What follows belongs to an exercise in optimizing a design on an open flow for small area and a short achievable clock period; a production flow would make more cautious choices.
At most, simulation tests tie the RTL to the original design; equivalence was not proved.
Not every run is shown, and edits may drop behaviour that the tests do not exercise.
No functional check of the RTL was part of runs 2 and 3.
Power and IR drop assume default switching activity.

Fig. 1: run 1, routing congestion map
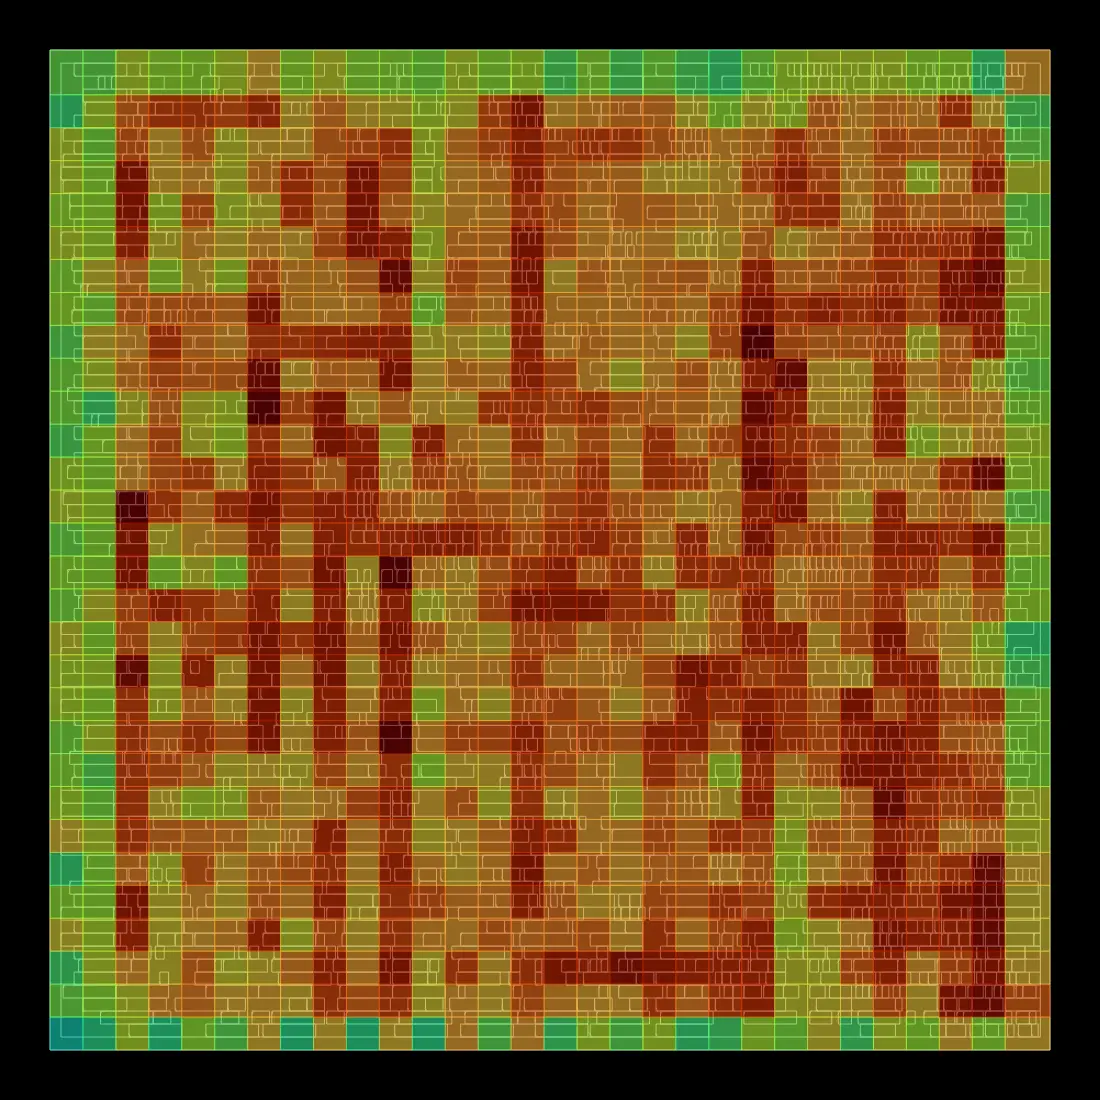
Fig. 2: run 1, metal 4
(3 px per micron) Supply wires on this layer in grey.
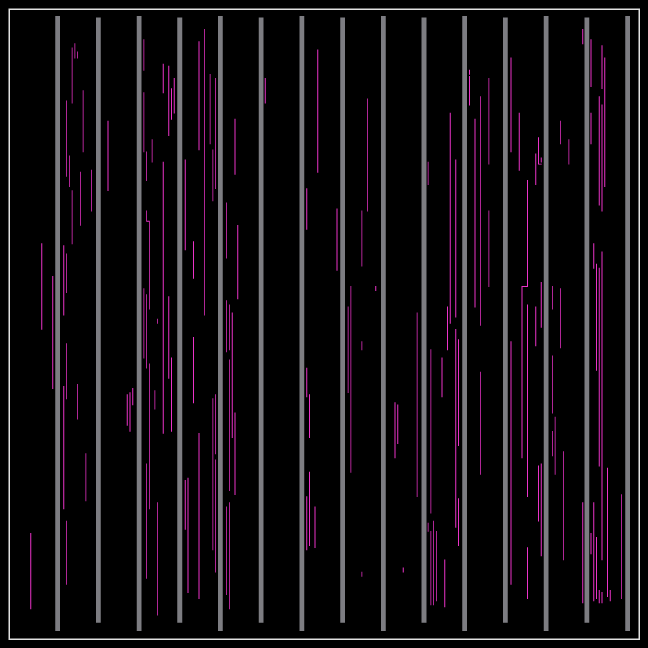
Fig. 3: run 1, wiring by layer
(2 px per micron) Two of the layers only.
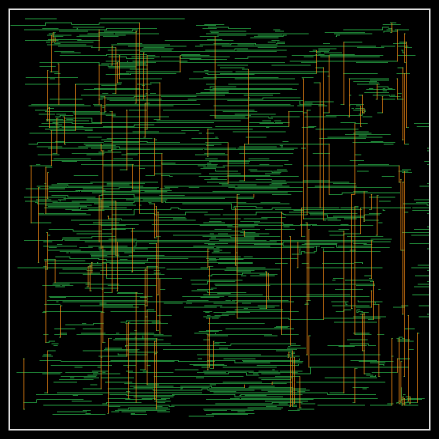
Fig. 4: run 1, cell classes on the final placement
(2 px per micron)
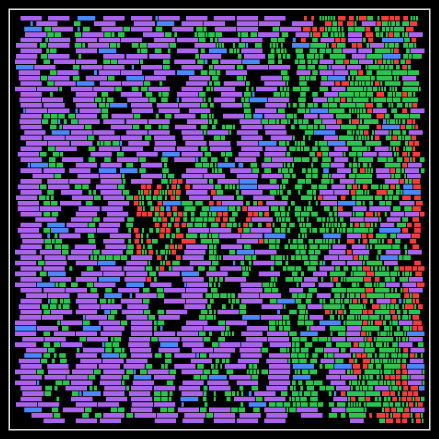
==> flow/design.v <==
module cpu
(
  input wire clk,
  input wire res,
  output wire [31:0] a,
  input wire [17:0] din,
  output wire [17:0] dout,
  output wire wr
);
  reg [31:0] r [0:14];   
  reg [31:0] pc;         
  reg        c;
  reg [3:0]  r_pfx;
  reg        di_valid;
  reg [31:0] p_q, g_q;
  reg        cin_q;      
  reg        s_p_q;      
  reg        s_g_q;      
  reg        s_c_q;      
  reg        s_sl_q;     
  reg        s_sr_q;     
  reg [1:0]  shb_q;      
  reg        w_lo_q, w_hi_q, w_c_q;
  reg [3:0]  w_d_q;      
  assign dout = 18'b0;
  assign wr   = 1'b0;
  wire [31:0] cy;        
  cpu_carry u_cy (.p(p_q), .g(g_q), .cin(cin_q), .c(cy));
  wire b_in = shb_q[1] ? (shb_q[0] & (s_sr_q ? p_q[31] : 1'b1))
                       : (shb_q[0] ? (s_sr_q ? p_q[0] : p_q[31]) : c);
  wire [31:0] rb = ({32{s_p_q}} & p_q) ^ ({32{s_g_q}} & g_q) ^ ({32{s_c_q}} & cy)
                 | ({32{s_sl_q}} & {p_q[30:0], b_in})
                 | ({32{s_sr_q}} & {b_in, p_q[31:1]});
  wire pc_lo_w = w_lo_q & (w_d_q == 4'd15);
  wire pc_hi_w = w_hi_q & (w_d_q == 4'd15);
  assign a = {pc_hi_w ? rb[31:16] : pc[31:16], pc_lo_w ? rb[15:0] : pc[15:0]};
  integer k;
  always @(posedge clk) begin
    for (k = 0; k < 15; k = k + 1) begin
      if (w_lo_q && w_d_q == k) r[k][15:0]  <= rb[15:0];
      if (w_hi_q && w_d_q == k) r[k][31:16] <= rb[31:16];
    end
    if (w_c_q)
      c <= s_sl_q ? p_q[31] : p_q[0];
  end
  wire [17:0] i = din;
  wire [1:0]  cls = i[17:16];
  wire [3:0]  op  = i[15:12];
  wire        run = di_valid & ~res;
  wire is_ll = (cls == 2'b00);
  wire is_lh = (cls == 2'b01);
  wire is_ri = (cls == 2'b10);
  wire is_rr = (cls == 2'b11);
  wire o_ld  = (op == 4'd0);
  wire o_add = (op == 4'd1);
  wire o_sub = (op == 4'd2);
  wire o_and = (op == 4'd3);
  wire o_or  = (op == 4'd4);
  wire o_xor = (op == 4'd5);
  wire o_sh  = (op == 4'd12);
  wire alu_w = cls[1] & (o_ld | o_add | o_sub | o_and | o_or | o_xor | o_sh);
  wire rsel  = is_rr & (op == 4'd15) & (i[11:4] == 8'hFF);
  wire x_use = cls[1] & ~(is_ri & o_ld);
  wire y_use = is_rr & ~o_ld & ~o_sh;
  wire [3:0]  xa  = i[16] ? i[7:4] : i[11:8];
  wire [15:0] sx  = (16'b1 << xa)   & {16{x_use}};
  wire [15:0] sy  = (16'b1 << i[3:0]) & {16{y_use}};
  wire [31:0] rx, ry;
  genvar gb, gk;
  generate
    for (gb = 0; gb < 32; gb = gb + 1) begin : g_rd
      wire [15:0] col;
      for (gk = 0; gk < 15; gk = gk + 1) begin : g_col
        assign col[gk] = r[gk][gb];
      end
      assign col[15] = pc[gb];
      cpu_rmux16 u_x (.d(col), .s(sx), .y(rx[gb]));
      cpu_rmux16 u_y (.d(col), .s(sy), .y(ry[gb]));
    end
  endgenerate
  wire fx_lo = x_use & w_lo_q & (w_d_q == xa);
  wire fx_hi = x_use & w_hi_q & (w_d_q == xa);
  wire fy_lo = y_use & w_lo_q & (w_d_q == i[3:0]);
  wire fy_hi = y_use & w_hi_q & (w_d_q == i[3:0]);
  wire [31:0] xf = {fx_hi ? rb[31:16] : rx[31:16], fx_lo ? rb[15:0] : rx[15:0]};
  wire [31:0] yr = {fy_hi ? rb[31:16] : ry[31:16], fy_lo ? rb[15:0] : ry[15:0]};
  wire [31:0] yi = is_ll ? {16'b0, i[15:0]} :
                   is_lh ? {i[15:0], i[15:0]} :
                   is_ri ? {24'b0, i[7:0]} : 32'b0;
  wire        sub = cls[1] & o_sub;
  wire [31:0] yf  = (yr | (yi & {32{~(is_ri & o_sh)}})) ^ {32{sub}};
  wire [31:0] pn = xf ^ yf;
  wire [31:0] gn = xf & yf;
  always @(posedge clk) begin
    p_q    <= pn;
    g_q    <= gn;
    cin_q  <= sub;
    s_p_q  <= ~cls[1] | o_ld | o_or | o_xor | o_add | o_sub;
    s_g_q  <= cls[1] & (o_and | o_or);
    s_c_q  <= cls[1] & (o_add | o_sub);
    s_sl_q <= cls[1] & o_sh & ~i[7];
    s_sr_q <= cls[1] & o_sh & i[7];
    shb_q  <= i[6:5];
    w_d_q  <= cls[1] ? i[11:8] : r_pfx;
    w_lo_q <= run & (alu_w | is_ll);
    w_hi_q <= run & (alu_w | ~cls[1]);
    w_c_q  <= run & cls[1] & o_sh;
  end
  wire [31:0] a1 = a + 32'd1;
  always @(posedge clk) begin
    if (res) begin
      pc       <= 32'b0;
      r_pfx    <= 4'b0;
      di_valid <= 1'b0;
    end else begin
      di_valid <= 1'b1;
      pc       <= a1;
      if (run && cls[1])
        r_pfx <= rsel ? i[3:0] : 4'b0;
    end
  end
endmodule
module cpu_carry (input wire [31:0] p, input wire [31:0] g, input wire cin,
                  output wire [31:0] c);
  reg [31:0] gg, pp;
  integer l, j;
  always @* begin
    gg = g;
    pp = p;
    gg[0] = g[0] | (p[0] & cin);
    for (l = 0; l < 5; l = l + 1)
      for (j = 0; j < 32; j = j + 1)
        if (j & (1 << l)) begin
          gg[j] = gg[j] | (pp[j] & gg[((j >> l) << l) - 1]);
          pp[j] = pp[j] & pp[((j >> l) << l) - 1];
        end
  end
  assign c = {gg[30:0], cin};
endmodule
module cpu_rmux16 (input wire [15:0] d, input wire [15:0] s, output wire y);
  wire [5:0] t;
  wire u, v;
  cpu_aoi222 a0 (.a(d[0]),  .b(s[0]),  .c(d[1]),  .d(s[1]),  .e(d[2]),  .f(s[2]),  .y(t[0]));
  cpu_aoi222 a1 (.a(d[3]),  .b(s[3]),  .c(d[4]),  .d(s[4]),  .e(d[5]),  .f(s[5]),  .y(t[1]));
  cpu_aoi222 a2 (.a(d[6]),  .b(s[6]),  .c(d[7]),  .d(s[7]),  .e(d[8]),  .f(s[8]),  .y(t[2]));
  cpu_aoi222 a3 (.a(d[9]),  .b(s[9]),  .c(d[10]), .d(s[10]), .e(d[11]), .f(s[11]), .y(t[3]));
  cpu_aoi222 a4 (.a(d[12]), .b(s[12]), .c(d[13]), .d(s[13]), .e(d[14]), .f(s[14]), .y(t[4]));
  assign t[5] = ~(d[15] & s[15]);
  cpu_nand3 n0 (.a(t[0]), .b(t[1]), .c(t[2]), .y(u));
  cpu_nand3 n1 (.a(t[3]), .b(t[4]), .c(t[5]), .y(v));
  assign y = u | v;
endmodule
module cpu_aoi222 (input wire a, b, c, d, e, f, output wire y);
  assign y = ~((a & b) | (c & d) | (e & f));
endmodule
module cpu_nand3 (input wire a, b, c, output wire y);
  assign y = ~(a & b & c);
endmodule
==> flow/run.sh <==
#!/bin/bash
# synth_recipe.tcl (not shown) runs the flow's synth.tcl, then flattens the netlist and writes it again
# the make line also repeats each setting of config.mk as NAME=value (left out here)
make -C /OpenROAD-flow-scripts/flow DESIGN_CONFIG=/design/flow/config.mk WORK_HOME=/design/flow/orfs CLKGATE_MAP_FILE= SYNTH_SCRIPT=/design/flow/synth_recipe.tcl finish
==> flow/config.mk <==
export PLATFORM = sky130hd
export DESIGN_NAME = cpu
export DESIGN_NICKNAME = cpu
export VERILOG_FILES = /design/flow/design.v
export SDC_FILE = /design/flow/constraint.sdc
export NUM_CORES = 4
export LEC_CHECK = 0
export CAP_MARGIN = 20
export CORE_MARGIN = 2
export CORE_UTILIZATION = 65
export PLACE_DENSITY = 0.7
export SETUP_SLACK_MARGIN = 5
export SLEW_MARGIN = 20
export SYNTH_HIERARCHICAL = 1
export SYNTH_MINIMUM_KEEP_SIZE = 0
==> flow/constraint.sdc <==
create_clock -name core_clock -period 10.0 [get_ports {clk}]
set_input_delay 2.0000 -clock core_clock [delete_from_list [all_inputs] [get_ports {clk}]]
set_output_delay 2.0000 -clock core_clock [all_outputs]
set_load 0.01 [all_outputs]
==> metrics.yaml, run 1 <==
place.gp.congestion: 0.955
timing.rr.end: "pc[12]"
drt-met1-wl_microns: 33100
synthAdderAreaFrac: 0.0150
yosysSeqAreaShare: 0.611
reg2reg_slack_ns: 4.67
p_int_uw: 4350
rsz0062_at_grt: "yes"
dp.cells: 2670
firstDrtPassIters: 12
synth_flop_cell: "edfxtp_1"
final_hold_viol_count: 0
crit_buf_inv: 3
synth_top_family_by_area: "compound AO/OA/AOI/OAI gates"
powerDensity_nw_per_um2: 178
cp-end-kind: "primary output"
core_sq_um: 41900
hpwl_microns: 54400
post-place-ws_ns: 3.95
pin_count: 71
relSlewSlack: 0.378
grt-ovfl-total: 0
synth_xor_area_frac: 0.0446
rr_worst_depth: 36
p_comb_frac: 0.113
status: "timing/DRC/antenna clean"
yosys-top-cells-area: "edfxtp_1, a222oi_1, dfxtp_1, nand2_1, nand3_1"
ctsHoldBuffers: 0
cp-endpoint: "a[27]"
met3_length_microns: 15600
max_stage_delay_ns: 0.50
cp.depth: 13
fin_ws_ns: 4.30
pwr-share-seq: 0.503
yosysMostFrequentCell: "edfxtp_1"
remaining_drc_errors: 0
worstMarginPinSlew_ns: 0.932
p_sw_uw: 1450
area_growth_pct: 18.8
hold_depth: 0
yosys.area.top_type_share: 0.526
die_x_microns: 209
reg2reg_from: "p_q[2]"
cp-startpoint: "p_q[16]"
min_period_ns: 5.70
cp_slowest_cell: "dfxtp_1"
placed_cell_area_sq_um: 28900
final.setup.tns_ns: 0
syn_area_sq_um: 27400
leakage_uw: 0.0122
arrival_ns: 3.70
crit_required_ns: 8.00
clk_pin_slew_worst_paths_ns: 0.06
About Fig. 1:
Avg WL per Cell: 31.7 microns
total track usage: 0.408
GR peak layer: met2

About Fig. 2:
- share of all routed wire: 4.1%
- nets with wire on the layer: 101
- wire length on this layer: 3,780 microns
via count: 22,400
Post-Route WL: 92,300 microns

About Fig. 3:
- green: met3 (wire length 15,600 microns)
- orange: met4 (wire length 3,780 microns)

About Fig. 4:
- purple: flip-flops (cells 597)
- blue: clock drivers and dummy loads (cells 110)
- red: other buffers and delay cells (cells 260)
- green: all other logic (cells 1,409)
fin util: 0.779
final instance area: 32,600 sq um
FP Rows: 75

==> run 1: final cells by class <==
cell class,count,area (sq um)
tap,539,674
fill,2507,9250
clock buffer,79,1580
inverter,41,154
clock inverter,31,357
sequential,597,16800
timing repair buffer,260,2140
antenna,1,2.50
multi-input combinational,1368,10900
==> run 1: repair_timing <==
action | CTS | global route
pin swaps | 43 | 31
resized for setup | 242 | 85
buffers inserted | 99 | 36
endpoints found under the setup margin | 96 | 97
==> run 1: flip-flops by register name, summed over array words and instances (netlist names) <==
| register | count |
|---|---|
| pc | 32 |
| w_d_q | 4 |
| w_hi_q | 1 |
| p_q | 32 |
| g_q | 32 |
| cin_q | 1 |
| di_valid | 1 |
| s_sr_q | 1 |
| r | 480 |
| c | 1 |
| shb_q | 2 |
| s_g_q | 1 |
| s_p_q | 1 |
| w_c_q | 1 |
| w_lo_q | 1 |
| s_sl_q | 1 |
| r_pfx | 4 |
| s_c_q | 1 |
==> run 1: power by group through the flow <==
stage | Combinational [uW] | Sequential [uW] | Clock, uW
floorplan | 341 | 2930 | 0
global placement | 508 | 2960 | 0
detailed placement | 522 | 2960 | 0
CTS | 595 | 2910 | 2230
global route | 686 | 2920 | 2320
finish | 658 | 2920 | 2220
==> run 1: cell usage in the layout, fill, tap and decap left out, types with 9 or more instances in the layout <==
cell type        Yosys  layout
conb_1               1      19
clkbuf_16            0      59
a21oi_1             42      37
buf_6                2      33
and3_1              19      19
nor2_1              98      69
edfxtp_1           481     481
clkdlybuf4s50_1      0      15
mux2i_1             21      10
clkinv_1             0      10
nand2_1            214     209
mux2i_4              0       9
ha_1                33      33
clkbuf_1            33      17
a222oi_1           320     320
xor2_1              10       9
buf_4               23     190
nand4_1             13      13
mux2_2              41      37
xnor3_1             15      15
o21ai_0             26      18
a21o_1              21      21
a221oi_1            26      24
nor2_2               2      23
or2_1               65      65
dfxtp_1            116      98
inv_2                1      14
nor3_1              18      14
dfxtp_2              0      11
xnor2_1             56      55
inv_1               40      27
a221o_4              0      12
a22oi_1             14      13
nand3_1            147     141
==> run 1: per-module statistics from Yosys (local to each module, per instance) <==
module | area (sq um) | flops+latches
cpu | 22400 | 597
cpu_aoi222 | 10.0 | 0
cpu_carry | 598 | 0
cpu_nand3 | 5.00 | 0
cpu_rmux16 | 10.0 | 0
Fig. 5: run 1, sequential cells coloured by netlist name
(2 px per micron) Other sequential cells in the stronger grey, the rest of the logic in the fainter grey.
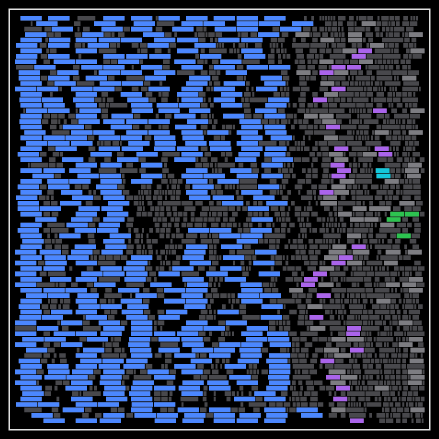

==> run 2: changes to the inputs <==
==> flow/design.v (replaced) <==
module cpu
(
  input wire clk,
  input wire res,
  output wire [31:0] a,
  input wire [17:0] din,
  output wire [17:0] dout,
  output wire wr
);
  reg [31:0] r [0:14];   
  reg [31:0] pc;         
  reg        c;
  reg [3:0]  r_pfx;
  reg        di_valid;
  wire [17:0] i = din;
  wire [1:0]  cls = i[17:16];
  wire [3:0]  op  = i[15:12];
  wire [2:0]  sh  = i[7:5];
  assign a    = pc;
  assign dout = 18'b0;
  assign wr   = 1'b0;
  wire [3:0] xa = i[16] ? i[7:4] : i[11:8];
  wire [3:0] ya = i[3:0];
  wire [31:0] rx = (xa == 4'd15) ? pc : r[xa];
  wire [31:0] ry = (ya == 4'd15) ? pc : r[ya];
  wire [31:0] y = i[16] ? ry : {24'b0, i[7:0]};
  wire [31:0] sum = (op == 4'd2) ? rx - y : rx + y;
  reg [31:0] res_v;
  reg        c_n;
  always @* begin
    c_n = c;
    case (op)
      4'd0:    res_v = i[16] ? rx : y;
      4'd1,
      4'd2:    res_v = sum;
      4'd3:    res_v = rx & y;
      4'd4:    res_v = rx | y;
      4'd5:    res_v = rx ^ y;
      default: begin
        if (!sh[2]) begin
          res_v = {rx[30:0], sh[1] ? sh[0] : (sh[0] ? rx[31] : c)};
          c_n = rx[31];
        end else begin
          res_v = {sh[1] ? (sh[0] & rx[31]) : (sh[0] ? rx[0] : c), rx[31:1]};
          c_n = rx[0];
        end
      end
    endcase
  end
  wire run   = di_valid;
  wire is_l  = run & ~cls[1];                  
  wire is_op = run & cls[1];
  wire alu_w = is_op & ((op <= 4'd5) | (op == 4'd12));
  wire sh_w  = is_op & (op == 4'd12);
  wire rsel  = is_op & cls[0] & (op == 4'd15) & (i[11:4] == 8'hFF);
  wire [3:0]  wa    = is_l ? r_pfx : i[11:8];
  wire        we_lo = alu_w | (is_l & ~cls[0]);
  wire        we_hi = alu_w | is_l;
  wire [15:0] wd_lo = is_l ? i[15:0] : res_v[15:0];
  wire [15:0] wd_hi = is_l ? (cls[0] ? i[15:0] : 16'b0) : res_v[31:16];
  integer k;
  always @(posedge clk) begin
    for (k = 0; k < 15; k = k + 1) begin
      if (!res && we_lo && wa == k) r[k][15:0]  <= wd_lo;
      if (!res && we_hi && wa == k) r[k][31:16] <= wd_hi;
    end
  end
  wire [31:0] pc1 = pc + 32'd1;
  always @(posedge clk) begin
    if (res) begin
      pc       <= 32'b0;
      r_pfx    <= 4'b0;
      di_valid <= 1'b0;
    end else begin
      di_valid <= 1'b1;
      pc[15:0]  <= (we_lo && wa == 4'd15) ? wd_lo : pc1[15:0];
      pc[31:16] <= (we_hi && wa == 4'd15) ? wd_hi : pc1[31:16];
      if (is_op)
        r_pfx <= rsel ? i[3:0] : 4'b0;
      if (sh_w)
        c <= c_n;
    end
  end
endmodule
==> flow/config.mk (replaced) <==
export PLATFORM = sky130hd
export DESIGN_NAME = cpu
export DESIGN_NICKNAME = cpu
export VERILOG_FILES = /design/flow/design.v
export SDC_FILE = /design/flow/constraint.sdc
export NUM_CORES = 4
export LEC_CHECK = 0
export CAP_MARGIN = 20
export CORE_MARGIN = 2
export CORE_UTILIZATION = 40
export PLACE_DENSITY = 0.6
export SLEW_MARGIN = 20
Fig. 6: run 2, sequential cells coloured by netlist name
(1.5 px per micron) Other sequential cells in the stronger grey, the rest of the logic in the fainter grey.
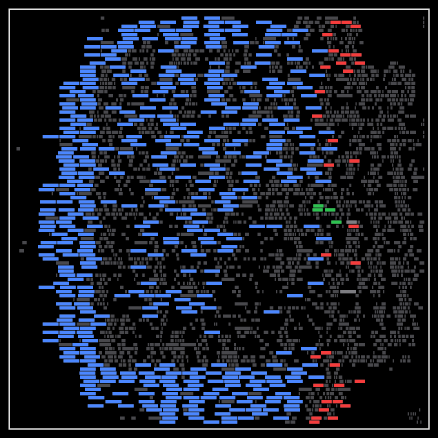
- red: `pc` (placed flops 32; where a column on the right)
- green: `r_pfx` (placed flops 4; where middle right)
- blue: `r` (placed flops 480)
- not coloured: 2
register area: 15,200 sq um
fin util: 0.463
Seq area share: 0.440
P_seq: 2490 uW

Fig. 7: run 2, cell classes on the final placement
(1.5 px per micron)
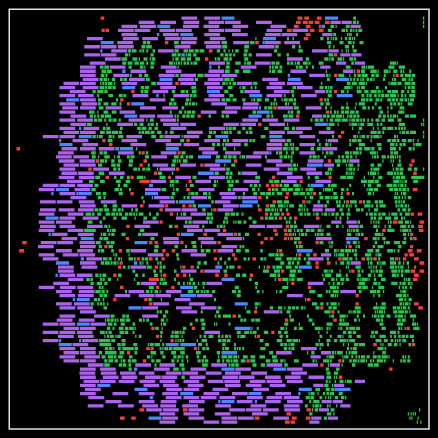
- red: other buffers and delay cells (cells 241)
- purple: flip-flops (cells 518)
- green: all other logic (cells 2,047)
- blue: clock drivers and dummy loads (cells 101)
final instance area: 34,500 sq um
FP Rows: 100

==> run 2 against run 1 <==
Still clean. Power rose by 3.1%. Combinational power is 96% higher. Clock skew about the same. Sequential power is 15% lower. Hold slack gained 0.18 ns. Clock power barely moved. Via count is 27% higher. Die area increased by 77%. Synthesized area increased by 10%. Worst setup slack lost 3.2 ns. Sequential share of layout area shrank 7.6 points. Largest power group unchanged.
==> metrics.yaml, run 2 <==
ctsHoldBuffers: 0
reg2reg_from: "r[9][8]"
arrival_ns: 9.20
yosys-top-cells-area: "edfxtp_1, a22oi_1, ha_1, a21oi_1, dfxtp_1"
clk_pin_slew_worst_paths_ns: 0.06
yosysSeqAreaShare: 0.503
final.setup.tns_ns: 0
timing.rr.end: "r[9][29]"
pwr-share-seq: 0.416
max_stage_delay_ns: 0.91
die_x_microns: 279
mostFrequentLayoutCells: "edfxtp_1, a22oi_1, buf_4"
remaining_drc_errors: 0
avgRoutedWirePerCell_microns: 39.4
placed_cell_area_sq_um: 32600
cp_slowest_cell: "nor2_1"
fin_ws_ns: 1.07
pin_count: 71
relSlewSlack: 0.102
place.gp.congestion: 1.05
p_sw_uw: 1830
largest_registers: "r (480), pc (32), r_pfx (4)"
hpwl_microns: 105000
min_period_ns: 8.93
routed_wl_microns: 153000
powerDensity_nw_per_um2: 173
syn_area_sq_um: 30200
regMostFlops: "r"
crit_required_ns: 10.27
met3_length_microns: 24100
largest_register_ffs: 480
status: "timing/DRC/antenna clean"
leakage_uw: 0.0119
cts.repair.resized: 0
grt-ovfl-total: 0
area_growth_pct: 14.3
vias: 28500
post-place-ws_ns: 0.819
drt-met1-wl_microns: 57000
reg2reg_slack_ns: 2.96
core_sq_um: 74600
cts_setup_buffers: 0
grtUsageTotal: 0.379
synth_flop_cell: "edfxtp_1"
worstMarginPinSlew_ns: 1.35
multi_input_area_sq_um: 13900
firstDrtPassIters: 14
cp-endpoint: "r[9][29]"
[run 2: cell types whose count changed after synthesis, sizes merged, moves of 79 or more]
cell	before	now
a22oi	14	226
a222oi	320	42
clkbuf	34	148
o21ai	26	116
nand3	148	55
a21oi	43	178
dfxtp	116	37
[run 2: cell type report]
| cell class | instances | share of cell area |
|---|---|---|
| multi-input cells | 1961 | 0.404 |
| inverters | 86 | 0.00935 |
| diodes | 4 | 0.000290 |
| flip-flops and latches | 518 | 0.440 |
| repair buffers | 241 | 0.0562 |
| well taps | 969 | 0.0351 |
| clock buffers | 63 | 0.0416 |
| clock inverters | 38 | 0.0138 |
[run 2: cell families after synthesis]
logic type / after synthesis / share of synthesized area
AO/OA/AOI/OAI: 982 / 0.232
AND/OR/NAND/NOR: 681 / 0.115
flip-flops: 518 / 0.503
buffers and inverters: 323 / 0.0489
multiplexers: 103 / 0.0381
adder cells (fa/ha/maj): 95 / 0.0396
XOR/XNOR: 81 / 0.0235
other: 1 / 0.000124
[run 2: worst min-delay path by stage]
| stage | from | to | slack, ns | depth (start not counted) |
|---|---|---|---|---|
| finish | r_pfx[1] | r_pfx[1] | 0.61 | 2 |
| global route | r_pfx[3] | r_pfx[3] | 0.65 | 2 |
| CTS | r_pfx[0] | r_pfx[0] | 0.61 | 2 |
| detailed placement | r_pfx[3] | r_pfx[3] | 0.59 | 2 |
| global placement | r_pfx[3] | r_pfx[3] | 0.58 | 2 |
| floorplan | r_pfx[3] | r_pfx[3] | 0.53 | 2 |
[run 2: power by group through the flow]
stage               clock (uW)  sequential [uW]  combinational [uW]
global placement             0             2530                1190
floorplan                    0             2530                 705
CTS                       2200             2490                1210
finish                    2200             2490                1290
detailed placement           0             2530                1200
global route              2280             2490                1320
[run 2: metrics by stage]
| stage | std cells | power [uW] |
|---|---|---|
| finish | 3880 | 5970 |
| global route | 3876 | 6090 |
| CTS | 3876 | 5900 |
| detailed placement | 3775 | 3740 |
| global placement | 3774 | 3720 |
| floorplan | 2802 | 3230 |
[run 2: layer usage]
| metal | global-route usage | vias to the layer above |
|---|---|---|
| met2 | 0.532 | 2731 |
| met5 | 0.0125 | - |
| met3 | 0.142 | 629 |
| li1 | - | 11100 |
| met4 | 0.204 | 10 |
| met1 | 0.505 | 14000 |
Fig. 8: run 2, routing congestion map
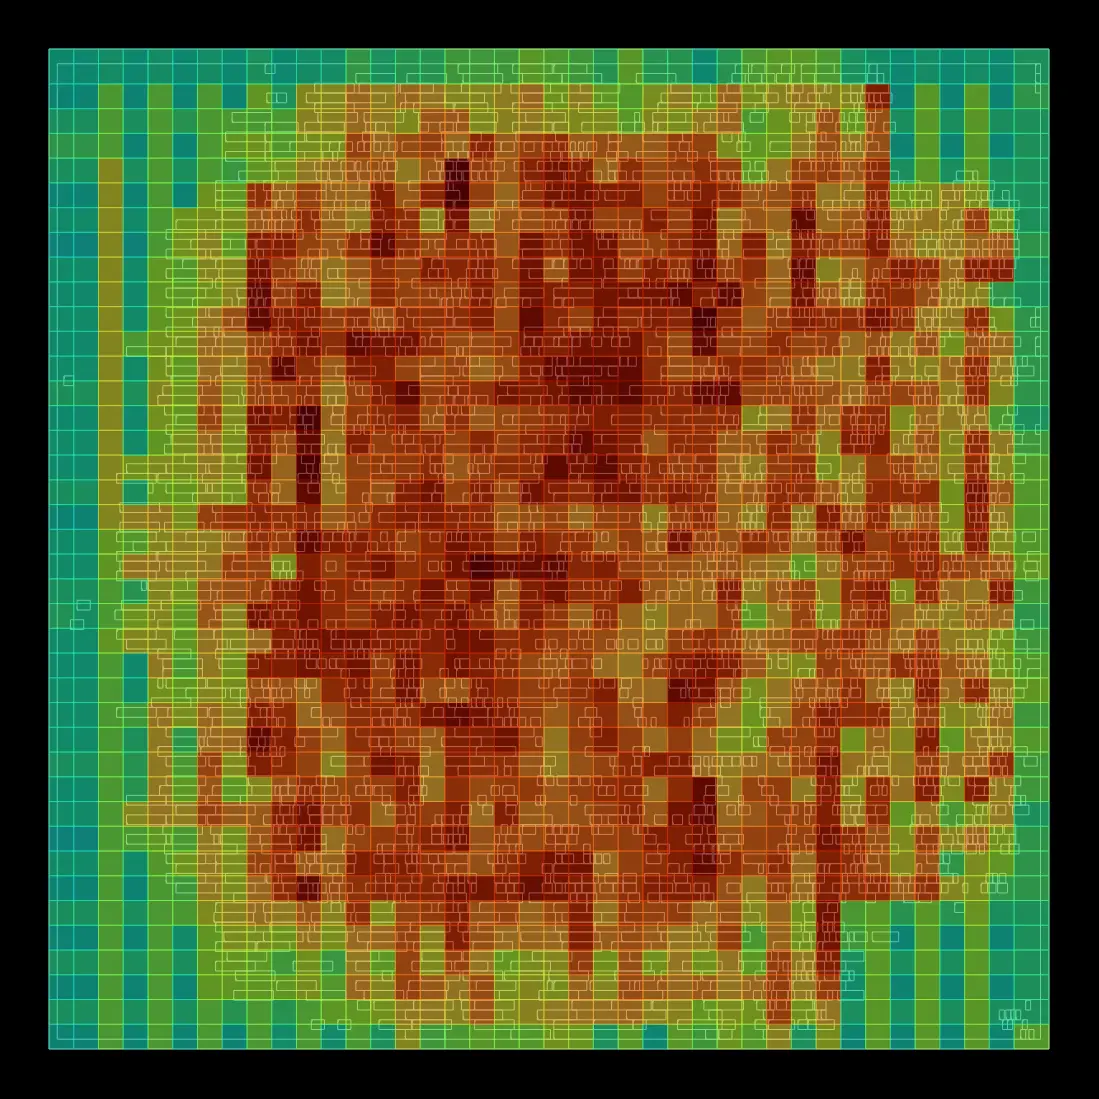

## Run 3: files that changed since run 2, shown whole
==> flow/design.v <==
module cpu
(
  input wire clk,
  input wire res,
  output wire [31:0] a,
  input wire [17:0] din,
  output wire [17:0] dout,
  output wire wr
);
  localparam I_LL = 2'b00;
  localparam I_LH = 2'b01;
  localparam I_RI = 2'b10;
  localparam I_RR = 2'b11;
  localparam OP_LD    = 4'd0;
  localparam OP_ADD   = 4'd1;
  localparam OP_SUB   = 4'd2;
  localparam OP_AND   = 4'd3;
  localparam OP_OR    = 4'd4;
  localparam OP_XOR   = 4'd5;
  localparam OP_TST   = 4'd6;
  localparam OP_CP    = 4'd7;
  localparam OP_MUL   = 4'd8;
  localparam OP_DIV   = 4'd9;
  localparam OP_RD    = 4'd10;
  localparam OP_WR    = 4'd11;
  localparam OP_SH    = 4'd12;
  localparam OP_13    = 4'd13;
  localparam OP_14    = 4'd14;
  localparam OP_MISC  = 4'd15;
  localparam SH_RL  = 3'd0;
  localparam SH_RLC = 3'd1;
  localparam SH_SL0 = 3'd2;
  localparam SH_SL1 = 3'd3;
  localparam SH_RR  = 3'd4;
  localparam SH_RRC = 3'd5;
  localparam SH_SRU = 3'd6;
  localparam SH_SRS = 3'd7;
  localparam IM_SKIP = 8'b11111110;
  localparam IM_RSEL = 8'b11111111;
  reg [31:0] r[0:15];    
  reg c, z;
  reg [3:0] r_pfx;       
  wire [17:0] i = din;
  reg di_valid;
  wire [17:0] d = 18'b0;
  assign a = r[15];
  assign dout = d;
  assign wr = 1'b0;
  always @(posedge clk)
  begin
    if (res)
    begin
      r[15] <= 0;
      r_pfx <= 0;
      di_valid <= 0;
    end
    else
    begin
      di_valid <= 1'b1;
      r[15] <= r[15] + 32'b1;
      if (di_valid)
        case (i[17:16])
          I_LL:
          begin
            r[r_pfx][15:0] <= i[15:0];   
            r[r_pfx][31:16] <= 0;        
          end
          I_LH:
            r[r_pfx][31:16] <= i[15:0];  
          I_RI:
          begin
            r_pfx <= 0;    
            case (i[15:12])
              OP_LD   : r[i[11:8]] <= i[7:0];
              OP_ADD  : r[i[11:8]] <= r[i[11:8]] + i[7:0];
              OP_SUB  : r[i[11:8]] <= r[i[11:8]] - i[7:0];
              OP_AND  : r[i[11:8]] <= r[i[11:8]] & i[7:0];
              OP_OR   : r[i[11:8]] <= r[i[11:8]] | i[7:0];
              OP_XOR  : r[i[11:8]] <= r[i[11:8]] ^ i[7:0];
              OP_TST  : z <= ~|{r[i[11:8]][7:0] & i[7:0]};
              OP_SH:
                case (i[7:5])
                  SH_RL : begin r[i[11:8]] <= {r[i[11:8]][30:0], c}; c <= r[i[11:8]][31]; end
                  SH_RLC: begin r[i[11:8]] <= {r[i[11:8]][30:0], r[i[11:8]][31]}; c <= r[i[11:8]][31]; end
                  SH_SL0: begin r[i[11:8]] <= {r[i[11:8]][30:0], 1'b0}; c <= r[i[11:8]][31]; end
                  SH_SL1: begin r[i[11:8]] <= {r[i[11:8]][30:0], 1'b1}; c <= r[i[11:8]][31]; end
                  SH_RR : begin r[i[11:8]] <= {c, r[i[11:8]][31:1]}; c <= r[i[11:8]][0]; end
                  SH_RRC: begin r[i[11:8]] <= {r[i[11:8]][0], r[i[11:8]][31:1]}; c <= r[i[11:8]][0]; end
                  SH_SRU: begin r[i[11:8]] <= {1'b0, r[i[11:8]][31:1]}; c <= r[i[11:8]][0]; end
                  SH_SRS: begin r[i[11:8]] <= {r[i[11:8]][31], r[i[11:8]][31:1]}; c <= r[i[11:8]][0]; end
                endcase  
            endcase  
          end
          I_RR:
          begin
            r_pfx <= 0;    
            case (i[15:12])
              OP_LD   : r[i[11:8]] <= r[i[7:4]];
              OP_ADD  : r[i[11:8]] <= r[i[7:4]] + r[i[3:0]];
              OP_SUB  : r[i[11:8]] <= r[i[7:4]] - r[i[3:0]];
              OP_AND  : r[i[11:8]] <= r[i[7:4]] & r[i[3:0]];
              OP_OR   : r[i[11:8]] <= r[i[7:4]] | r[i[3:0]];
              OP_XOR  : r[i[11:8]] <= r[i[7:4]] ^ r[i[3:0]];
              OP_TST  : z <= ~|{r[i[7:4]] & r[i[3:0]]};
              OP_SH:
                case (i[7:5])
                  SH_RL : begin r[i[11:8]] <= {r[i[7:4]][30:0], c}; c <= r[i[7:4]][31]; end
                  SH_RLC: begin r[i[11:8]] <= {r[i[7:4]][30:0], r[i[7:4]][31]}; c <= r[i[7:4]][31]; end
                  SH_SL0: begin r[i[11:8]] <= {r[i[7:4]][30:0], 1'b0}; c <= r[i[7:4]][31]; end
                  SH_SL1: begin r[i[11:8]] <= {r[i[7:4]][30:0], 1'b1}; c <= r[i[7:4]][31]; end
                  SH_RR : begin r[i[11:8]] <= {c, r[i[7:4]][31:1]}; c <= r[i[7:4]][0]; end
                  SH_RRC: begin r[i[11:8]] <= {r[i[7:4]][0], r[i[7:4]][31:1]}; c <= r[i[7:4]][0]; end
                  SH_SRU: begin r[i[11:8]] <= {1'b0, r[i[7:4]][31:1]}; c <= r[i[7:4]][0]; end
                  SH_SRS: begin r[i[11:8]] <= {r[i[7:4]][31], r[i[7:4]][31:1]}; c <= r[i[7:4]][0]; end
                endcase   
              OP_MISC:
                case (i[11:4])
                  IM_RSEL:
                    r_pfx <= i[3:0];   
                  IM_SKIP:
                    ;
                endcase  
            endcase   
          end
        endcase   
    end
  end
endmodule
Fig. 9: run 3, routing congestion map
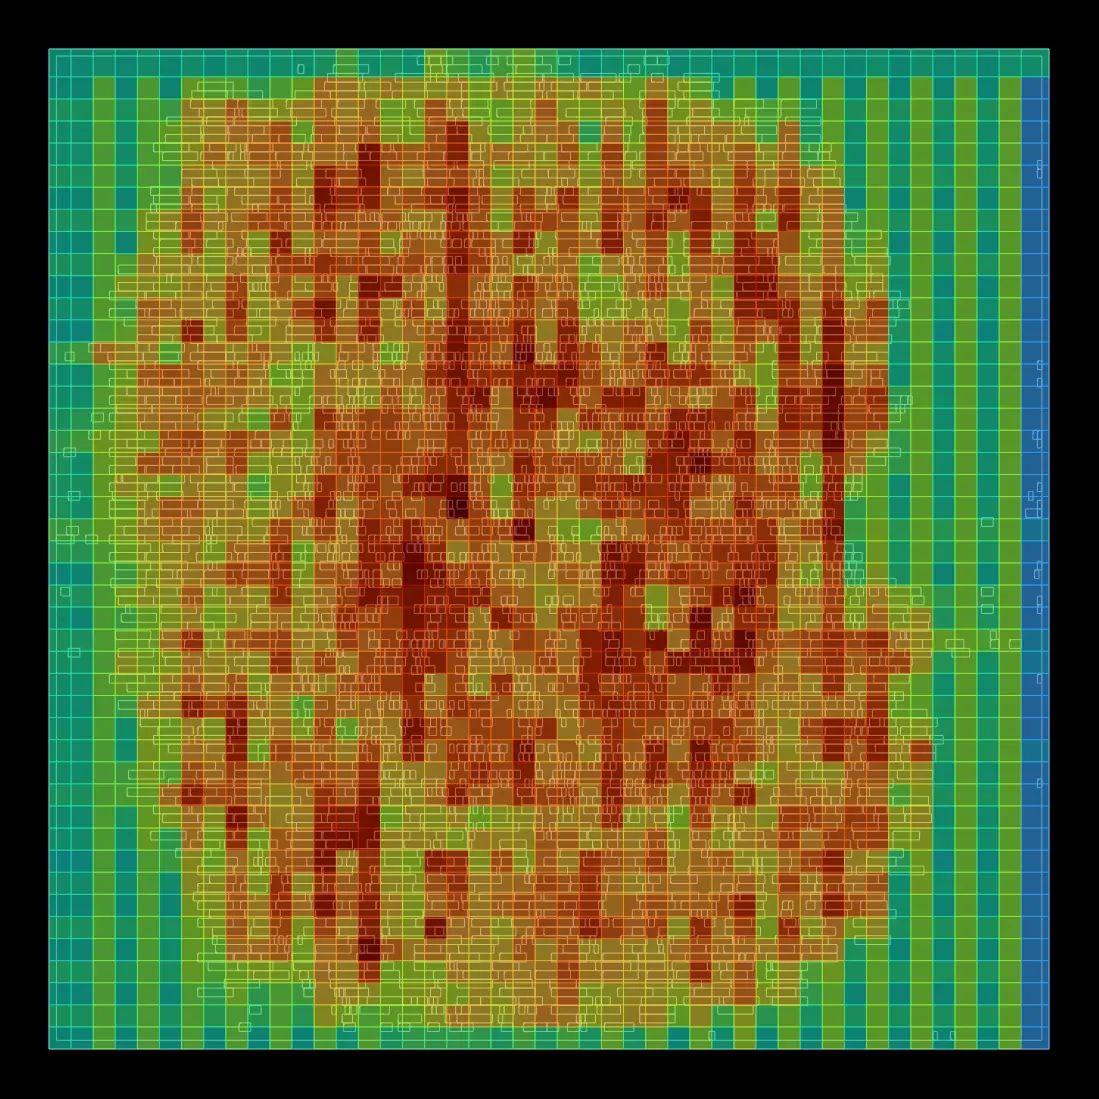
fin util: 0.442
Avg WL per Cell: 31.9 microns
met1 usage: 0.386

Fig. 10: run 3, sequential cells coloured by netlist name
(1 px per micron) Other sequential cells in the stronger grey, the rest of the logic in the fainter grey.
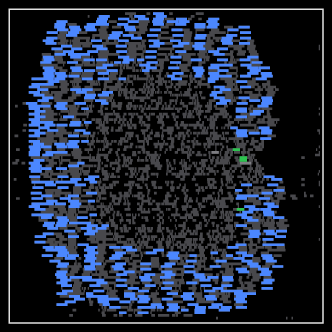
- blue: `r` (placed flops 512; where widely spread)
- green: `r_pfx` (placed flops 4; where middle right)
- not coloured: 2
P_seq: 2420 uW
Seq area share: 0.363

==> run 3 against run 2 <==
Still clean on timing, DRC and antenna. Hold slack better by 0.0079 ns. Flip-flop and latch count stayed put. Clock-buffer cell count is 8 higher. Critical path type unchanged. Critical endpoint is now r[15][31]. Highest routed layer unchanged.
==> metrics.yaml, run 3 <==
synth_top_family_by_area: "multiplexers"
final.setup.tns_ns: 0
synthAdderAreaFrac: 0.0414
relSlewSlack: 0.271
synth_flop_cell: "edfxtp_1"
cts_setup_buffers: 0
rows: 113
mostFrequentLayoutCell: "edfxtp_1"
final_area_sq_um: 41800
pin_count: 71
core_sq_um: 94600
largest_registers: "r (512), r_pfx (4)"
rr_worst_depth: 16
whs_endpoint: "r_pfx[0]"
die_x_microns: 312
place.gp.congestion: 1.01
remaining_drc_errors: 0
hpwl_microns: 95800
nFillCells: 8644
cp-end-kind: "register"
final_hold_viol_count: 0
timing.rr.end: "r[2][30]"
multi_input_area_sq_um: 21300
crit_required_ns: 10.52
powerDensity_nw_per_um2: 140
grt-ovfl-total: 0
synth-compound-area-share: 0.143
arrival_ns: 8.25
status: "timing/DRC/antenna clean"
rsz0062_at_grt: "no"
hp-start: "r_pfx[0]"
synthMuxAreaShare: 0.262
yosys.area_share.simple: 0.0893
seq_area_sq_um: 15200
synth_xor_area_frac: 0.0182
leakage_uw: 0.0143
-- run 3: cell types whose count changed in the layout (fill, tap and decap cells not counted), sizes merged, moves of 27 or more --
cell	previous run	this run
buf	196	128
mux4	6	408
a22oi	226	47
a222oi	42	5
a221oi	35	65
nor2	178	213
mux2	36	9
ha	94	121
inv	86	138
o22ai	54	24
nand2	167	231
-- run 3: critical path, cell delays in order --
cell and delay, ns:
buf_8 0.58, buf_4 0.68, mux4_2 0.60, mux4_2 0.56, inv_1 0.13, ha_1 0.33
nor3_1 0.27, nand2b_1 0.11, nor2_1 0.21, inv_1 0.06, a211oi_1 0.39, nor3_1 0.22
o41ai_1 0.60, mux2_2 0.40, a21oi_1 0.14, a32oi_1 0.15, buf_2 0.30, a22o_1 0.23
-- run 3: area by class of cell --
class,count,area share
clock buffer,71,0.0358
timing repair buffer,167,0.0333
antenna,1,0.0000598
sequential,518,0.363
clock inverter,31,0.00853
tap,1265,0.0378
multi-input combinational,2190,0.509
inverter,138,0.0124
-- run 3: report_power, final --
| part | switching, uW | internal, uW |
|---|---|---|
| clock network | 875 | 1260 |
| registers | 9.17 | 2410 |
| logic | 817 | 477 |
-- run 3: logic make-up after synthesis --
kind of cell,Yosys count
flops,518
compound gates,768
mux,484
other cells,1
simple gates,716
fa+ha+maj,124
buf+inv,395
xor+xnor,79
-- run 3: layer usage --
layer,GRT usage,vias up,part of all wire
li1,-,12400,-
met1,0.386,15300,0.39
met2,0.438,2057,0.46
met3,0.0504,382,0.11
met4,0.116,4,0.046
met5,0,-,0.00015
-- run 3: through the flow --
step,power [uW],worst slack (ns),instances
final,5850,2.27,4381
after global routing,6030,1.98,4380
after CTS,5840,2.18,4379
after detailed placement,3720,1.54,4277
after global placement,3730,1.59,4276
after floorplan,3370,2.62,3103
-- run 3: worst max path at each step --
stage | start | endpoint | slack, ns | depth (start not counted)
floorplan | din[5] | r[0][31] | 2.62 | 19
global placement | din[5] | r[5][31] | 1.59 | 16
detailed placement | din[2] | r[3][28] | 1.54 | 16
CTS | din[2] | r[3][28] | 2.18 | 16
global route | din[5] | r[14][23] | 1.98 | 18
finish | din[5] | r[15][31] | 2.27 | 18
Fig. 11: run 3, metal 4
(2 px per micron) Supply wires on this layer in grey.
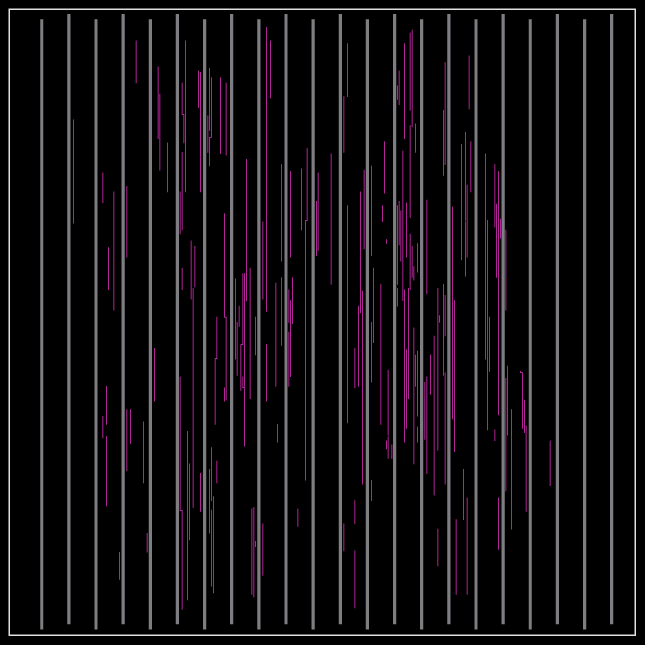

--- run 4 (changed files replaced; the others as in run 3) ---
removed: flow/run.sh
==> flow/design.v <==
module cpu
(
  input wire clk,
  input wire res,
  output wire [31:0] a,
  input wire [17:0] din,
  output wire [17:0] dout,
  output wire wr
);
  reg [31:0] r [0:14];   
  reg [31:0] pc;         
  reg        c;
  reg [3:0]  r_pfx;
  reg        di_valid;
  reg [31:0] p_q, g_q;
  reg        cin_q;      
  reg        s_p_q;      
  reg        s_g_q;      
  reg        s_c_q;      
  reg        s_sl_q;     
  reg        s_sr_q;     
  reg [1:0]  shb_q;      
  reg        w_lo_q, w_hi_q, w_c_q;
  reg [3:0]  w_d_q;      
  assign dout = 18'b0;
  assign wr   = 1'b0;
  wire [31:0] cy;        
  cpu_carry u_cy (.p(p_q), .g(g_q), .cin(cin_q), .c(cy));
  wire b_in = shb_q[1] ? (shb_q[0] & (s_sr_q ? p_q[31] : 1'b1))
                       : (shb_q[0] ? (s_sr_q ? p_q[0] : p_q[31]) : c);
  wire [31:0] lr = ({32{s_p_q}} & p_q) ^ ({32{s_g_q}} & g_q)
                 | ({32{s_sl_q}} & {p_q[30:0], b_in})
                 | ({32{s_sr_q}} & {b_in, p_q[31:1]});
  wire [31:0] x0n = ~(s_c_q ? p_q  : lr);
  wire [31:0] x1n = ~(s_c_q ? ~p_q : lr);
  wire pc_lo_w = w_lo_q & (w_d_q == 4'd15);
  wire pc_hi_w = w_hi_q & (w_d_q == 4'd15);
  wire [31:0] pcw = {{16{pc_hi_w}}, {16{pc_lo_w}}};
  wire [31:0] a0n = pcw & x0n | ~pcw & ~pc;
  wire [31:0] a1n = pcw & x1n | ~pcw & ~pc;
  wire [31:0] rb;
  genvar gb, gk;
  generate
    for (gb = 0; gb < 32; gb = gb + 1) begin : g_out
      cpu_mux2i u_rb (.s(cy[gb]), .a(x0n[gb]), .b(x1n[gb]), .y(rb[gb]));
      cpu_mux2i u_a  (.s(cy[gb]), .a(a0n[gb]), .b(a1n[gb]), .y(a[gb]));
    end
  endgenerate
  integer k;
  always @(posedge clk) begin
    for (k = 0; k < 15; k = k + 1) begin
      if (w_lo_q && w_d_q == k) r[k][15:0]  <= rb[15:0];
      if (w_hi_q && w_d_q == k) r[k][31:16] <= rb[31:16];
    end
    if (w_c_q)
      c <= s_sl_q ? p_q[31] : p_q[0];
  end
  wire [17:0] i = din;
  wire [1:0]  cls = i[17:16];
  wire [3:0]  op  = i[15:12];
  wire        run = di_valid & ~res;
  wire is_ll = (cls == 2'b00);
  wire is_lh = (cls == 2'b01);
  wire is_ri = (cls == 2'b10);
  wire is_rr = (cls == 2'b11);
  wire o_ld  = (op == 4'd0);
  wire o_add = (op == 4'd1);
  wire o_sub = (op == 4'd2);
  wire o_and = (op == 4'd3);
  wire o_or  = (op == 4'd4);
  wire o_xor = (op == 4'd5);
  wire o_sh  = (op == 4'd12);
  wire alu_w = cls[1] & (o_ld | o_add | o_sub | o_and | o_or | o_xor | o_sh);
  wire rsel  = is_rr & (op == 4'd15) & (i[11:4] == 8'hFF);
  wire x_use = cls[1] & ~(is_ri & o_ld);
  wire y_use = is_rr & ~o_ld & ~o_sh;
  wire [3:0]  xa = i[16] ? i[7:4] : i[11:8];
  wire [15:0] dx = (16'b1 << xa) & {16{x_use}};
  wire [15:0] dy = (16'b1 << i[3:0]) & {16{y_use}};
  wire [15:0] wd1 = 16'b1 << w_d_q;
  wire [15:0] wp_lo = wd1 & {16{w_lo_q}};
  wire [15:0] wp_hi = wd1 & {16{w_hi_q}};
  wire [15:0] sx_lo = dx & ~wp_lo, sx_hi = dx & ~wp_hi;
  wire [15:0] sy_lo = dy & ~wp_lo, sy_hi = dy & ~wp_hi;
  wire fx_lo = |(dx & wp_lo), fx_hi = |(dx & wp_hi);
  wire fy_lo = |(dy & wp_lo), fy_hi = |(dy & wp_hi);
  wire [31:0] xf, yr;
  generate
    for (gb = 0; gb < 32; gb = gb + 1) begin : g_rd
      wire [15:0] col;
      for (gk = 0; gk < 15; gk = gk + 1) begin : g_col
        assign col[gk] = r[gk][gb];
      end
      assign col[15] = pc[gb];
      if (gb < 16) begin : g_lo
        cpu_rmux17 u_x (.d(col), .s(sx_lo), .f(rb[gb]), .fs(fx_lo), .y(xf[gb]));
        cpu_rmux17 u_y (.d(col), .s(sy_lo), .f(rb[gb]), .fs(fy_lo), .y(yr[gb]));
      end else begin : g_hi
        cpu_rmux17 u_x (.d(col), .s(sx_hi), .f(rb[gb]), .fs(fx_hi), .y(xf[gb]));
        cpu_rmux17 u_y (.d(col), .s(sy_hi), .f(rb[gb]), .fs(fy_hi), .y(yr[gb]));
      end
    end
  endgenerate
  wire [31:0] yi = is_ll ? {16'b0, i[15:0]} :
                   is_lh ? {i[15:0], i[15:0]} :
                   is_ri ? {24'b0, i[7:0]} : 32'b0;
  wire        sub = cls[1] & o_sub;
  wire [31:0] yf  = (yr | (yi & {32{~(is_ri & o_sh)}})) ^ {32{sub}};
  wire [31:0] pn = xf ^ yf;
  wire [31:0] gn = xf & yf;
  always @(posedge clk) begin
    p_q    <= pn;
    g_q    <= gn;
    cin_q  <= sub;
    s_p_q  <= ~cls[1] | o_ld | o_or | o_xor | o_add | o_sub;
    s_g_q  <= cls[1] & (o_and | o_or);
    s_c_q  <= cls[1] & (o_add | o_sub);
    s_sl_q <= cls[1] & o_sh & ~i[7];
    s_sr_q <= cls[1] & o_sh & i[7];
    shb_q  <= i[6:5];
    w_d_q  <= cls[1] ? i[11:8] : r_pfx;
    w_lo_q <= run & (alu_w | is_ll);
    w_hi_q <= run & (alu_w | ~cls[1]);
    w_c_q  <= run & cls[1] & o_sh;
  end
  wire [31:0] a_inc = a + 32'd1;
  always @(posedge clk) begin
    if (res) begin
      pc       <= 32'b0;
      r_pfx    <= 4'b0;
      di_valid <= 1'b0;
    end else begin
      di_valid <= 1'b1;
      pc       <= a_inc;
      if (run && cls[1])
        r_pfx <= rsel ? i[3:0] : 4'b0;
    end
  end
endmodule
module cpu_carry (input wire [31:0] p, input wire [31:0] g, input wire cin,
                  output wire [31:0] c);
  reg [31:0] gg, pp;
  integer l, j;
  always @* begin
    gg = g;
    pp = p;
    gg[0] = g[0] | (p[0] & cin);
    for (l = 0; l < 5; l = l + 1)
      for (j = 0; j < 32; j = j + 1)
        if (j & (1 << l)) begin
          gg[j] = gg[j] | (pp[j] & gg[((j >> l) << l) - 1]);
          pp[j] = pp[j] & pp[((j >> l) << l) - 1];
        end
  end
  assign c = {gg[30:0], cin};
endmodule
module cpu_rmux17 (input wire [15:0] d, input wire [15:0] s, input wire f,
                   input wire fs, output wire y);
  wire [5:0] t;
  wire u, v, t6;
  cpu_aoi222 a0 (.a(d[0]),  .b(s[0]),  .c(d[1]),  .d(s[1]),  .e(d[2]),  .f(s[2]),  .y(t[0]));
  cpu_aoi222 a1 (.a(d[3]),  .b(s[3]),  .c(d[4]),  .d(s[4]),  .e(d[5]),  .f(s[5]),  .y(t[1]));
  cpu_aoi222 a2 (.a(d[6]),  .b(s[6]),  .c(d[7]),  .d(s[7]),  .e(d[8]),  .f(s[8]),  .y(t[2]));
  cpu_aoi222 a3 (.a(d[9]),  .b(s[9]),  .c(d[10]), .d(s[10]), .e(d[11]), .f(s[11]), .y(t[3]));
  cpu_aoi222 a4 (.a(d[12]), .b(s[12]), .c(d[13]), .d(s[13]), .e(d[14]), .f(s[14]), .y(t[4]));
  cpu_nand2 a5 (.a(d[15]), .b(s[15]), .y(t[5]));
  cpu_nand2 a6 (.a(f), .b(fs), .y(t6));
  cpu_nand3 n0 (.a(t[0]), .b(t[1]), .c(t[2]), .y(u));
  cpu_nand4 n1 (.a(t[3]), .b(t[4]), .c(t[5]), .d(t6), .y(v));
  assign y = u | v;
endmodule
module cpu_nand2 (input wire a, b, output wire y);
  assign y = ~(a & b);
endmodule
module cpu_nand4 (input wire a, b, c, d, output wire y);
  assign y = ~(a & b & c & d);
endmodule
module cpu_mux2i (input wire s, a, b, output wire y);
  assign y = ~(s ? b : a);
endmodule
module cpu_aoi222 (input wire a, b, c, d, e, f, output wire y);
  assign y = ~((a & b) | (c & d) | (e & f));
endmodule
module cpu_nand3 (input wire a, b, c, output wire y);
  assign y = ~(a & b & c);
endmodule
==> flow/flow/run.sh <==
#!/bin/bash
# Standard ORFS layout, with the port buffers made from buf_4 instead of the
# default buffer_ports choice (a delay cell).
set -euo pipefail
echo 'export BUFFER_PORTS_ARGS = -buffer_cell sky130_fd_sc_hd__buf_4' >> config.mk
bash standard.sh > standard.log 2>&1
==> flow/standard.sh <==
#!/bin/bash
# synth_recipe.tcl (not shown) runs the flow's synth.tcl, then flattens the netlist and writes it again
# the make line also repeats each setting of config.mk as NAME=value (left out here)
make -C /OpenROAD-flow-scripts/flow DESIGN_CONFIG=/design/flow/config.mk WORK_HOME=/design/flow/orfs CLKGATE_MAP_FILE= SYNTH_SCRIPT=/design/flow/synth_recipe.tcl "${@:-finish}"
==> flow/config.mk <==
export PLATFORM = sky130hd
export DESIGN_NAME = cpu
export DESIGN_NICKNAME = cpu
export VERILOG_FILES = /design/flow/design.v
export SDC_FILE = /design/flow/constraint.sdc
export NUM_CORES = 4
export LEC_CHECK = 0
export CAP_MARGIN = 20
export CORE_MARGIN = 2
export CORE_UTILIZATION = 65
export PLACE_DENSITY = 0.7
export SETUP_SLACK_MARGIN = 5
export SLEW_MARGIN = 20
export SYNTH_HIERARCHICAL = 1
export SYNTH_MINIMUM_KEEP_SIZE = 0
export BUFFER_PORTS_ARGS = -buffer_cell sky130_fd_sc_hd__buf_4
Fig. 12: run 4, metal 4
(3 px per micron) Supply wires on this layer in grey.
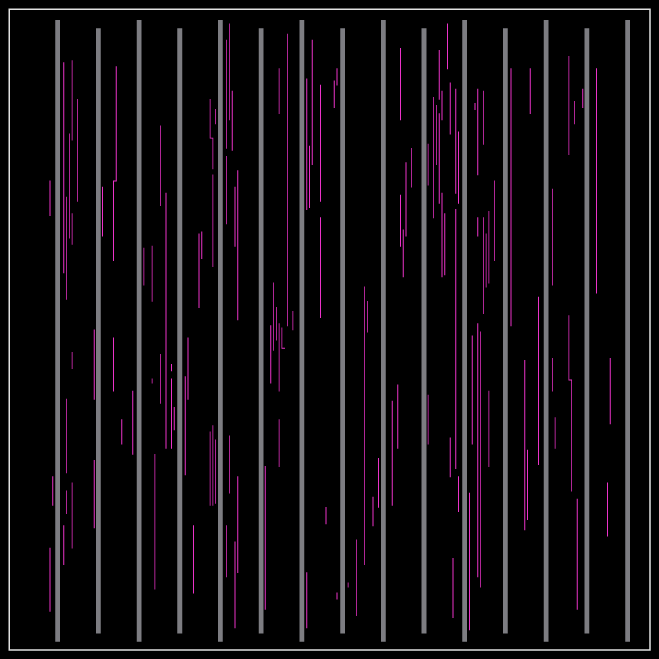
- main direction: vertical
- share of all routed wire: 3.6%
via count: 23,900
Post-Route WL: 94,900 microns

Fig. 13: run 4, routing congestion map
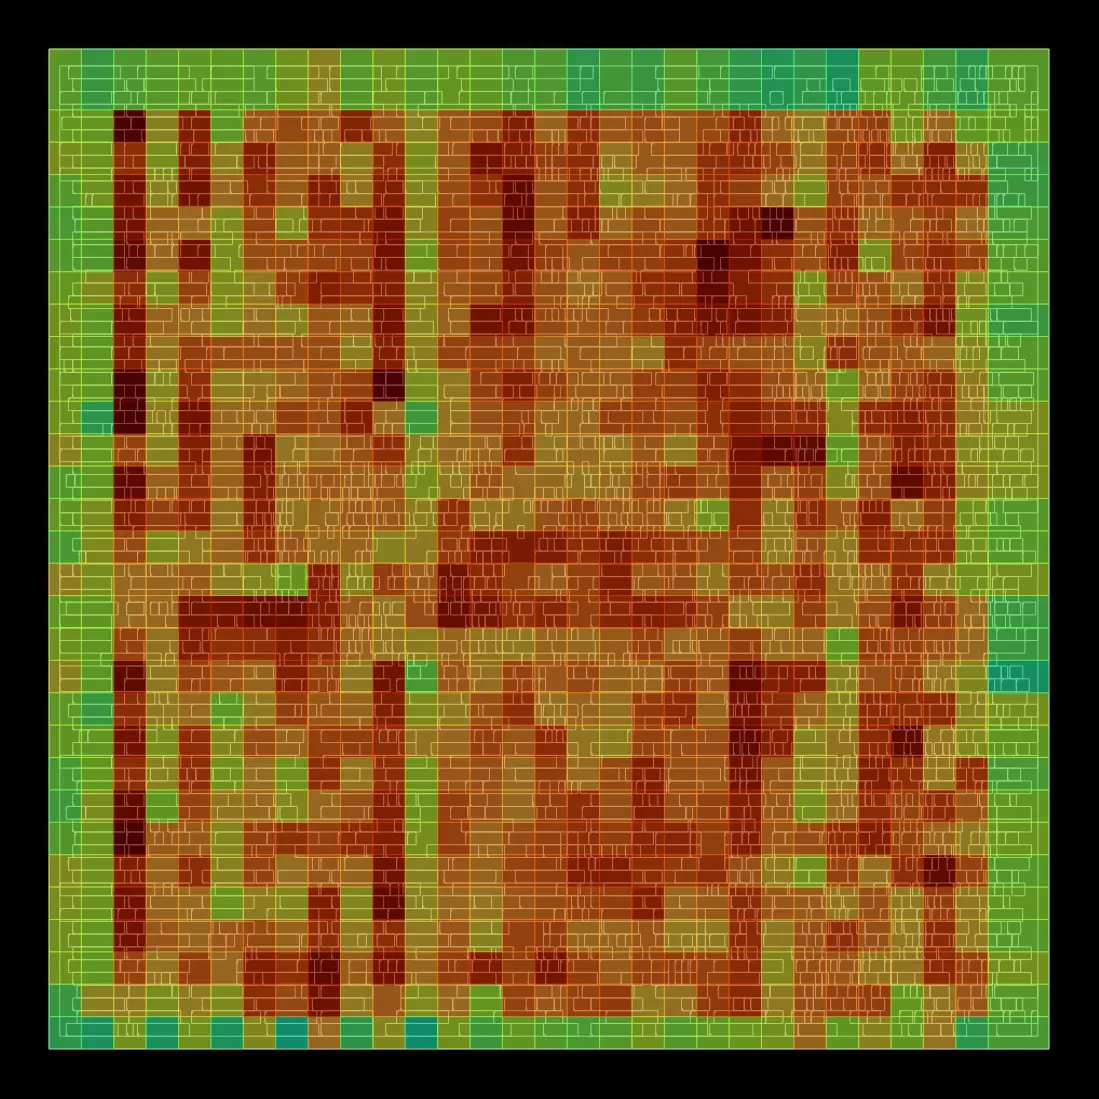
Avg WL per Cell: 29.8 microns
GR Util met3: 0.150
met1 usage: 0.580
total track usage: 0.414
met2 Track Usage GR: 0.591

==> run 4 against run 3 <==
Die area decreased by 53%. Wire length is 32% lower. Power increased by 5.2%. Non-clock buffer count increased by 49. Cell area shrank 21%. Global-route usage up 13 points. Clock power increased by 12%. Via count is 21% lower. Fmax increased by 53%. Cell count fell by 27%. Critical path type is now register to primary output. Highest routed layer unchanged.
==> metrics.yaml, run 4 <==
mostFrequentLayoutCell: "edfxtp_1"
status: "timing/DRC/antenna clean"
min_period_ns: 5.06
power_frac_clock: 0.388
cts_buffers: 59
rr_worst_depth: 16
worstMarginPinSlew_ns: 1.23
yosys.area.top_type_share: 0.508
p_total_uw: 6150
place.gp.congestion: 0.986
cp-end-kind: "primary output"
yosys-top-cells-area: "edfxtp_1, a222oi_1, dfxtp_1, nand2_1, mux2i_1"
remaining_drc_errors: 0
maxPowerGroup: "registers"
power.share.switching: 0.264
rows: 76
slew_viol_final: 0
powerDensity_nw_per_um2: 186
mostFrequentLayoutCells: "edfxtp_1, nand2_1, a222oi_1"
area_growth_pct: 16.4
p_sw_uw: 1620
clk_pin_slew_worst_paths_ns: 0.06
cp-startpoint: "p_q[12]"
regMostFlops: "r"
finalCritPeriodShare: 0.506
yosysSeqAreaShare: 0.590
yosysMostFrequentCell: "edfxtp_1"
ctsHoldBuffers: 0
arrival_ns: 3.06
cp-endpoint: "a[28]"
fin_ws_ns: 4.94
leakage_uw: 0.0116
htree_levels: 2
core_sq_um: 43100
syn_area_sq_um: 28400
timing.rr.end: "p_q[28]"
crit_required_ns: 8.00
p_int_uw: 4530
grt-ovfl-total: 0
cts_setup_buffers: 29
comb_power_uw: 778
pwr.group.clock_uw: 2390
synth_flop_cell: "edfxtp_1"
reg2reg_from: "p_q[0]"
p_comb_frac: 0.126
pin_count: 71
reg2reg_slack_ns: 5.93
die_x_microns: 213
post-place-ws_ns: 4.62
final.setup.tns_ns: 0
pwr-share-seq: 0.486
pg_seq_uw: 2990
rsz0062_at_grt: "yes"
relSlewSlack: 0.177
largest_register_ffs: 480
cts.repair.resized: 81
final_hold_viol_count: 0
hpwl_microns: 59500
firstDrtPassIters: 14
-- run 4: cell count changes after synthesis, moves of 101 or more --
| cell | delta |
|---|---|
| nand2_1 | +144 |
| a21oi_1 | -104 |
| inv_1 | -116 |
| mux4_2 | -408 |
| a222oi_1 | +315 |
| clkbuf_1 | -101 |
-- run 4: worst min-delay path by stage --
stage | start | endpoint | slack (ns) | depth (start not counted)
3_5_place_dp | w_c_q | c | 0.44 | 0
3_3_place_gp | w_c_q | c | 0.42 | 0
5_1_grt | w_c_q | c | 0.48 | 0
2_1_floorplan | w_c_q | c | 0.41 | 0
4_1_cts | w_c_q | c | 0.47 | 0
6_report | w_c_q | c | 0.47 | 0
-- run 4: layer usage --
layer  track usage  part of all wire
met2         0.591              0.42
met5             0            0.0013
met3         0.150              0.18
met1         0.580              0.36
met4         0.158             0.036
-- run 4: modules after synthesis (local to each module, per instance), a selection --
module,cells inside,copies in the design,cell area [sq um]
cpu_nand4,1,64,6.26
cpu_aoi222,1,320,10.0
cpu_nand2,1,128,3.75
cpu_carry,87,1,598
cpu_mux2i,1,64,10.0
cpu_nand3,1,64,5.00
-- run 4: logic make-up after synthesis --
logic type / share of synthesized area
buf+inv: 0.0177
fa+ha+maj: 0.0145
xor+xnor: 0.0274
simple gates: 0.145
other cells: 0.000132
flops: 0.590
mux: 0.0265
compound gates: 0.178
-- run 4: through the flow --
step / hold slack (ns) / cells / instance area (sq um)
after floorplan: 0.413 / 2365 / 28500
after global placement: 0.418 / 3035 / 30200
after detailed placement: 0.438 / 3035 / 30200
after CTS: 0.466 / 3175 / 32800
after global routing: 0.483 / 3189 / 33100
final: 0.470 / 3190 / 33100
-- run 4: cell type report --
| class | instances | area [sq um] |
|---|---|---|
| timing repair inverter | 1 | 7.51 |
| tap | 585 | 732 |
| clock inverter | 43 | 567 |
| sequential | 597 | 16800 |
| antenna | 1 | 2.50 |
| multi-input combinational | 1663 | 11700 |
| clock buffer | 67 | 1530 |
| timing repair buffer | 216 | 1640 |
| inverter | 17 | 67.6 |
| fill | 2739 | 10000 |
-- run 4: worst max-delay path: stages (launching register included) --
cell,delay (ns)
dfxtp_4,0.37
and4_4,0.21
nand4_1,0.15
or3_4,0.36
o22a_4,0.24
o21a_1,0.23
a21oi_4,0.17
a221o_1,0.26
mux2i_4,0.30
buf_6,0.14
Fig. 14: run 4, sequential cells coloured by netlist name
(2 px per micron) Other sequential cells in the stronger grey, the rest of the logic in the fainter grey.
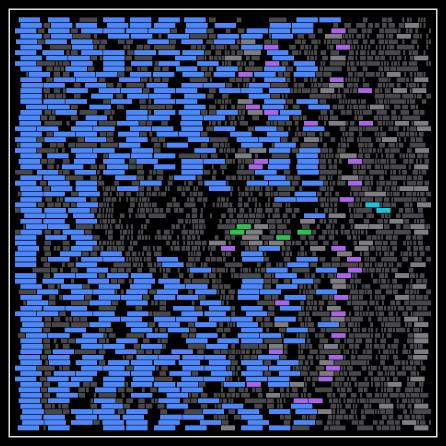

==> run 5: a larger rewrite; changed files in full <==
==> flow/design.v <==
module cpu
(
  input wire clk,
  input wire res,
  output wire [31:0] a,
  input wire [17:0] din,
  output wire [17:0] dout,
  output wire wr
);
  reg [31:0] r [0:14];   
  reg [31:0] pc;         
  reg        c;
  reg [3:0]  r_pfx;
  reg        di_valid;
  reg [31:0] p_q, g_q;
  reg        cin_q;      
  reg        s_p_q;      
  reg        s_g_q;      
  reg        s_c_q;      
  reg        s_sl_q;     
  reg        s_sr_q;     
  reg        b_c_q, b_31_q, b_0_q, b_1_q;   
  reg        w_q, w_c_q;
  reg        pcw_q;      
  reg        npcw_q;     
  reg [3:0]  w_d_q;      
  assign dout = 18'b0;
  assign wr   = 1'b0;
  genvar gb, gk;
  wire [31:0] cyn;       
  cpu_carry u_cy (.p(p_q), .g(g_q), .cin(cin_q), .cn(cyn));
  wire b_in = (b_c_q & c) | (b_31_q & p_q[31]) | (b_0_q & p_q[0]) | b_1_q;
  wire [31:0] lr = ({32{s_p_q}} & p_q) ^ ({32{s_g_q}} & g_q)
                 | ({32{s_sl_q}} & {p_q[30:0], b_in})
                 | ({32{s_sr_q}} & {b_in, p_q[31:1]});
  wire [31:0] x0n = ~(s_c_q ? p_q  : lr);
  wire [31:0] x1n = ~(s_c_q ? ~p_q : lr);
  wire [31:0] pcw = {{16{~npcw_q}}, {16{pcw_q}}};
  wire [31:0] a0n = pcw & x0n | ~pcw & ~pc;
  wire [31:0] a1n = pcw & x1n | ~pcw & ~pc;
  wire [31:0] rb;        
  generate
    for (gb = 0; gb < 32; gb = gb + 1) begin : g_out
      cpu_mux2i u_rb (.s(cyn[gb]), .a(x1n[gb]), .b(x0n[gb]), .y(rb[gb]));
      cpu_mux2i u_a  (.s(cyn[gb]), .a(a1n[gb]), .b(a0n[gb]), .y(a[gb]));
    end
  endgenerate
  integer k;
  always @(posedge clk) begin
    for (k = 0; k < 15; k = k + 1) begin
      if (w_q && w_d_q == k) r[k] <= rb;
    end
    if (w_c_q)
      c <= s_sl_q ? p_q[31] : p_q[0];
  end
  wire [17:0] i = din;
  wire [1:0]  cls = i[17:16];
  wire [3:0]  op  = i[15:12];
  wire        run = di_valid & ~res;
  wire        pfx15 = (r_pfx == 4'd15);
  wire is_ll = (cls == 2'b00);
  wire is_lh = (cls == 2'b01);
  wire is_ri = (cls == 2'b10);
  wire is_rr = (cls == 2'b11);
  wire o_ld  = (op == 4'd0);
  wire o_add = (op == 4'd1);
  wire o_sub = (op == 4'd2);
  wire o_and = (op == 4'd3);
  wire o_or  = (op == 4'd4);
  wire o_xor = (op == 4'd5);
  wire o_sh  = (op == 4'd12);
  wire alu_w = cls[1] & (o_ld | o_add | o_sub | o_and | o_or | o_xor | o_sh);
  wire rsel  = is_rr & (op == 4'd15) & (i[11:4] == 8'hFF);
  wire x_use = cls[1] & ~(is_ri & o_ld);
  wire y_use = is_rr & ~o_ld & ~o_sh;
  wire y_use_lo = y_use | is_lh;
  wire [3:0] d_rd_l, d_rd_h, d_rs_l, d_rs_h, d_ra_l, d_ra_h;
  cpu_dec2 u_d0 (.a(i[9:8]),   .y(d_rd_l));
  cpu_dec2 u_d1 (.a(i[11:10]), .y(d_rd_h));
  cpu_dec2 u_d2 (.a(i[5:4]),   .y(d_rs_l));
  cpu_dec2 u_d3 (.a(i[7:6]),   .y(d_rs_h));
  cpu_dec2 u_d4 (.a(i[1:0]),   .y(d_ra_l));
  cpu_dec2 u_d5 (.a(i[3:2]),   .y(d_ra_h));
  wire [3:0] d_pf_l = 4'b1 << r_pfx[1:0];
  wire [3:0] d_pf_h = 4'b1 << r_pfx[3:2];
  wire i16n = ~i[16];
  wire i17n = ~i[17];
  wire [3:0] xl, xh, yl, yh;
  generate
    for (gk = 0; gk < 4; gk = gk + 1) begin : g_pd
      cpu_ao22 u_xl (.a(i[16]), .b(d_rs_l[gk]), .c(i16n), .d(d_rd_l[gk]), .y(xl[gk]));
      cpu_ao22 u_xh (.a(i[16]), .b(d_rs_h[gk]), .c(i16n), .d(d_rd_h[gk]), .y(xh[gk]));
      cpu_ao22 u_yl (.a(i[17]), .b(d_ra_l[gk]), .c(i17n), .d(d_pf_l[gk]), .y(yl[gk]));
      cpu_ao22 u_yh (.a(i[17]), .b(d_ra_h[gk]), .c(i17n), .d(d_pf_h[gk]), .y(yh[gk]));
    end
  endgenerate
  wire [15:0] nw = ~((16'b1 << w_d_q) & {16{w_q}});
  wire [15:0] sx, sy;
  generate
    for (gk = 0; gk < 16; gk = gk + 1) begin : g_sel
      cpu_sel3 u_x (.a(xl[gk % 4]), .b(xh[gk / 4]), .c(nw[gk]), .y(sx[gk]));
      cpu_sel3 u_y (.a(yl[gk % 4]), .b(yh[gk / 4]), .c(nw[gk]), .y(sy[gk]));
    end
  endgenerate
  wire [3:0] d_w_l = 4'b1 << w_d_q[1:0];
  wire [3:0] d_w_h = (4'b1 << w_d_q[3:2]) & {4{w_q}};
  wire fx, fy;
  cpu_match u_fx (.al(xl), .bl(d_w_l), .ah(xh), .bh(d_w_h), .y(fx));
  cpu_match u_fy (.al(yl), .bl(d_w_l), .ah(yh), .bh(d_w_h), .y(fy));
  wire [31:0] yi = is_ll ? {16'b0, i[15:0]} :
                   is_lh ? {i[15:0], 16'b0} :
                   is_ri & ~o_sh ? {24'b0, i[7:0]} : 32'b0;
  wire        sub = cls[1] & o_sub;
  wire [31:0] yk  = yi ^ {32{sub}};
  wire [31:0] pn, gn;
  generate
    for (gb = 0; gb < 32; gb = gb + 1) begin : g_rd
      wire [15:0] col;
      for (gk = 0; gk < 15; gk = gk + 1) begin : g_col
        assign col[gk] = r[gk][gb];
      end
      assign col[15] = pc[gb];
      wire ux, vx, uy, vy;
      cpu_rmux17 u_x (.d(col), .s(sx), .f(rb[gb]), .fs(fx), .u(ux), .v(vx));
      cpu_rmux17 u_y (.d(col), .s(sy), .f(rb[gb]), .fs(fy), .u(uy), .v(vy));
      cpu_pg u_pg (.ux(ux), .vx(vx), .xu(x_use), .uy(uy), .vy(vy),
                   .yu(gb < 16 ? y_use_lo : y_use),
                   .k(yk[gb]), .p(pn[gb]), .g(gn[gb]));
    end
  endgenerate
  always @(posedge clk) begin
    p_q    <= pn;
    g_q    <= gn;
    cin_q  <= sub;
    s_p_q  <= ~cls[1] | o_ld | o_or | o_xor | o_add | o_sub;
    s_g_q  <= cls[1] & (o_and | o_or);
    s_c_q  <= cls[1] & (o_add | o_sub);
    s_sl_q <= cls[1] & o_sh & ~i[7];
    s_sr_q <= cls[1] & o_sh & i[7];
    b_c_q  <= i[6:5] == 2'd0;
    b_31_q <= (i[6:5] == 2'd1 & ~i[7]) | (i[6:5] == 2'd3 & i[7]);
    b_0_q  <= i[6:5] == 2'd1 & i[7];
    b_1_q  <= i[6:5] == 2'd3 & ~i[7];
    w_d_q  <= cls[1] ? i[11:8] : r_pfx;
    w_q    <= run & (alu_w | is_ll | (is_lh & ~pfx15));
    w_c_q  <= run & cls[1] & o_sh;
    pcw_q  <= pcw_n;
    npcw_q <= ~pcw_n;
  end
  wire [31:0] a_inc = ((pcw & rb) | (~pcw & pc)) + 32'd1;
  wire        lh15  = run & is_lh & pfx15;
  wire        pcw_n = run & (cls[1] ? alu_w & (i[11:8] == 4'd15) : is_ll & pfx15);
  always @(posedge clk) begin
    if (res) begin
      pc       <= 32'b0;
      r_pfx    <= 4'b0;
      di_valid <= 1'b0;
    end else begin
      di_valid <= 1'b1;
      pc       <= lh15 ? {i[15:0], a_inc[15:0]} : a_inc;
      if (run && cls[1])
        r_pfx <= rsel ? i[3:0] : 4'b0;
    end
  end
endmodule
module cpu_carry (input wire [31:0] p, input wire [31:0] g, input wire cin,
                  output wire [31:0] cn);
  wire [31:0] gl [0:5];
  wire [31:0] pl [0:5];
  assign gl[0] = {g[30:0], cin};
  assign pl[0] = {p[30:0], 1'b0};
  genvar l, j;
  generate
    for (l = 1; l <= 5; l = l + 1) begin : g_lv
      for (j = 0; j < 32; j = j + 1) begin : g_bit
        if (j >= (1 << (l - 1))) begin : g_comb
          if (l % 2 == 1) begin : g_odd    
            cpu_aoi21 u_g (.a(pl[l-1][j]), .b(gl[l-1][j - (1 << (l - 1))]), .c(gl[l-1][j]), .y(gl[l][j]));
            if (j >= (1 << l)) begin : g_p
              cpu_nand2 u_p (.a(pl[l-1][j]), .b(pl[l-1][j - (1 << (l - 1))]), .y(pl[l][j]));
            end else begin : g_np
              assign pl[l][j] = 1'b1;
            end
          end else begin : g_even         
            cpu_oai21 u_g (.a(pl[l-1][j]), .b(gl[l-1][j - (1 << (l - 1))]), .c(gl[l-1][j]), .y(gl[l][j]));
            if (j >= (1 << l)) begin : g_p
              cpu_nor2 u_p (.a(pl[l-1][j]), .b(pl[l-1][j - (1 << (l - 1))]), .y(pl[l][j]));
            end else begin : g_np
              assign pl[l][j] = 1'b0;
            end
          end
        end else begin : g_pass
          cpu_inv u_g (.a(gl[l-1][j]), .y(gl[l][j]));
          assign pl[l][j] = (l % 2 == 1) ? 1'b1 : 1'b0;
        end
      end
    end
  endgenerate
  assign cn = gl[5];
endmodule
module cpu_pg (input wire ux, vx, xu, uy, vy, yu, k, output wire p, g);
  wire xn, ym, ys;
  cpu_oai21 u0 (.a(ux), .b(vx), .c(xu), .y(xn));
  cpu_oai21 u1 (.a(uy), .b(vy), .c(yu), .y(ym));
  cpu_xor2  u2 (.a(ym), .b(k), .y(ys));
  cpu_xor2  u3 (.a(xn), .b(ys), .y(p));
  cpu_nor2  u4 (.a(xn), .b(ys), .y(g));
endmodule
module cpu_sel3 (input wire a, b, c, output wire y);
  wire n;
  cpu_nand3 u0 (.a(a), .b(b), .c(c), .y(n));
  cpu_inv   u1 (.a(n), .y(y));
endmodule
module cpu_rmux17 (input wire [15:0] d, input wire [15:0] s, input wire f,
                   input wire fs, output wire u, output wire v);
  wire [6:0] t;
  cpu_aoi222 a0 (.a(d[0]),  .b(s[0]),  .c(d[1]),  .d(s[1]),  .e(d[2]),  .f(s[2]),  .y(t[0]));
  cpu_aoi222 a1 (.a(d[3]),  .b(s[3]),  .c(d[4]),  .d(s[4]),  .e(d[5]),  .f(s[5]),  .y(t[1]));
  cpu_aoi222 a2 (.a(d[6]),  .b(s[6]),  .c(d[7]),  .d(s[7]),  .e(d[8]),  .f(s[8]),  .y(t[2]));
  cpu_aoi222 a3 (.a(d[9]),  .b(s[9]),  .c(d[10]), .d(s[10]), .e(d[11]), .f(s[11]), .y(t[3]));
  cpu_aoi222 a4 (.a(d[12]), .b(s[12]), .c(d[13]), .d(s[13]), .e(d[14]), .f(s[14]), .y(t[4]));
  cpu_nand2  a5 (.a(d[15]), .b(s[15]), .y(t[5]));
  cpu_nand2  a6 (.a(f), .b(fs), .y(t[6]));
  cpu_nand3  n0 (.a(t[0]), .b(t[1]), .c(t[2]), .y(u));
  cpu_nand4  n1 (.a(t[3]), .b(t[4]), .c(t[5]), .d(t[6]), .y(v));
endmodule
module cpu_dec2 (input wire [1:0] a, output wire [3:0] y);
  assign y = 4'b1 << a;
endmodule
module cpu_match (input wire [3:0] al, bl, ah, bh, output wire y);
  assign y = (|(al & bl)) & (|(ah & bh));
endmodule
module cpu_ao22 (input wire a, b, c, d, output wire y);
  assign y = (a & b) | (c & d);
endmodule
module cpu_aoi222 (input wire a, b, c, d, e, f, output wire y);
  assign y = ~((a & b) | (c & d) | (e & f));
endmodule
module cpu_aoi21 (input wire a, b, c, output wire y);
  assign y = ~((a & b) | c);
endmodule
module cpu_oai21 (input wire a, b, c, output wire y);
  assign y = ~((a | b) & c);
endmodule
module cpu_nand2 (input wire a, b, output wire y);
  assign y = ~(a & b);
endmodule
module cpu_nand3 (input wire a, b, c, output wire y);
  assign y = ~(a & b & c);
endmodule
module cpu_nand4 (input wire a, b, c, d, output wire y);
  assign y = ~(a & b & c & d);
endmodule
module cpu_nor2 (input wire a, b, output wire y);
  assign y = ~(a | b);
endmodule
module cpu_xor2 (input wire a, b, output wire y);
  assign y = a ^ b;
endmodule
module cpu_inv (input wire a, output wire y);
  assign y = ~a;
endmodule
module cpu_mux2i (input wire s, a, b, output wire y);
  assign y = ~(s ? b : a);
endmodule
==> flow/flow/run.sh <==
#!/bin/bash
set -euo pipefail
cat >> config.mk <<'EOC'
export BUFFER_PORTS_ARGS = -buffer_cell sky130_fd_sc_hd__buf_4
export SETUP_SLACK_MARGIN = 5.5
EOC
bash standard.sh > standard.log 2>&1
==> flow/config.mk <==
export PLATFORM = sky130hd
export DESIGN_NAME = cpu
export DESIGN_NICKNAME = cpu
export VERILOG_FILES = /design/flow/design.v
export SDC_FILE = /design/flow/constraint.sdc
export NUM_CORES = 4
export LEC_CHECK = 0
export CAP_MARGIN = 20
export CORE_MARGIN = 2
export CORE_UTILIZATION = 70
export CTS_CLUSTER_DIAMETER = 100
export CTS_CLUSTER_SIZE = 22
export PLACE_DENSITY = 0.76
export SLEW_MARGIN = 20
export SYNTH_HIERARCHICAL = 1
export SYNTH_MINIMUM_KEEP_SIZE = 0
export BUFFER_PORTS_ARGS = -buffer_cell sky130_fd_sc_hd__buf_4
export SETUP_SLACK_MARGIN = 5.5
Fig. 15: run 5, sequential cells coloured by netlist name
(2 px per micron) Other sequential cells in the stronger grey, the rest of the logic in the fainter grey.
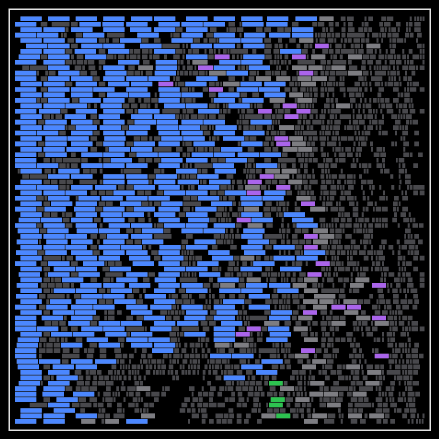
- blue: `r` (placed flops 480)
- green: `r_pfx` (placed flops 4)
- purple: `g_q` (placed flops 32)
Seq area share: 0.521
fin util: 0.773
register area: 16,900 sq um

Fig. 16: run 5, wiring by layer
(2 px per micron) Two of the layers only.
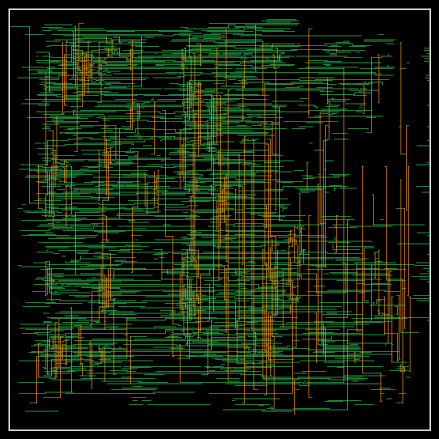
Post-Route WL: 106,000 microns
Avg WL per Cell: 32.3 microns
total track usage: 0.474

==> run 5 against run 4 <==
Still clean. Hold slack better by 0.033 ns. Synthesized area rose by 4.3%. Combinational power is 9.3% higher. Global-route usage up 6.0 points. Critical endpoint is now a[22]. Largest cell class unchanged. Highest routed layer unchanged.
==> metrics.yaml, run 5 <==
yosys-top-cells-area: "edfxtp_1, a222oi_1, dfxtp_1, nand2_1, mux2i_1"
yosysSeqAreaShare: 0.568
finalCritPeriodShare: 0.449
whs_endpoint: "c"
highest_layer: "met5"
powerDensity_nw_per_um2: 161
worstMarginPinSlew_ns: 1.04
min_period_ns: 4.49
pwr-share-seq: 0.574
syn_area_sq_um: 29600
cp-end-kind: "primary output"
hpwl_microns: 67100
final_hold_viol_count: 0
grt-ovfl-total: 0
grtUsageMet3: 0.154
synth_xor_area_frac: 0.0355
use_met2: 0.704
pin_count: 71
remaining_drc_errors: 0
core_sq_um: 41900
power_frac_clock: 0.263
reg2reg_slack_ns: 6.02
die_x_microns: 210
vias: 26600
rr_worst_depth: 12
cts_buffers: 31
cts.repair.resized: 20
synth_flop_cell: "edfxtp_1"
power.share.switching: 0.291
rows: 75
reg2reg_from: "w_q"
yosys.area.top_type_share: 0.487
cts_setup_buffers: 3
timing.rr.end: "p_q[6]"
cp-startpoint: "p_q[5]"
ctsHoldBuffers: 0
slew_viol_final: 0
largest_register_ffs: 480
hold_slack_ns: 0.503
mostFrequentLayoutCell: "edfxtp_1"
yosysMostFrequentCell: "edfxtp_1"
wl_met2_microns: 44900
mostFrequentLayoutCells: "edfxtp_1, nand2_1, a222oi_1"
relSlewSlack: 0.306
drt-met1-wl_microns: 33900
p_comb_frac: 0.163
cp-endpoint: "a[22]"
firstDrtPassIters: 17
regMostFlops: "r"
grt_busiest_layer: "met2"
status: "timing/DRC/antenna clean"
==> run 5: cell count changes in the layout (fill, tap and decap cells not counted), moves of 28 or more <==
cell       delta
a21oi_2      +69
a31oi_1      +28
buf_4        -65
clkbuf_16    -28
ha_1         -32
inv_1        +84
mux2i_1      +40
nand2_1      +40
nand3_1      +29
nor2_1       -33
o21a_1       -28
o21ai_1     +102
or2_1        -65
xor2_1       +54
==> run 5: cell type report <==
class / count / area, sq um
Clock buffer: 55 / 866
Antenna cell: 2 / 5.00
Sequential cell: 600 / 16900
Inverter: 101 / 383
Tap cell: 539 / 674
Multi-Input combinational cell: 1823 / 12400
Fill cell: 2666 / 9490
Timing Repair inverter: 1 / 7.51
Timing Repair Buffer: 150 / 1170
Clock inverter: 2 / 25.0
==> run 5: stage by stage <==
stage	instances	cell area (sq um)	setup WS, ns	util
floorplan	2602	29700	5.51	-
detailed placement	3206	31200	5.33	0.746
global placement	3206	31200	5.37	0.746
finish	3273	32400	5.51	0.773
CTS	3267	32200	5.50	0.769
global route	3271	32400	5.49	0.773
==> run 5: cells by family after synthesis <==
group / after synthesis
other: 1
adder cells (fa/ha/maj): 1
AND/OR/NAND/NOR: 829
AO/OA/AOI/OAI: 776
buffers and inverters: 179
XOR/XNOR: 120
flip-flops: 600
multiplexers: 78
==> run 5: critical path, cell delays in order (launching register included) <==
cell,delay (ns)
dfxtp_2,0.41
a21oi_2,0.19
o21ai_1,0.15
a21oi_2,0.19
inv_1,0.13
a21oi_2,0.42
mux2i_1,0.24
buf_4,0.14
==> run 5: per-module statistics from Yosys (local to each module, per instance), a selection <==
module      flops+latches  cells inside  area [sq um]  times used
cpu_aoi222              0             1          10.0         320
cpu_inv                 0             1          3.75          63
cpu                   600          1412         21500           1
cpu_oai21               0             1          5.00         118
cpu_nand2               0             1          3.75         182
cpu_match               0             5          37.5           2
cpu_mux2i               0             1          10.0          64
cpu_dec2                0             4          26.3           6
cpu_xor2                0             1          8.76          64
cpu_ao22                0             1          8.76          16
==> run 5: power groups by stage <==
stage / Combinational [uW] / Sequential [uW] / Clock [uW]
after global placement: 753 / 3030 / 0
after CTS: 792 / 2980 / 1350
after detailed placement: 783 / 3030 / 0
after global routing: 885 / 3000 / 1440
after floorplan: 466 / 2990 / 0
final: 850 / 3000 / 1370
Fig. 17: run 5, metal 4
(3 px per micron) Supply wires on this layer in grey.
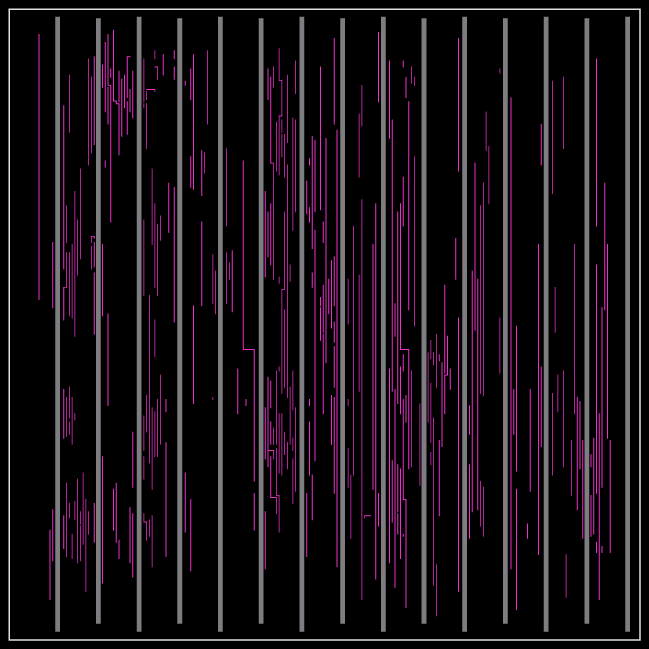

==> run 6: changes to the inputs <==
--- a/flow/config.mk
+++ b/flow/config.mk
@@ -8,8 +8,6 @@
 export CAP_MARGIN = 20
 export CORE_MARGIN = 2
 export CORE_UTILIZATION = 70
-export CTS_CLUSTER_DIAMETER = 100
-export CTS_CLUSTER_SIZE = 22
 export PLACE_DENSITY = 0.76
 export SLEW_MARGIN = 20
 export SYNTH_HIERARCHICAL = 1
Fig. 18: run 6, metal 4
(3 px per micron) Supply wires on this layer in grey.
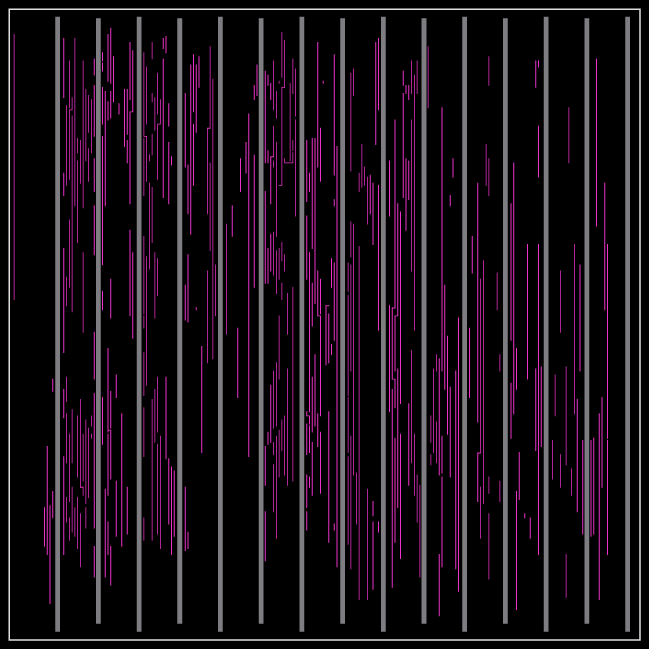
Post-Route WL: 110,000 microns
via count: 27,300

Fig. 19: run 6, wiring by layer
(2 px per micron) Two of the layers only.
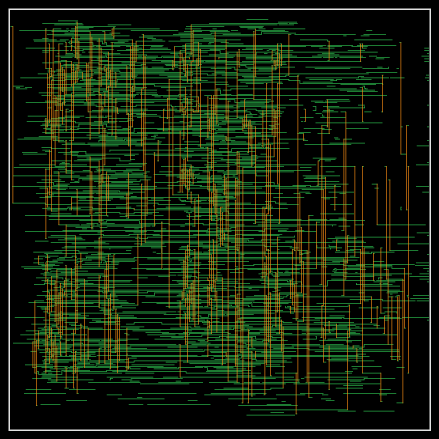
- green: met3 (wire length 21.0 mm)
- orange: met4 (wire length 8,140 microns)
total track usage: 0.487
Avg WL per Cell: 33.1 microns

==> run 6 against run 5 <==
Still clean. Fmax decreased by 1.6%. Wire length increased by 4.0%. Synthesized cell count unchanged. Power up 15%. Cell area up 2.9%. Flip-flop and latch count stayed put. Critical path depth up 3. Combinational power increased by 1%. Global-route usage rose by 1.3 points. Synthesized area did not move. Worst setup slack lost 0.074 ns. Largest cell class unchanged. Highest routed layer unchanged.
==> metrics.yaml, run 6 <==
status: "timing/DRC/antenna clean"
hp-start: "w_c_q"
dp.cells: 3206
area_growth_pct: 12.3
hold_depth: 0
synthAdderAreaFrac: 0.000422
grtUsageMet3: 0.188
worstMarginPinSlew_ns: 1.05
clk_pin_slew_worst_paths_ns: 0.06
die_x_microns: 210
post-place-ws_ns: 5.33
rows: 75
yosysMostFrequentCell: "edfxtp_1"
pin_count: 71
powerDensity_nw_per_um2: 180
yosys.area.top_type_share: 0.487
synth-compound-area-share: 0.216
relSlewSlack: 0.297
mostFrequentLayoutCell: "edfxtp_1"
yosys.area_share.simple: 0.128
rr_worst_depth: 11
nFillCells: 2492
whs_endpoint: "c"
placed_cell_area_sq_um: 31200
finalCritPeriodShare: 0.457
synth_xor_area_frac: 0.0355
cp-end-kind: "register"
hold_slack_ns: 0.503
synth_top_family_by_area: "compound AO/OA/AOI/OAI gates"
rsz0062_at_grt: "yes"
hpwl_microns: 67100
synthMuxAreaShare: 0.0265
reg2reg_slack_ns: 5.79
largest_register_ffs: 480
yosysSeqAreaShare: 0.568
core_sq_um: 41900
p_total_uw: 5990
[run 6: cell counts after synthesis]
No cell type changed its count.
[run 6: repair_timing]
action	CTS	global route
pin swaps	0	6
gates resized for setup	15	39
setup endpoints to repair	27	32
cloned	1	1
setup buffers	4	11
[run 6: report_power, final]
group	switching, uW	internal (uW)
clock	946	1190
combinational	629	232
sequential	125	2880
total	1700	4290
[run 6: modules after synthesis (local to each module, per instance), excerpt]
module / flops+latches / copies in the design / cells inside / cell area, sq um
cpu: 600 / 1 / 1412 / 21500
cpu_aoi222: 0 / 320 / 1 / 10.0
cpu_mux2i: 0 / 64 / 1 / 10.0
cpu_aoi21: 0 / 75 / 1 / 8.76
cpu_xor2: 0 / 64 / 1 / 8.76
cpu_ao22: 0 / 16 / 1 / 8.76
cpu_nand4: 0 / 64 / 1 / 6.26
cpu_oai21: 0 / 118 / 1 / 5.00
cpu_inv: 0 / 63 / 1 / 3.75
cpu_nand2: 0 / 182 / 1 / 3.75
cpu_nor2: 0 / 76 / 1 / 3.75
[run 6: cell type report]
| type | count | share of cell area |
|---|---|---|
| clock buffers | 72 | 0.0461 |
| repair inverters | 2 | 0.000376 |
| well taps | 539 | 0.0203 |
| multi-input cells | 1823 | 0.370 |
| inverters | 101 | 0.0116 |
| diodes | 5 | 0.000376 |
| clock inverters | 30 | 0.00812 |
| repair buffers | 158 | 0.0366 |
| flip-flops and latches | 600 | 0.507 |
[run 6: worst max-delay path, stage by stage]
cell and delay [ns]:
buf_4 0.20, and2b_2 0.25, a22o_1 0.33, nand3_2 0.22, clkinvlp_4 0.26, buf_4 0.31
a222oi_1 0.69, nand3_1 0.37, o21ai_2 0.25, xor2_1 0.17
[run 6: worst max-delay path by stage]
| stage | startpoint | endpoint | slack (ns) |
|---|---|---|---|
| floorplan | w_d_q[1] | p_q[0] | 5.51 |
| global placement | din[17] | p_q[25] | 5.37 |
| detailed placement | din[17] | p_q[25] | 5.33 |
| CTS | p_q[24] | a[25] | 5.50 |
| global route | p_q[6] | a[12] | 5.48 |
| finish | din[5] | p_q[5] | 5.43 |
[run 6: layer usage]
| metal | vias to the layer above | part of all wire |
|---|---|---|
| li1 | 10800 | - |
| met2 | 3144 | 0.42 |
| met5 | - | 0.00025 |
| met1 | 12500 | 0.31 |
| met4 | 4 | 0.074 |
| met3 | 768 | 0.19 |
Fig. 20: run 6, cell classes on the final placement
(2 px per micron)
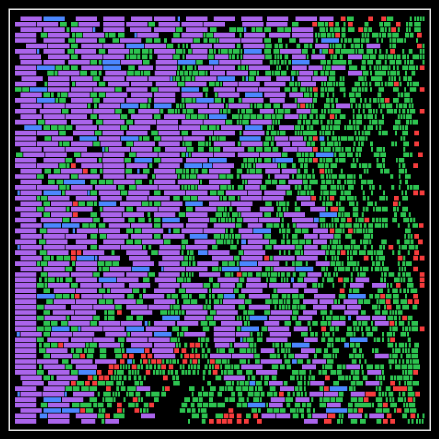

==> run 7: changes to the inputs <==
--- a/flow/design.v
+++ b/flow/design.v
@@ -30,18 +30,16 @@
   wire [31:0] cyn;       
   cpu_carry u_cy (.p(p_q), .g(g_q), .cin(cin_q), .cn(cyn));
   wire b_in = (b_c_q & c) | (b_31_q & p_q[31]) | (b_0_q & p_q[0]) | b_1_q;
-  wire [31:0] lr = ({32{s_p_q}} & p_q) ^ ({32{s_g_q}} & g_q)
+  wire [31:0] lr = ({32{s_p_q}} & p_q) | ({32{s_g_q}} & g_q)
                  | ({32{s_sl_q}} & {p_q[30:0], b_in})
                  | ({32{s_sr_q}} & {b_in, p_q[31:1]});
-  wire [31:0] x0n = ~(s_c_q ? p_q  : lr);
-  wire [31:0] x1n = ~(s_c_q ? ~p_q : lr);
+  wire [31:0] lr1 = lr ^ {32{s_c_q}};    
   wire [31:0] pcw = {{16{~npcw_q}}, {16{pcw_q}}};
-  wire [31:0] a0n = pcw & x0n | ~pcw & ~pc;
-  wire [31:0] a1n = pcw & x1n | ~pcw & ~pc;
-  wire [31:0] rb;        
+  wire [31:0] a0n = ~(pcw & lr  | ~pcw & pc);
+  wire [31:0] a1n = ~(pcw & lr1 | ~pcw & pc);
+  wire [31:0] rb = lr ^ (~cyn & {32{s_c_q}});
   generate
     for (gb = 0; gb < 32; gb = gb + 1) begin : g_out
-      cpu_mux2i u_rb (.s(cyn[gb]), .a(x1n[gb]), .b(x0n[gb]), .y(rb[gb]));
       cpu_mux2i u_a  (.s(cyn[gb]), .a(a1n[gb]), .b(a0n[gb]), .y(a[gb]));
     end
   endgenerate
@@ -147,7 +145,8 @@
     pcw_q  <= pcw_n;
     npcw_q <= ~pcw_n;
   end
-  wire [31:0] a_inc = ((pcw & rb) | (~pcw & pc)) + 32'd1;
+  wire [31:0] a_inc;
+  cpu_inc u_inc (.v((pcw & rb) | (~pcw & pc)), .y(a_inc));
   wire        lh15  = run & is_lh & pfx15;
   wire        pcw_n = run & (cls[1] ? alu_w & (i[11:8] == 4'd15) : is_ll & pfx15);
   always @(posedge clk) begin
@@ -263,3 +262,29 @@
 module cpu_mux2i (input wire s, a, b, output wire y);
   assign y = ~(s ? b : a);
 endmodule
+module cpu_inc (input wire [31:0] v, output wire [31:0] y);
+  wire [7:0] b;        
+  wire [7:0] cb;       
+  genvar k;
+  generate
+    for (k = 0; k < 8; k = k + 1) begin : g_b
+      assign b[k] = &v[4*k+3:4*k];
+    end
+  endgenerate
+  assign cb[0] = 1'b1;
+  assign cb[1] = b[0];
+  assign cb[2] = &b[1:0];
+  assign cb[3] = &b[2:0];
+  assign cb[4] = &b[3:0];
+  assign cb[5] = cb[4] & b[4];
+  assign cb[6] = cb[4] & (&b[5:4]);
+  assign cb[7] = cb[4] & (&b[6:4]);
+  generate
+    for (k = 0; k < 8; k = k + 1) begin : g_s
+      assign y[4*k]   = v[4*k]   ^ cb[k];
+      assign y[4*k+1] = v[4*k+1] ^ (cb[k] & v[4*k]);
+      assign y[4*k+2] = v[4*k+2] ^ (cb[k] & (&v[4*k+1:4*k]));
+      assign y[4*k+3] = v[4*k+3] ^ (cb[k] & (&v[4*k+2:4*k]));
+    end
+  endgenerate
+endmodule
==> flow/flow/run.sh (replaced) <==
#!/bin/bash
set -euo pipefail
cat >> config.mk <<'EOC'
export BUFFER_PORTS_ARGS = -buffer_cell sky130_fd_sc_hd__buf_4
export SETUP_SLACK_MARGIN = 5.8
EOC
bash standard.sh > standard.log 2>&1
--- a/flow/config.mk
+++ b/flow/config.mk
@@ -8,9 +8,11 @@
 export CAP_MARGIN = 20
 export CORE_MARGIN = 2
 export CORE_UTILIZATION = 70
+export CTS_CLUSTER_DIAMETER = 100
+export CTS_CLUSTER_SIZE = 22
 export PLACE_DENSITY = 0.76
 export SLEW_MARGIN = 20
 export SYNTH_HIERARCHICAL = 1
 export SYNTH_MINIMUM_KEEP_SIZE = 0
 export BUFFER_PORTS_ARGS = -buffer_cell sky130_fd_sc_hd__buf_4
-export SETUP_SLACK_MARGIN = 5.5
+export SETUP_SLACK_MARGIN = 5.8
Fig. 21: run 7, cell classes on the final placement
(2 px per micron)
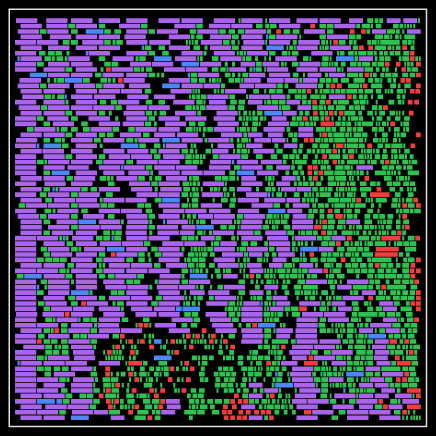
- purple: flip-flops (cells 600)
- green: all other logic (cells 1,767)
- red: other buffers and delay cells (cells 188)
- blue: clock drivers and dummy loads (cells 58)
core area: 40,900 sq um
fin util: 0.807
FP Rows: 74
Seq area share: 0.514
final instance area: 33,000 sq um

Fig. 22: run 7, routing congestion map
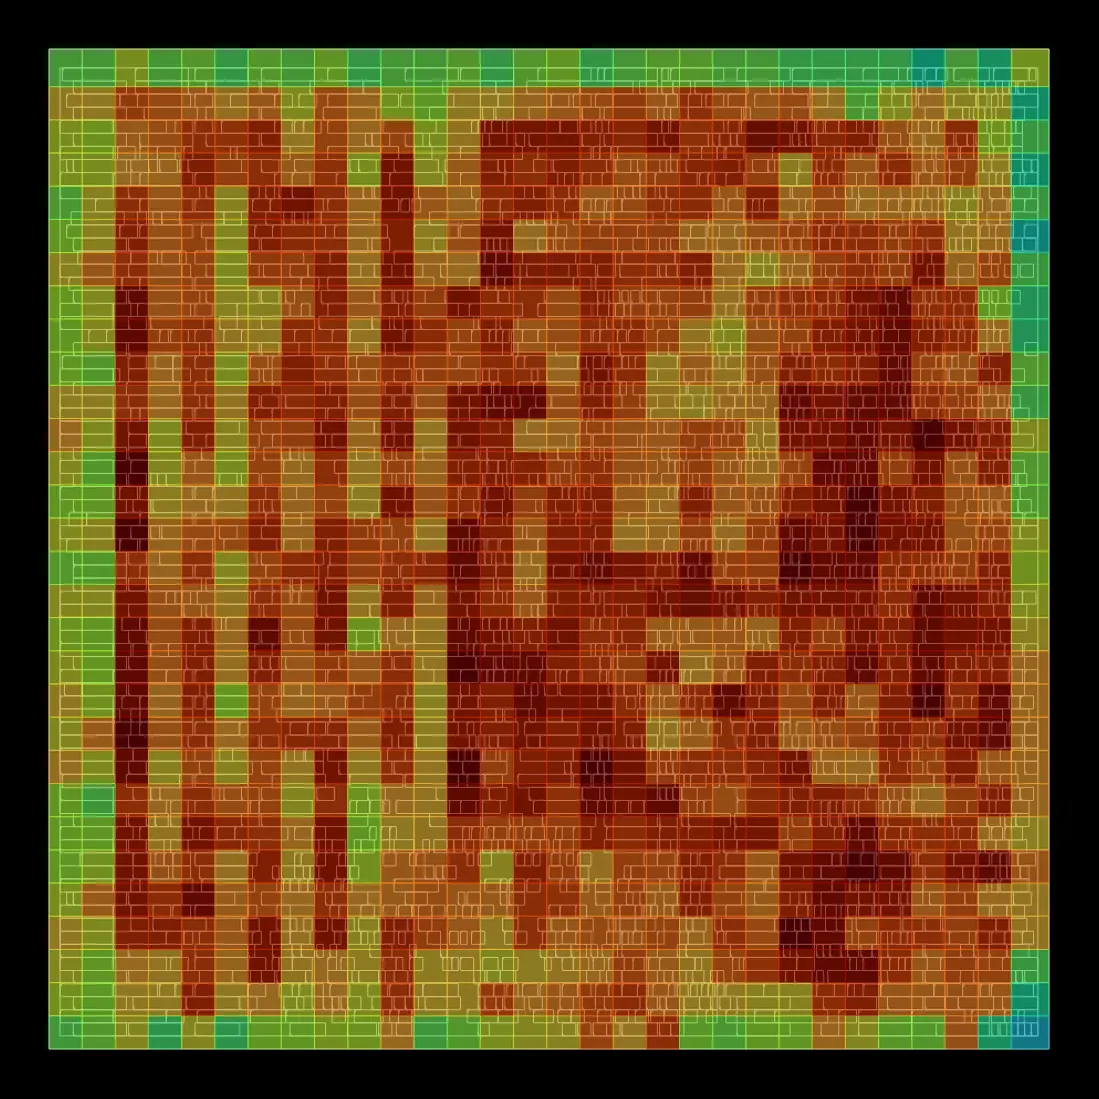
GR Util met3: 0.154
total track usage: 0.472
met2 Track Usage GR: 0.700
met1 usage: 0.626
Avg WL per Cell: 33.5 microns

==> run 7 against run 6 <==
Critical path depth shrank 3. Via count decreased by 7.2%. Non-clock buffer count increased by 30. Largest cell class unchanged.
==> metrics.yaml, run 7 <==
nFillCells: 2333
max_stage_delay_ns: 0.43
grt_busiest_layer: "met2"
crit_required_ns: 8.00
yosys-top-cells-area: "edfxtp_1, a222oi_1, dfxtp_1, nand2_1, xor2_1"
yosysMostFrequentCell: "edfxtp_1"
status: "timing/DRC/antenna clean"
worstPathCellList: "buf_12 > a222oi_1 > inv_1 > or3_1 > a31oi_1 > mux2i_1 > buf_4"
vias: 25300
powerDensity_nw_per_um2: 157
rsz0062_at_grt: "yes"
mostFrequentLayoutCells: "edfxtp_1, a222oi_1, nand2_1"
slew_viol_final: 0
syn_area_sq_um: 29100
mostFrequentLayoutCell: "edfxtp_1"
arrival_ns: 2.52
hpwl_microns: 64000
cts_buffers: 31
area_growth_pct: 13.4
largest_register_ffs: 480
pin_count: 71
async_flop_share: 0
leakage_uw: 0.0120
place.gp.congestion: 1.00
cpLargestDelayFamily: "compound AO/OA/AOI/OAI gates"
instances_no_fill: 3145
clk_pin_slew_worst_paths_ns: 0.09
cp-end-kind: "primary output"
grt-ovfl-total: 0
fin_nets: 2617
final.setup.tns_ns: 0
yosysSeqAreaShare: 0.578
antenna_cells: 0
relSlewSlack: 0.262
firstDrtPassIters: 15
htree_levels: 1
cp_slowest_cell: "a222oi_1"
routed_wl_microns: 105000
clk_path_buf_depth: 3
worstMarginPinSlew_ns: 1.11
die_x_microns: 208
setup_viol: 0
yosysWarningCount: 9
dp.cells: 3029
remaining_drc_errors: 0
finalCritPeriodShare: 0.452
yosys.area.top_type_share: 0.496
min_period_ns: 4.52
regMostFlops: "r"
final_hold_viol_count: 0
grt_max_degree: 65
crit_buf_inv: 3
postRouteAntennaNets: 0
drt-vias-per-instance: 8.05
synth_flop_cell: "edfxtp_1"
synth_cell_types: 57
## run 7: per-stage QoR
stage / cell area [sq um] / power, uW / worst slack [ns] / hold WS (ns)
after CTS: 32500 / 5060 / 5.55 / 0.447
after detailed placement: 30700 / 3660 / 5.28 / 0.425
after global placement: 30700 / 3640 / 5.41 / 0.416
after global routing: 33000 / 5280 / 5.32 / 0.459
after floorplan: 29200 / 3360 / 5.80 / 0.413
final: 33000 / 5190 / 5.48 / 0.445
## run 7: worst register-to-register path: stages, from the launching register on
cell	delay (ns)
dfxtp_2	0.44
nand2_2	0.18
nor2_2	0.20
nand2_1	0.14
o21ai_1	0.20
a21oi_2	0.10
nand2b_1	0.24
xnor2_4	0.54
mux2_2	0.33
nand4_2	0.19
nor4_1	0.63
and3_1	0.29
ha_1	0.17
xor2_1	0.18
nand2_1	0.07
o21ai_0	0.14
## run 7: kinds of logic (layout without fill, tap and decap cells)
kind of cell / count (synthesis) / after routing / share of synthesized area
simple gates: 693 / 693 / 0.116
compound gates: 713 / 713 / 0.201
fa+ha+maj: 9 / 9 / 0.00387
xor+xnor: 157 / 157 / 0.0472
flops: 600 / 600 / 0.578
other cells: 1 / 19 / 0.000129
mux: 83 / 83 / 0.0294
buf+inv: 165 / 339 / 0.0249
## run 7: layout make-up
type | instances | area (sq um) | share of cell area
inverter | 93 | 360 | 0.0109
sequential | 600 | 17000 | 0.514
tap | 532 | 666 | 0.0202
clock buffer | 55 | 866 | 0.0262
clock inverter | 3 | 28.8 | 0.000871
multi-input combinational | 1674 | 12500 | 0.380
timing repair buffer | 188 | 1600 | 0.0484
## run 7: metal layers
metal  up-vias  wire length (microns)
li1      10100                      -
met1     11800                  34000
met2      2795                  45200
met3       568                  19200
met4         0                   6940
met5         -                      0
## run 7: final timing paths
kind | cells past startpoint | endpoint | slack [ns] | startpoint
setup reg to reg | 15 | pc[25] | 5.90 | p_q[12]
hold reg to reg | 0 | c | 0.44 | w_c_q
hold / removal | 0 | c | 0.44 | w_c_q
setup / recovery | 7 | a[0] | 5.48 | s_sr_q
## run 7: power breakdown
part	internal, uW	switching [uW]	leakage, uW
logic	265	569	0.00615
clock network	594	793	0.000425
registers	2850	121	0.00540
## run 7: timing repair
action                                  in CTS  in global routing
gates resized for setup                    173                 76
hold buffers                                 0                  0
setup buffers                               37                 17
endpoints found under the setup margin      35                 45
pin swaps                                   57                 27
cloned                                       4                  0
Fig. 23: run 7, metal 4
(3 px per micron) Supply wires on this layer in grey.
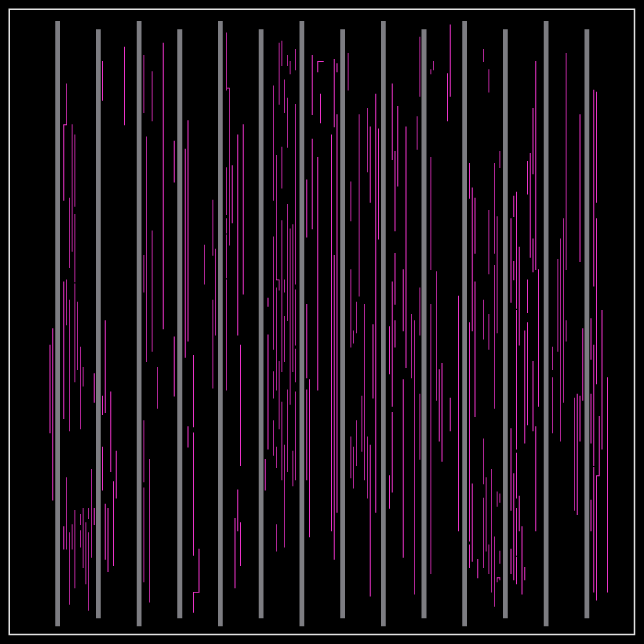

==> run 8: changes to the inputs <==
==> flow/flow/run.sh (replaced) <==
#!/bin/bash
set -euo pipefail
cat >> config.mk <<'EOC'
export BUFFER_PORTS_ARGS = -buffer_cell sky130_fd_sc_hd__buf_4
export SETUP_SLACK_MARGIN = 5.5
EOC
bash standard.sh > standard.log 2>&1
--- a/flow/config.mk
+++ b/flow/config.mk
@@ -15,4 +15,4 @@
 export SYNTH_HIERARCHICAL = 1
 export SYNTH_MINIMUM_KEEP_SIZE = 0
 export BUFFER_PORTS_ARGS = -buffer_cell sky130_fd_sc_hd__buf_4
-export SETUP_SLACK_MARGIN = 5.8
+export SETUP_SLACK_MARGIN = 5.5
Fig. 24: run 8, metal 4
(3 px per micron) Supply wires on this layer in grey.
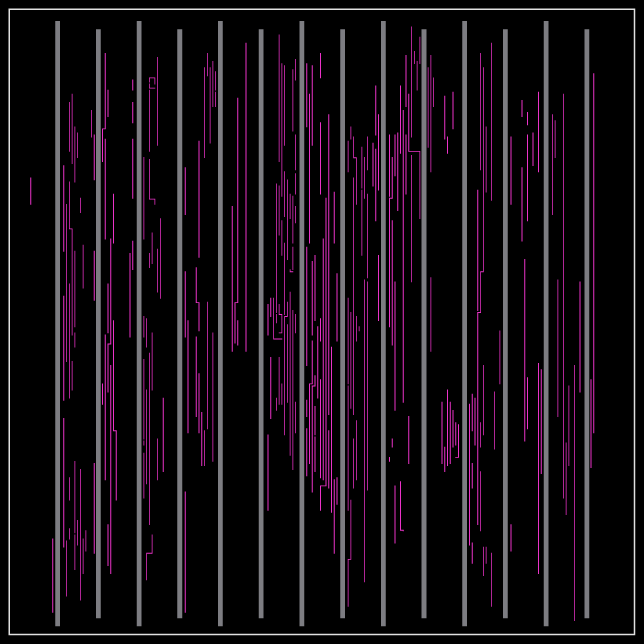
- wire length on this layer: 6,400 microns
- main direction: vertical
- share of all routed wire: 6.2%
- longest straight run: 135 microns
- nets with wire on the layer: 142
Post-Route WL: 103,000 microns
via count: 24,900

==> run 8 against run 7 <==
Global-route usage fell by 0.86 points. Combinational power fell by 9.8%. Critical path depth did not move. Non-clock buffer count fell by 50. Wire length fell by 2.1%. Clock skew barely moved. Synthesized cell count did not move. Synthesized area did not move.
==> metrics.yaml, run 8 <==
yosysSeqAreaShare: 0.578
regMostFlops: "r"
setup_viol: 0
clk_pin_slew_worst_paths_ns: 0.09
slew_viol_final: 0
synthAdderAreaFrac: 0.00387
cts_buffers: 31
min_period_ns: 4.52
htree_levels: 1
area_growth_pct: 9.38
finalCritPeriodShare: 0.452
hpwl_microns: 64400
remaining_drc_errors: 0
worstPathCellList: "nand2_1 > nor2_1 > nand2_1 > nor2_1 > a21oi_2 > mux2i_1 > buf_4"
final.setup.tns_ns: 0
largest_register_ffs: 480
final_hold_viol_count: 0
crit_required_ns: 8.00
synthMuxAreaShare: 0.0294
place.gp.congestion: 0.990
postRouteAntennaNets: 0
final_util: 0.778
synth_flop_cell: "edfxtp_1"
cp_slowest_cell: "dfxtp_1"
syn_area_sq_um: 29100
antenna_cells: 0
ctsHoldBuffers: 0
synth_xor_area_frac: 0.0472
rsz0062_at_grt: "yes"
pin_count: 71
fin_nets: 2567
reg2reg_slack_ns: 5.63
powerDensity_nw_per_um2: 160
status: "timing/DRC/antenna clean"
cpLargestDelayFamily: "simple AND/OR/NAND/NOR gates"
drt-vias-per-instance: 8.05
Fig. 25: run 8, routing congestion map
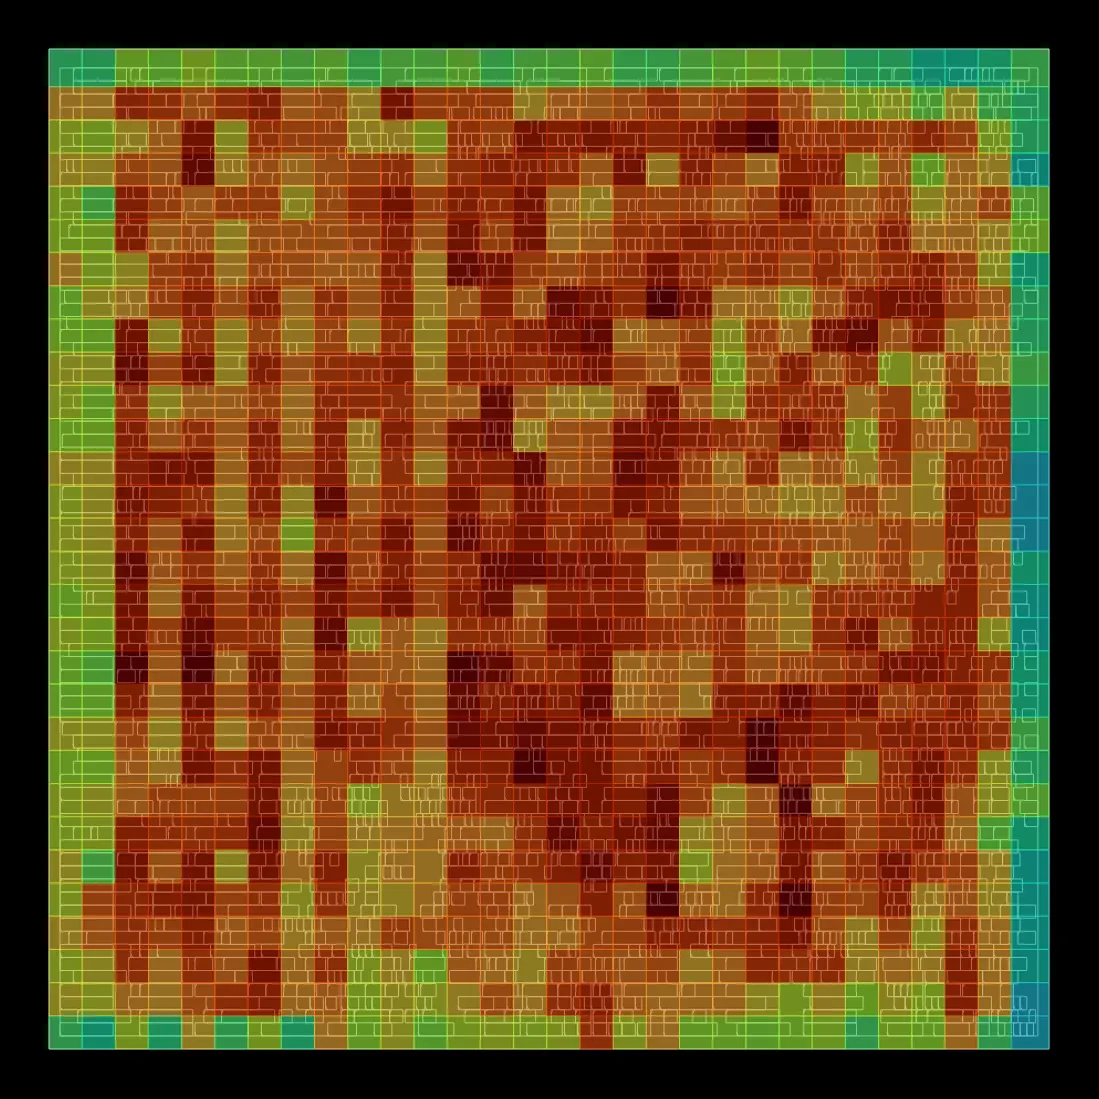
total track usage: 0.463
GR Util met3: 0.170
met2 Track Usage GR: 0.681

## run 8: cell counts after synthesis
No cell type changed its count.
## run 8: through the flow
stage	setup slack, ns	area (sq um)	power [uW]	hold slack (ns)	instances
after global routing	5.47	31800	5190	0.472	3095
final	5.48	31800	5110	0.450	3095
after detailed placement	5.05	30700	3660	0.427	3031
after global placement	5.12	30700	3630	0.420	3031
after floorplan	5.51	29200	3360	0.413	2439
after CTS	5.43	31700	5010	0.449	3091
## run 8: what timing repair did
item | CTS | global route
pin swaps | 1 | 3
gates resized for setup | 16 | 43
buffers inserted | 2 | 2
endpoints found under the setup margin | 29 | 41
hold endpoints to repair | 0 | 0
## run 8: logic make-up (layout without fill, tap and decap cells)
family          Yosys count  count (layout)
buf+inv                 165             289
mux                      83              83
fa+ha+maj                 9               9
xor+xnor                157             157
other cells               1              19
flops                   600             600
compound gates          713             713
simple gates            693             693
## run 8: report_power, final
part	internal, uW	switching [uW]
registers	2840	101
clock network	620	797
logic	214	538
## run 8: worst register-to-register path, cell delays in order (launching register included)
cell and delay, ns:
dfxtp_1 0.49, nand2_1 0.16, nor2_1 0.24, nand2_1 0.13
o21ai_2 0.26, inv_1 0.11, nand2b_1 0.18, xnor2_1 0.20
buf_4 0.27, a21o_1 0.25, nand3_4 0.14, nor4_1 0.91
and3_1 0.27, ha_1 0.16, xor2_1 0.31, nand2_1 0.08
o21ai_0 0.14
## run 8: layout make-up
type | instances | area [sq um]
Clock inverter | 3 | 66.3
Inverter | 93 | 353
Timing Repair Buffer | 138 | 1070
Tap cell | 532 | 666
Multi-Input combinational cell | 1674 | 12000
Sequential cell | 600 | 16900
Fill cell | 2524 | 9080
Clock buffer | 55 | 866
## run 8: final timing paths
| kind | startpoint | endpoint | cells after the start |
|---|---|---|---|
| worst max-delay path | p_q[11] | a[17] | 7 |
| worst min-delay path | w_c_q | c | 0 |
| worst max register to register | p_q[11] | pc[25] | 16 |
| worst min register to register | w_c_q | c | 0 |
## run 8: per-layer routing
metal | wire length (microns) | global-route usage | part of all wire
met1 | 33500 | 0.617 | 0.32
met2 | 44100 | 0.681 | 0.43
met3 | 19200 | 0.170 | 0.19
met4 | 6400 | 0.219 | 0.062
met5 | 0 | 0 | 0

==> gallery <==
Wiring by layer.
image #1
(2 px per micron) Two of the layers only.
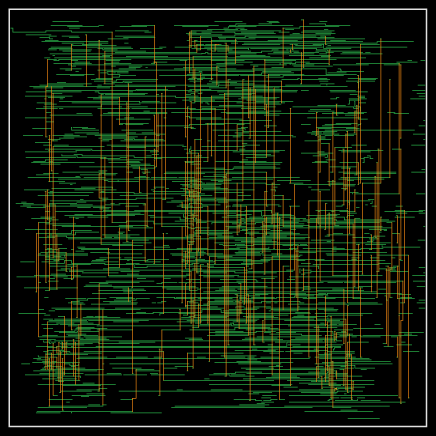
image #2
(1.5 px per micron) Two of the layers only.
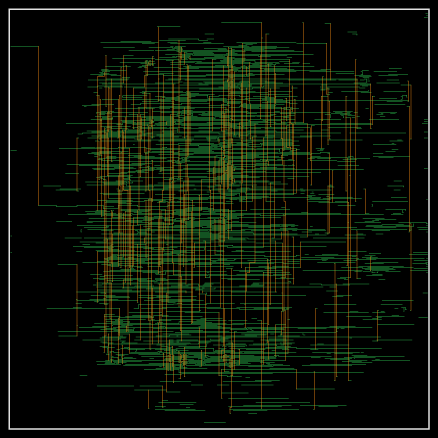
image #3
(2 px per micron) Two of the layers only.
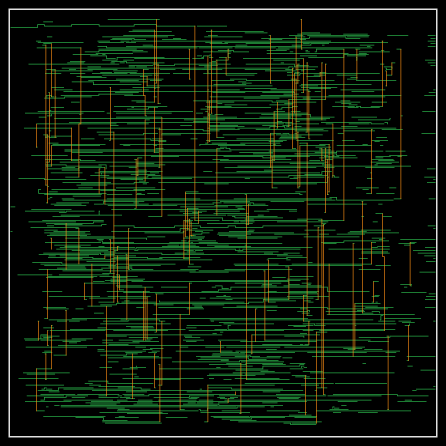
image #4
(1 px per micron) Two of the layers only.
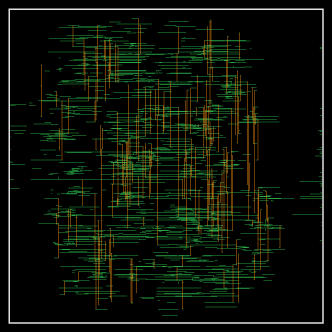
Run 7 is image #1.
Run 4 is image #3.
Run 2 is image #2.
Run 3 is image #4.
- largest die: image #4

## re-timing with driven ports
Ports are ideal in the flow. The routed layouts listed here were re-timed in OpenROAD. Step 1, drivers: a clkbuf_16 drives clk and a buf_2 each remaining input, both assumed. Step 2 times the ports against the registers' clock, not the clock port: input delays grow and output delays shrink by t, the midpoint of the rising clock arrivals with the driver on. Slacks: no drivers / after step 1 / after step 2; pairs: no drivers / after step 1.
| run | t, ns | setup slack, ns | cell pins on the clock port's net |
|---|---|---|---|
| run 1 | 0.701 | 4.298 / 4.239 / 4.341 | 1 |
| run 2 | 0.684 | 1.073 / 1.106 / 0.421 | 1 |
| run 3 | 0.682 | 2.273 / 2.270 / 1.587 | 1 |
| run 4 | 0.696 | 4.945 / 4.885 / 4.488 | 1 |
| run 5 | 0.681 | 5.509 / 5.453 / 5.087 | 1 |
| run 6 | 0.652 | 5.435 / 5.457 / 4.805 | 1 |
| run 7 | 0.688 | 5.480 / 5.420 / 5.129 | 1 |
| run 8 | 0.706 | 5.485 / 5.424 / 4.881 | 1 |
After both steps every run listed still meets setup and hold. For run 3, which loses most, drivers alone change the setup slack by -0.003 ns; drivers and shift together by -0.686 ns.
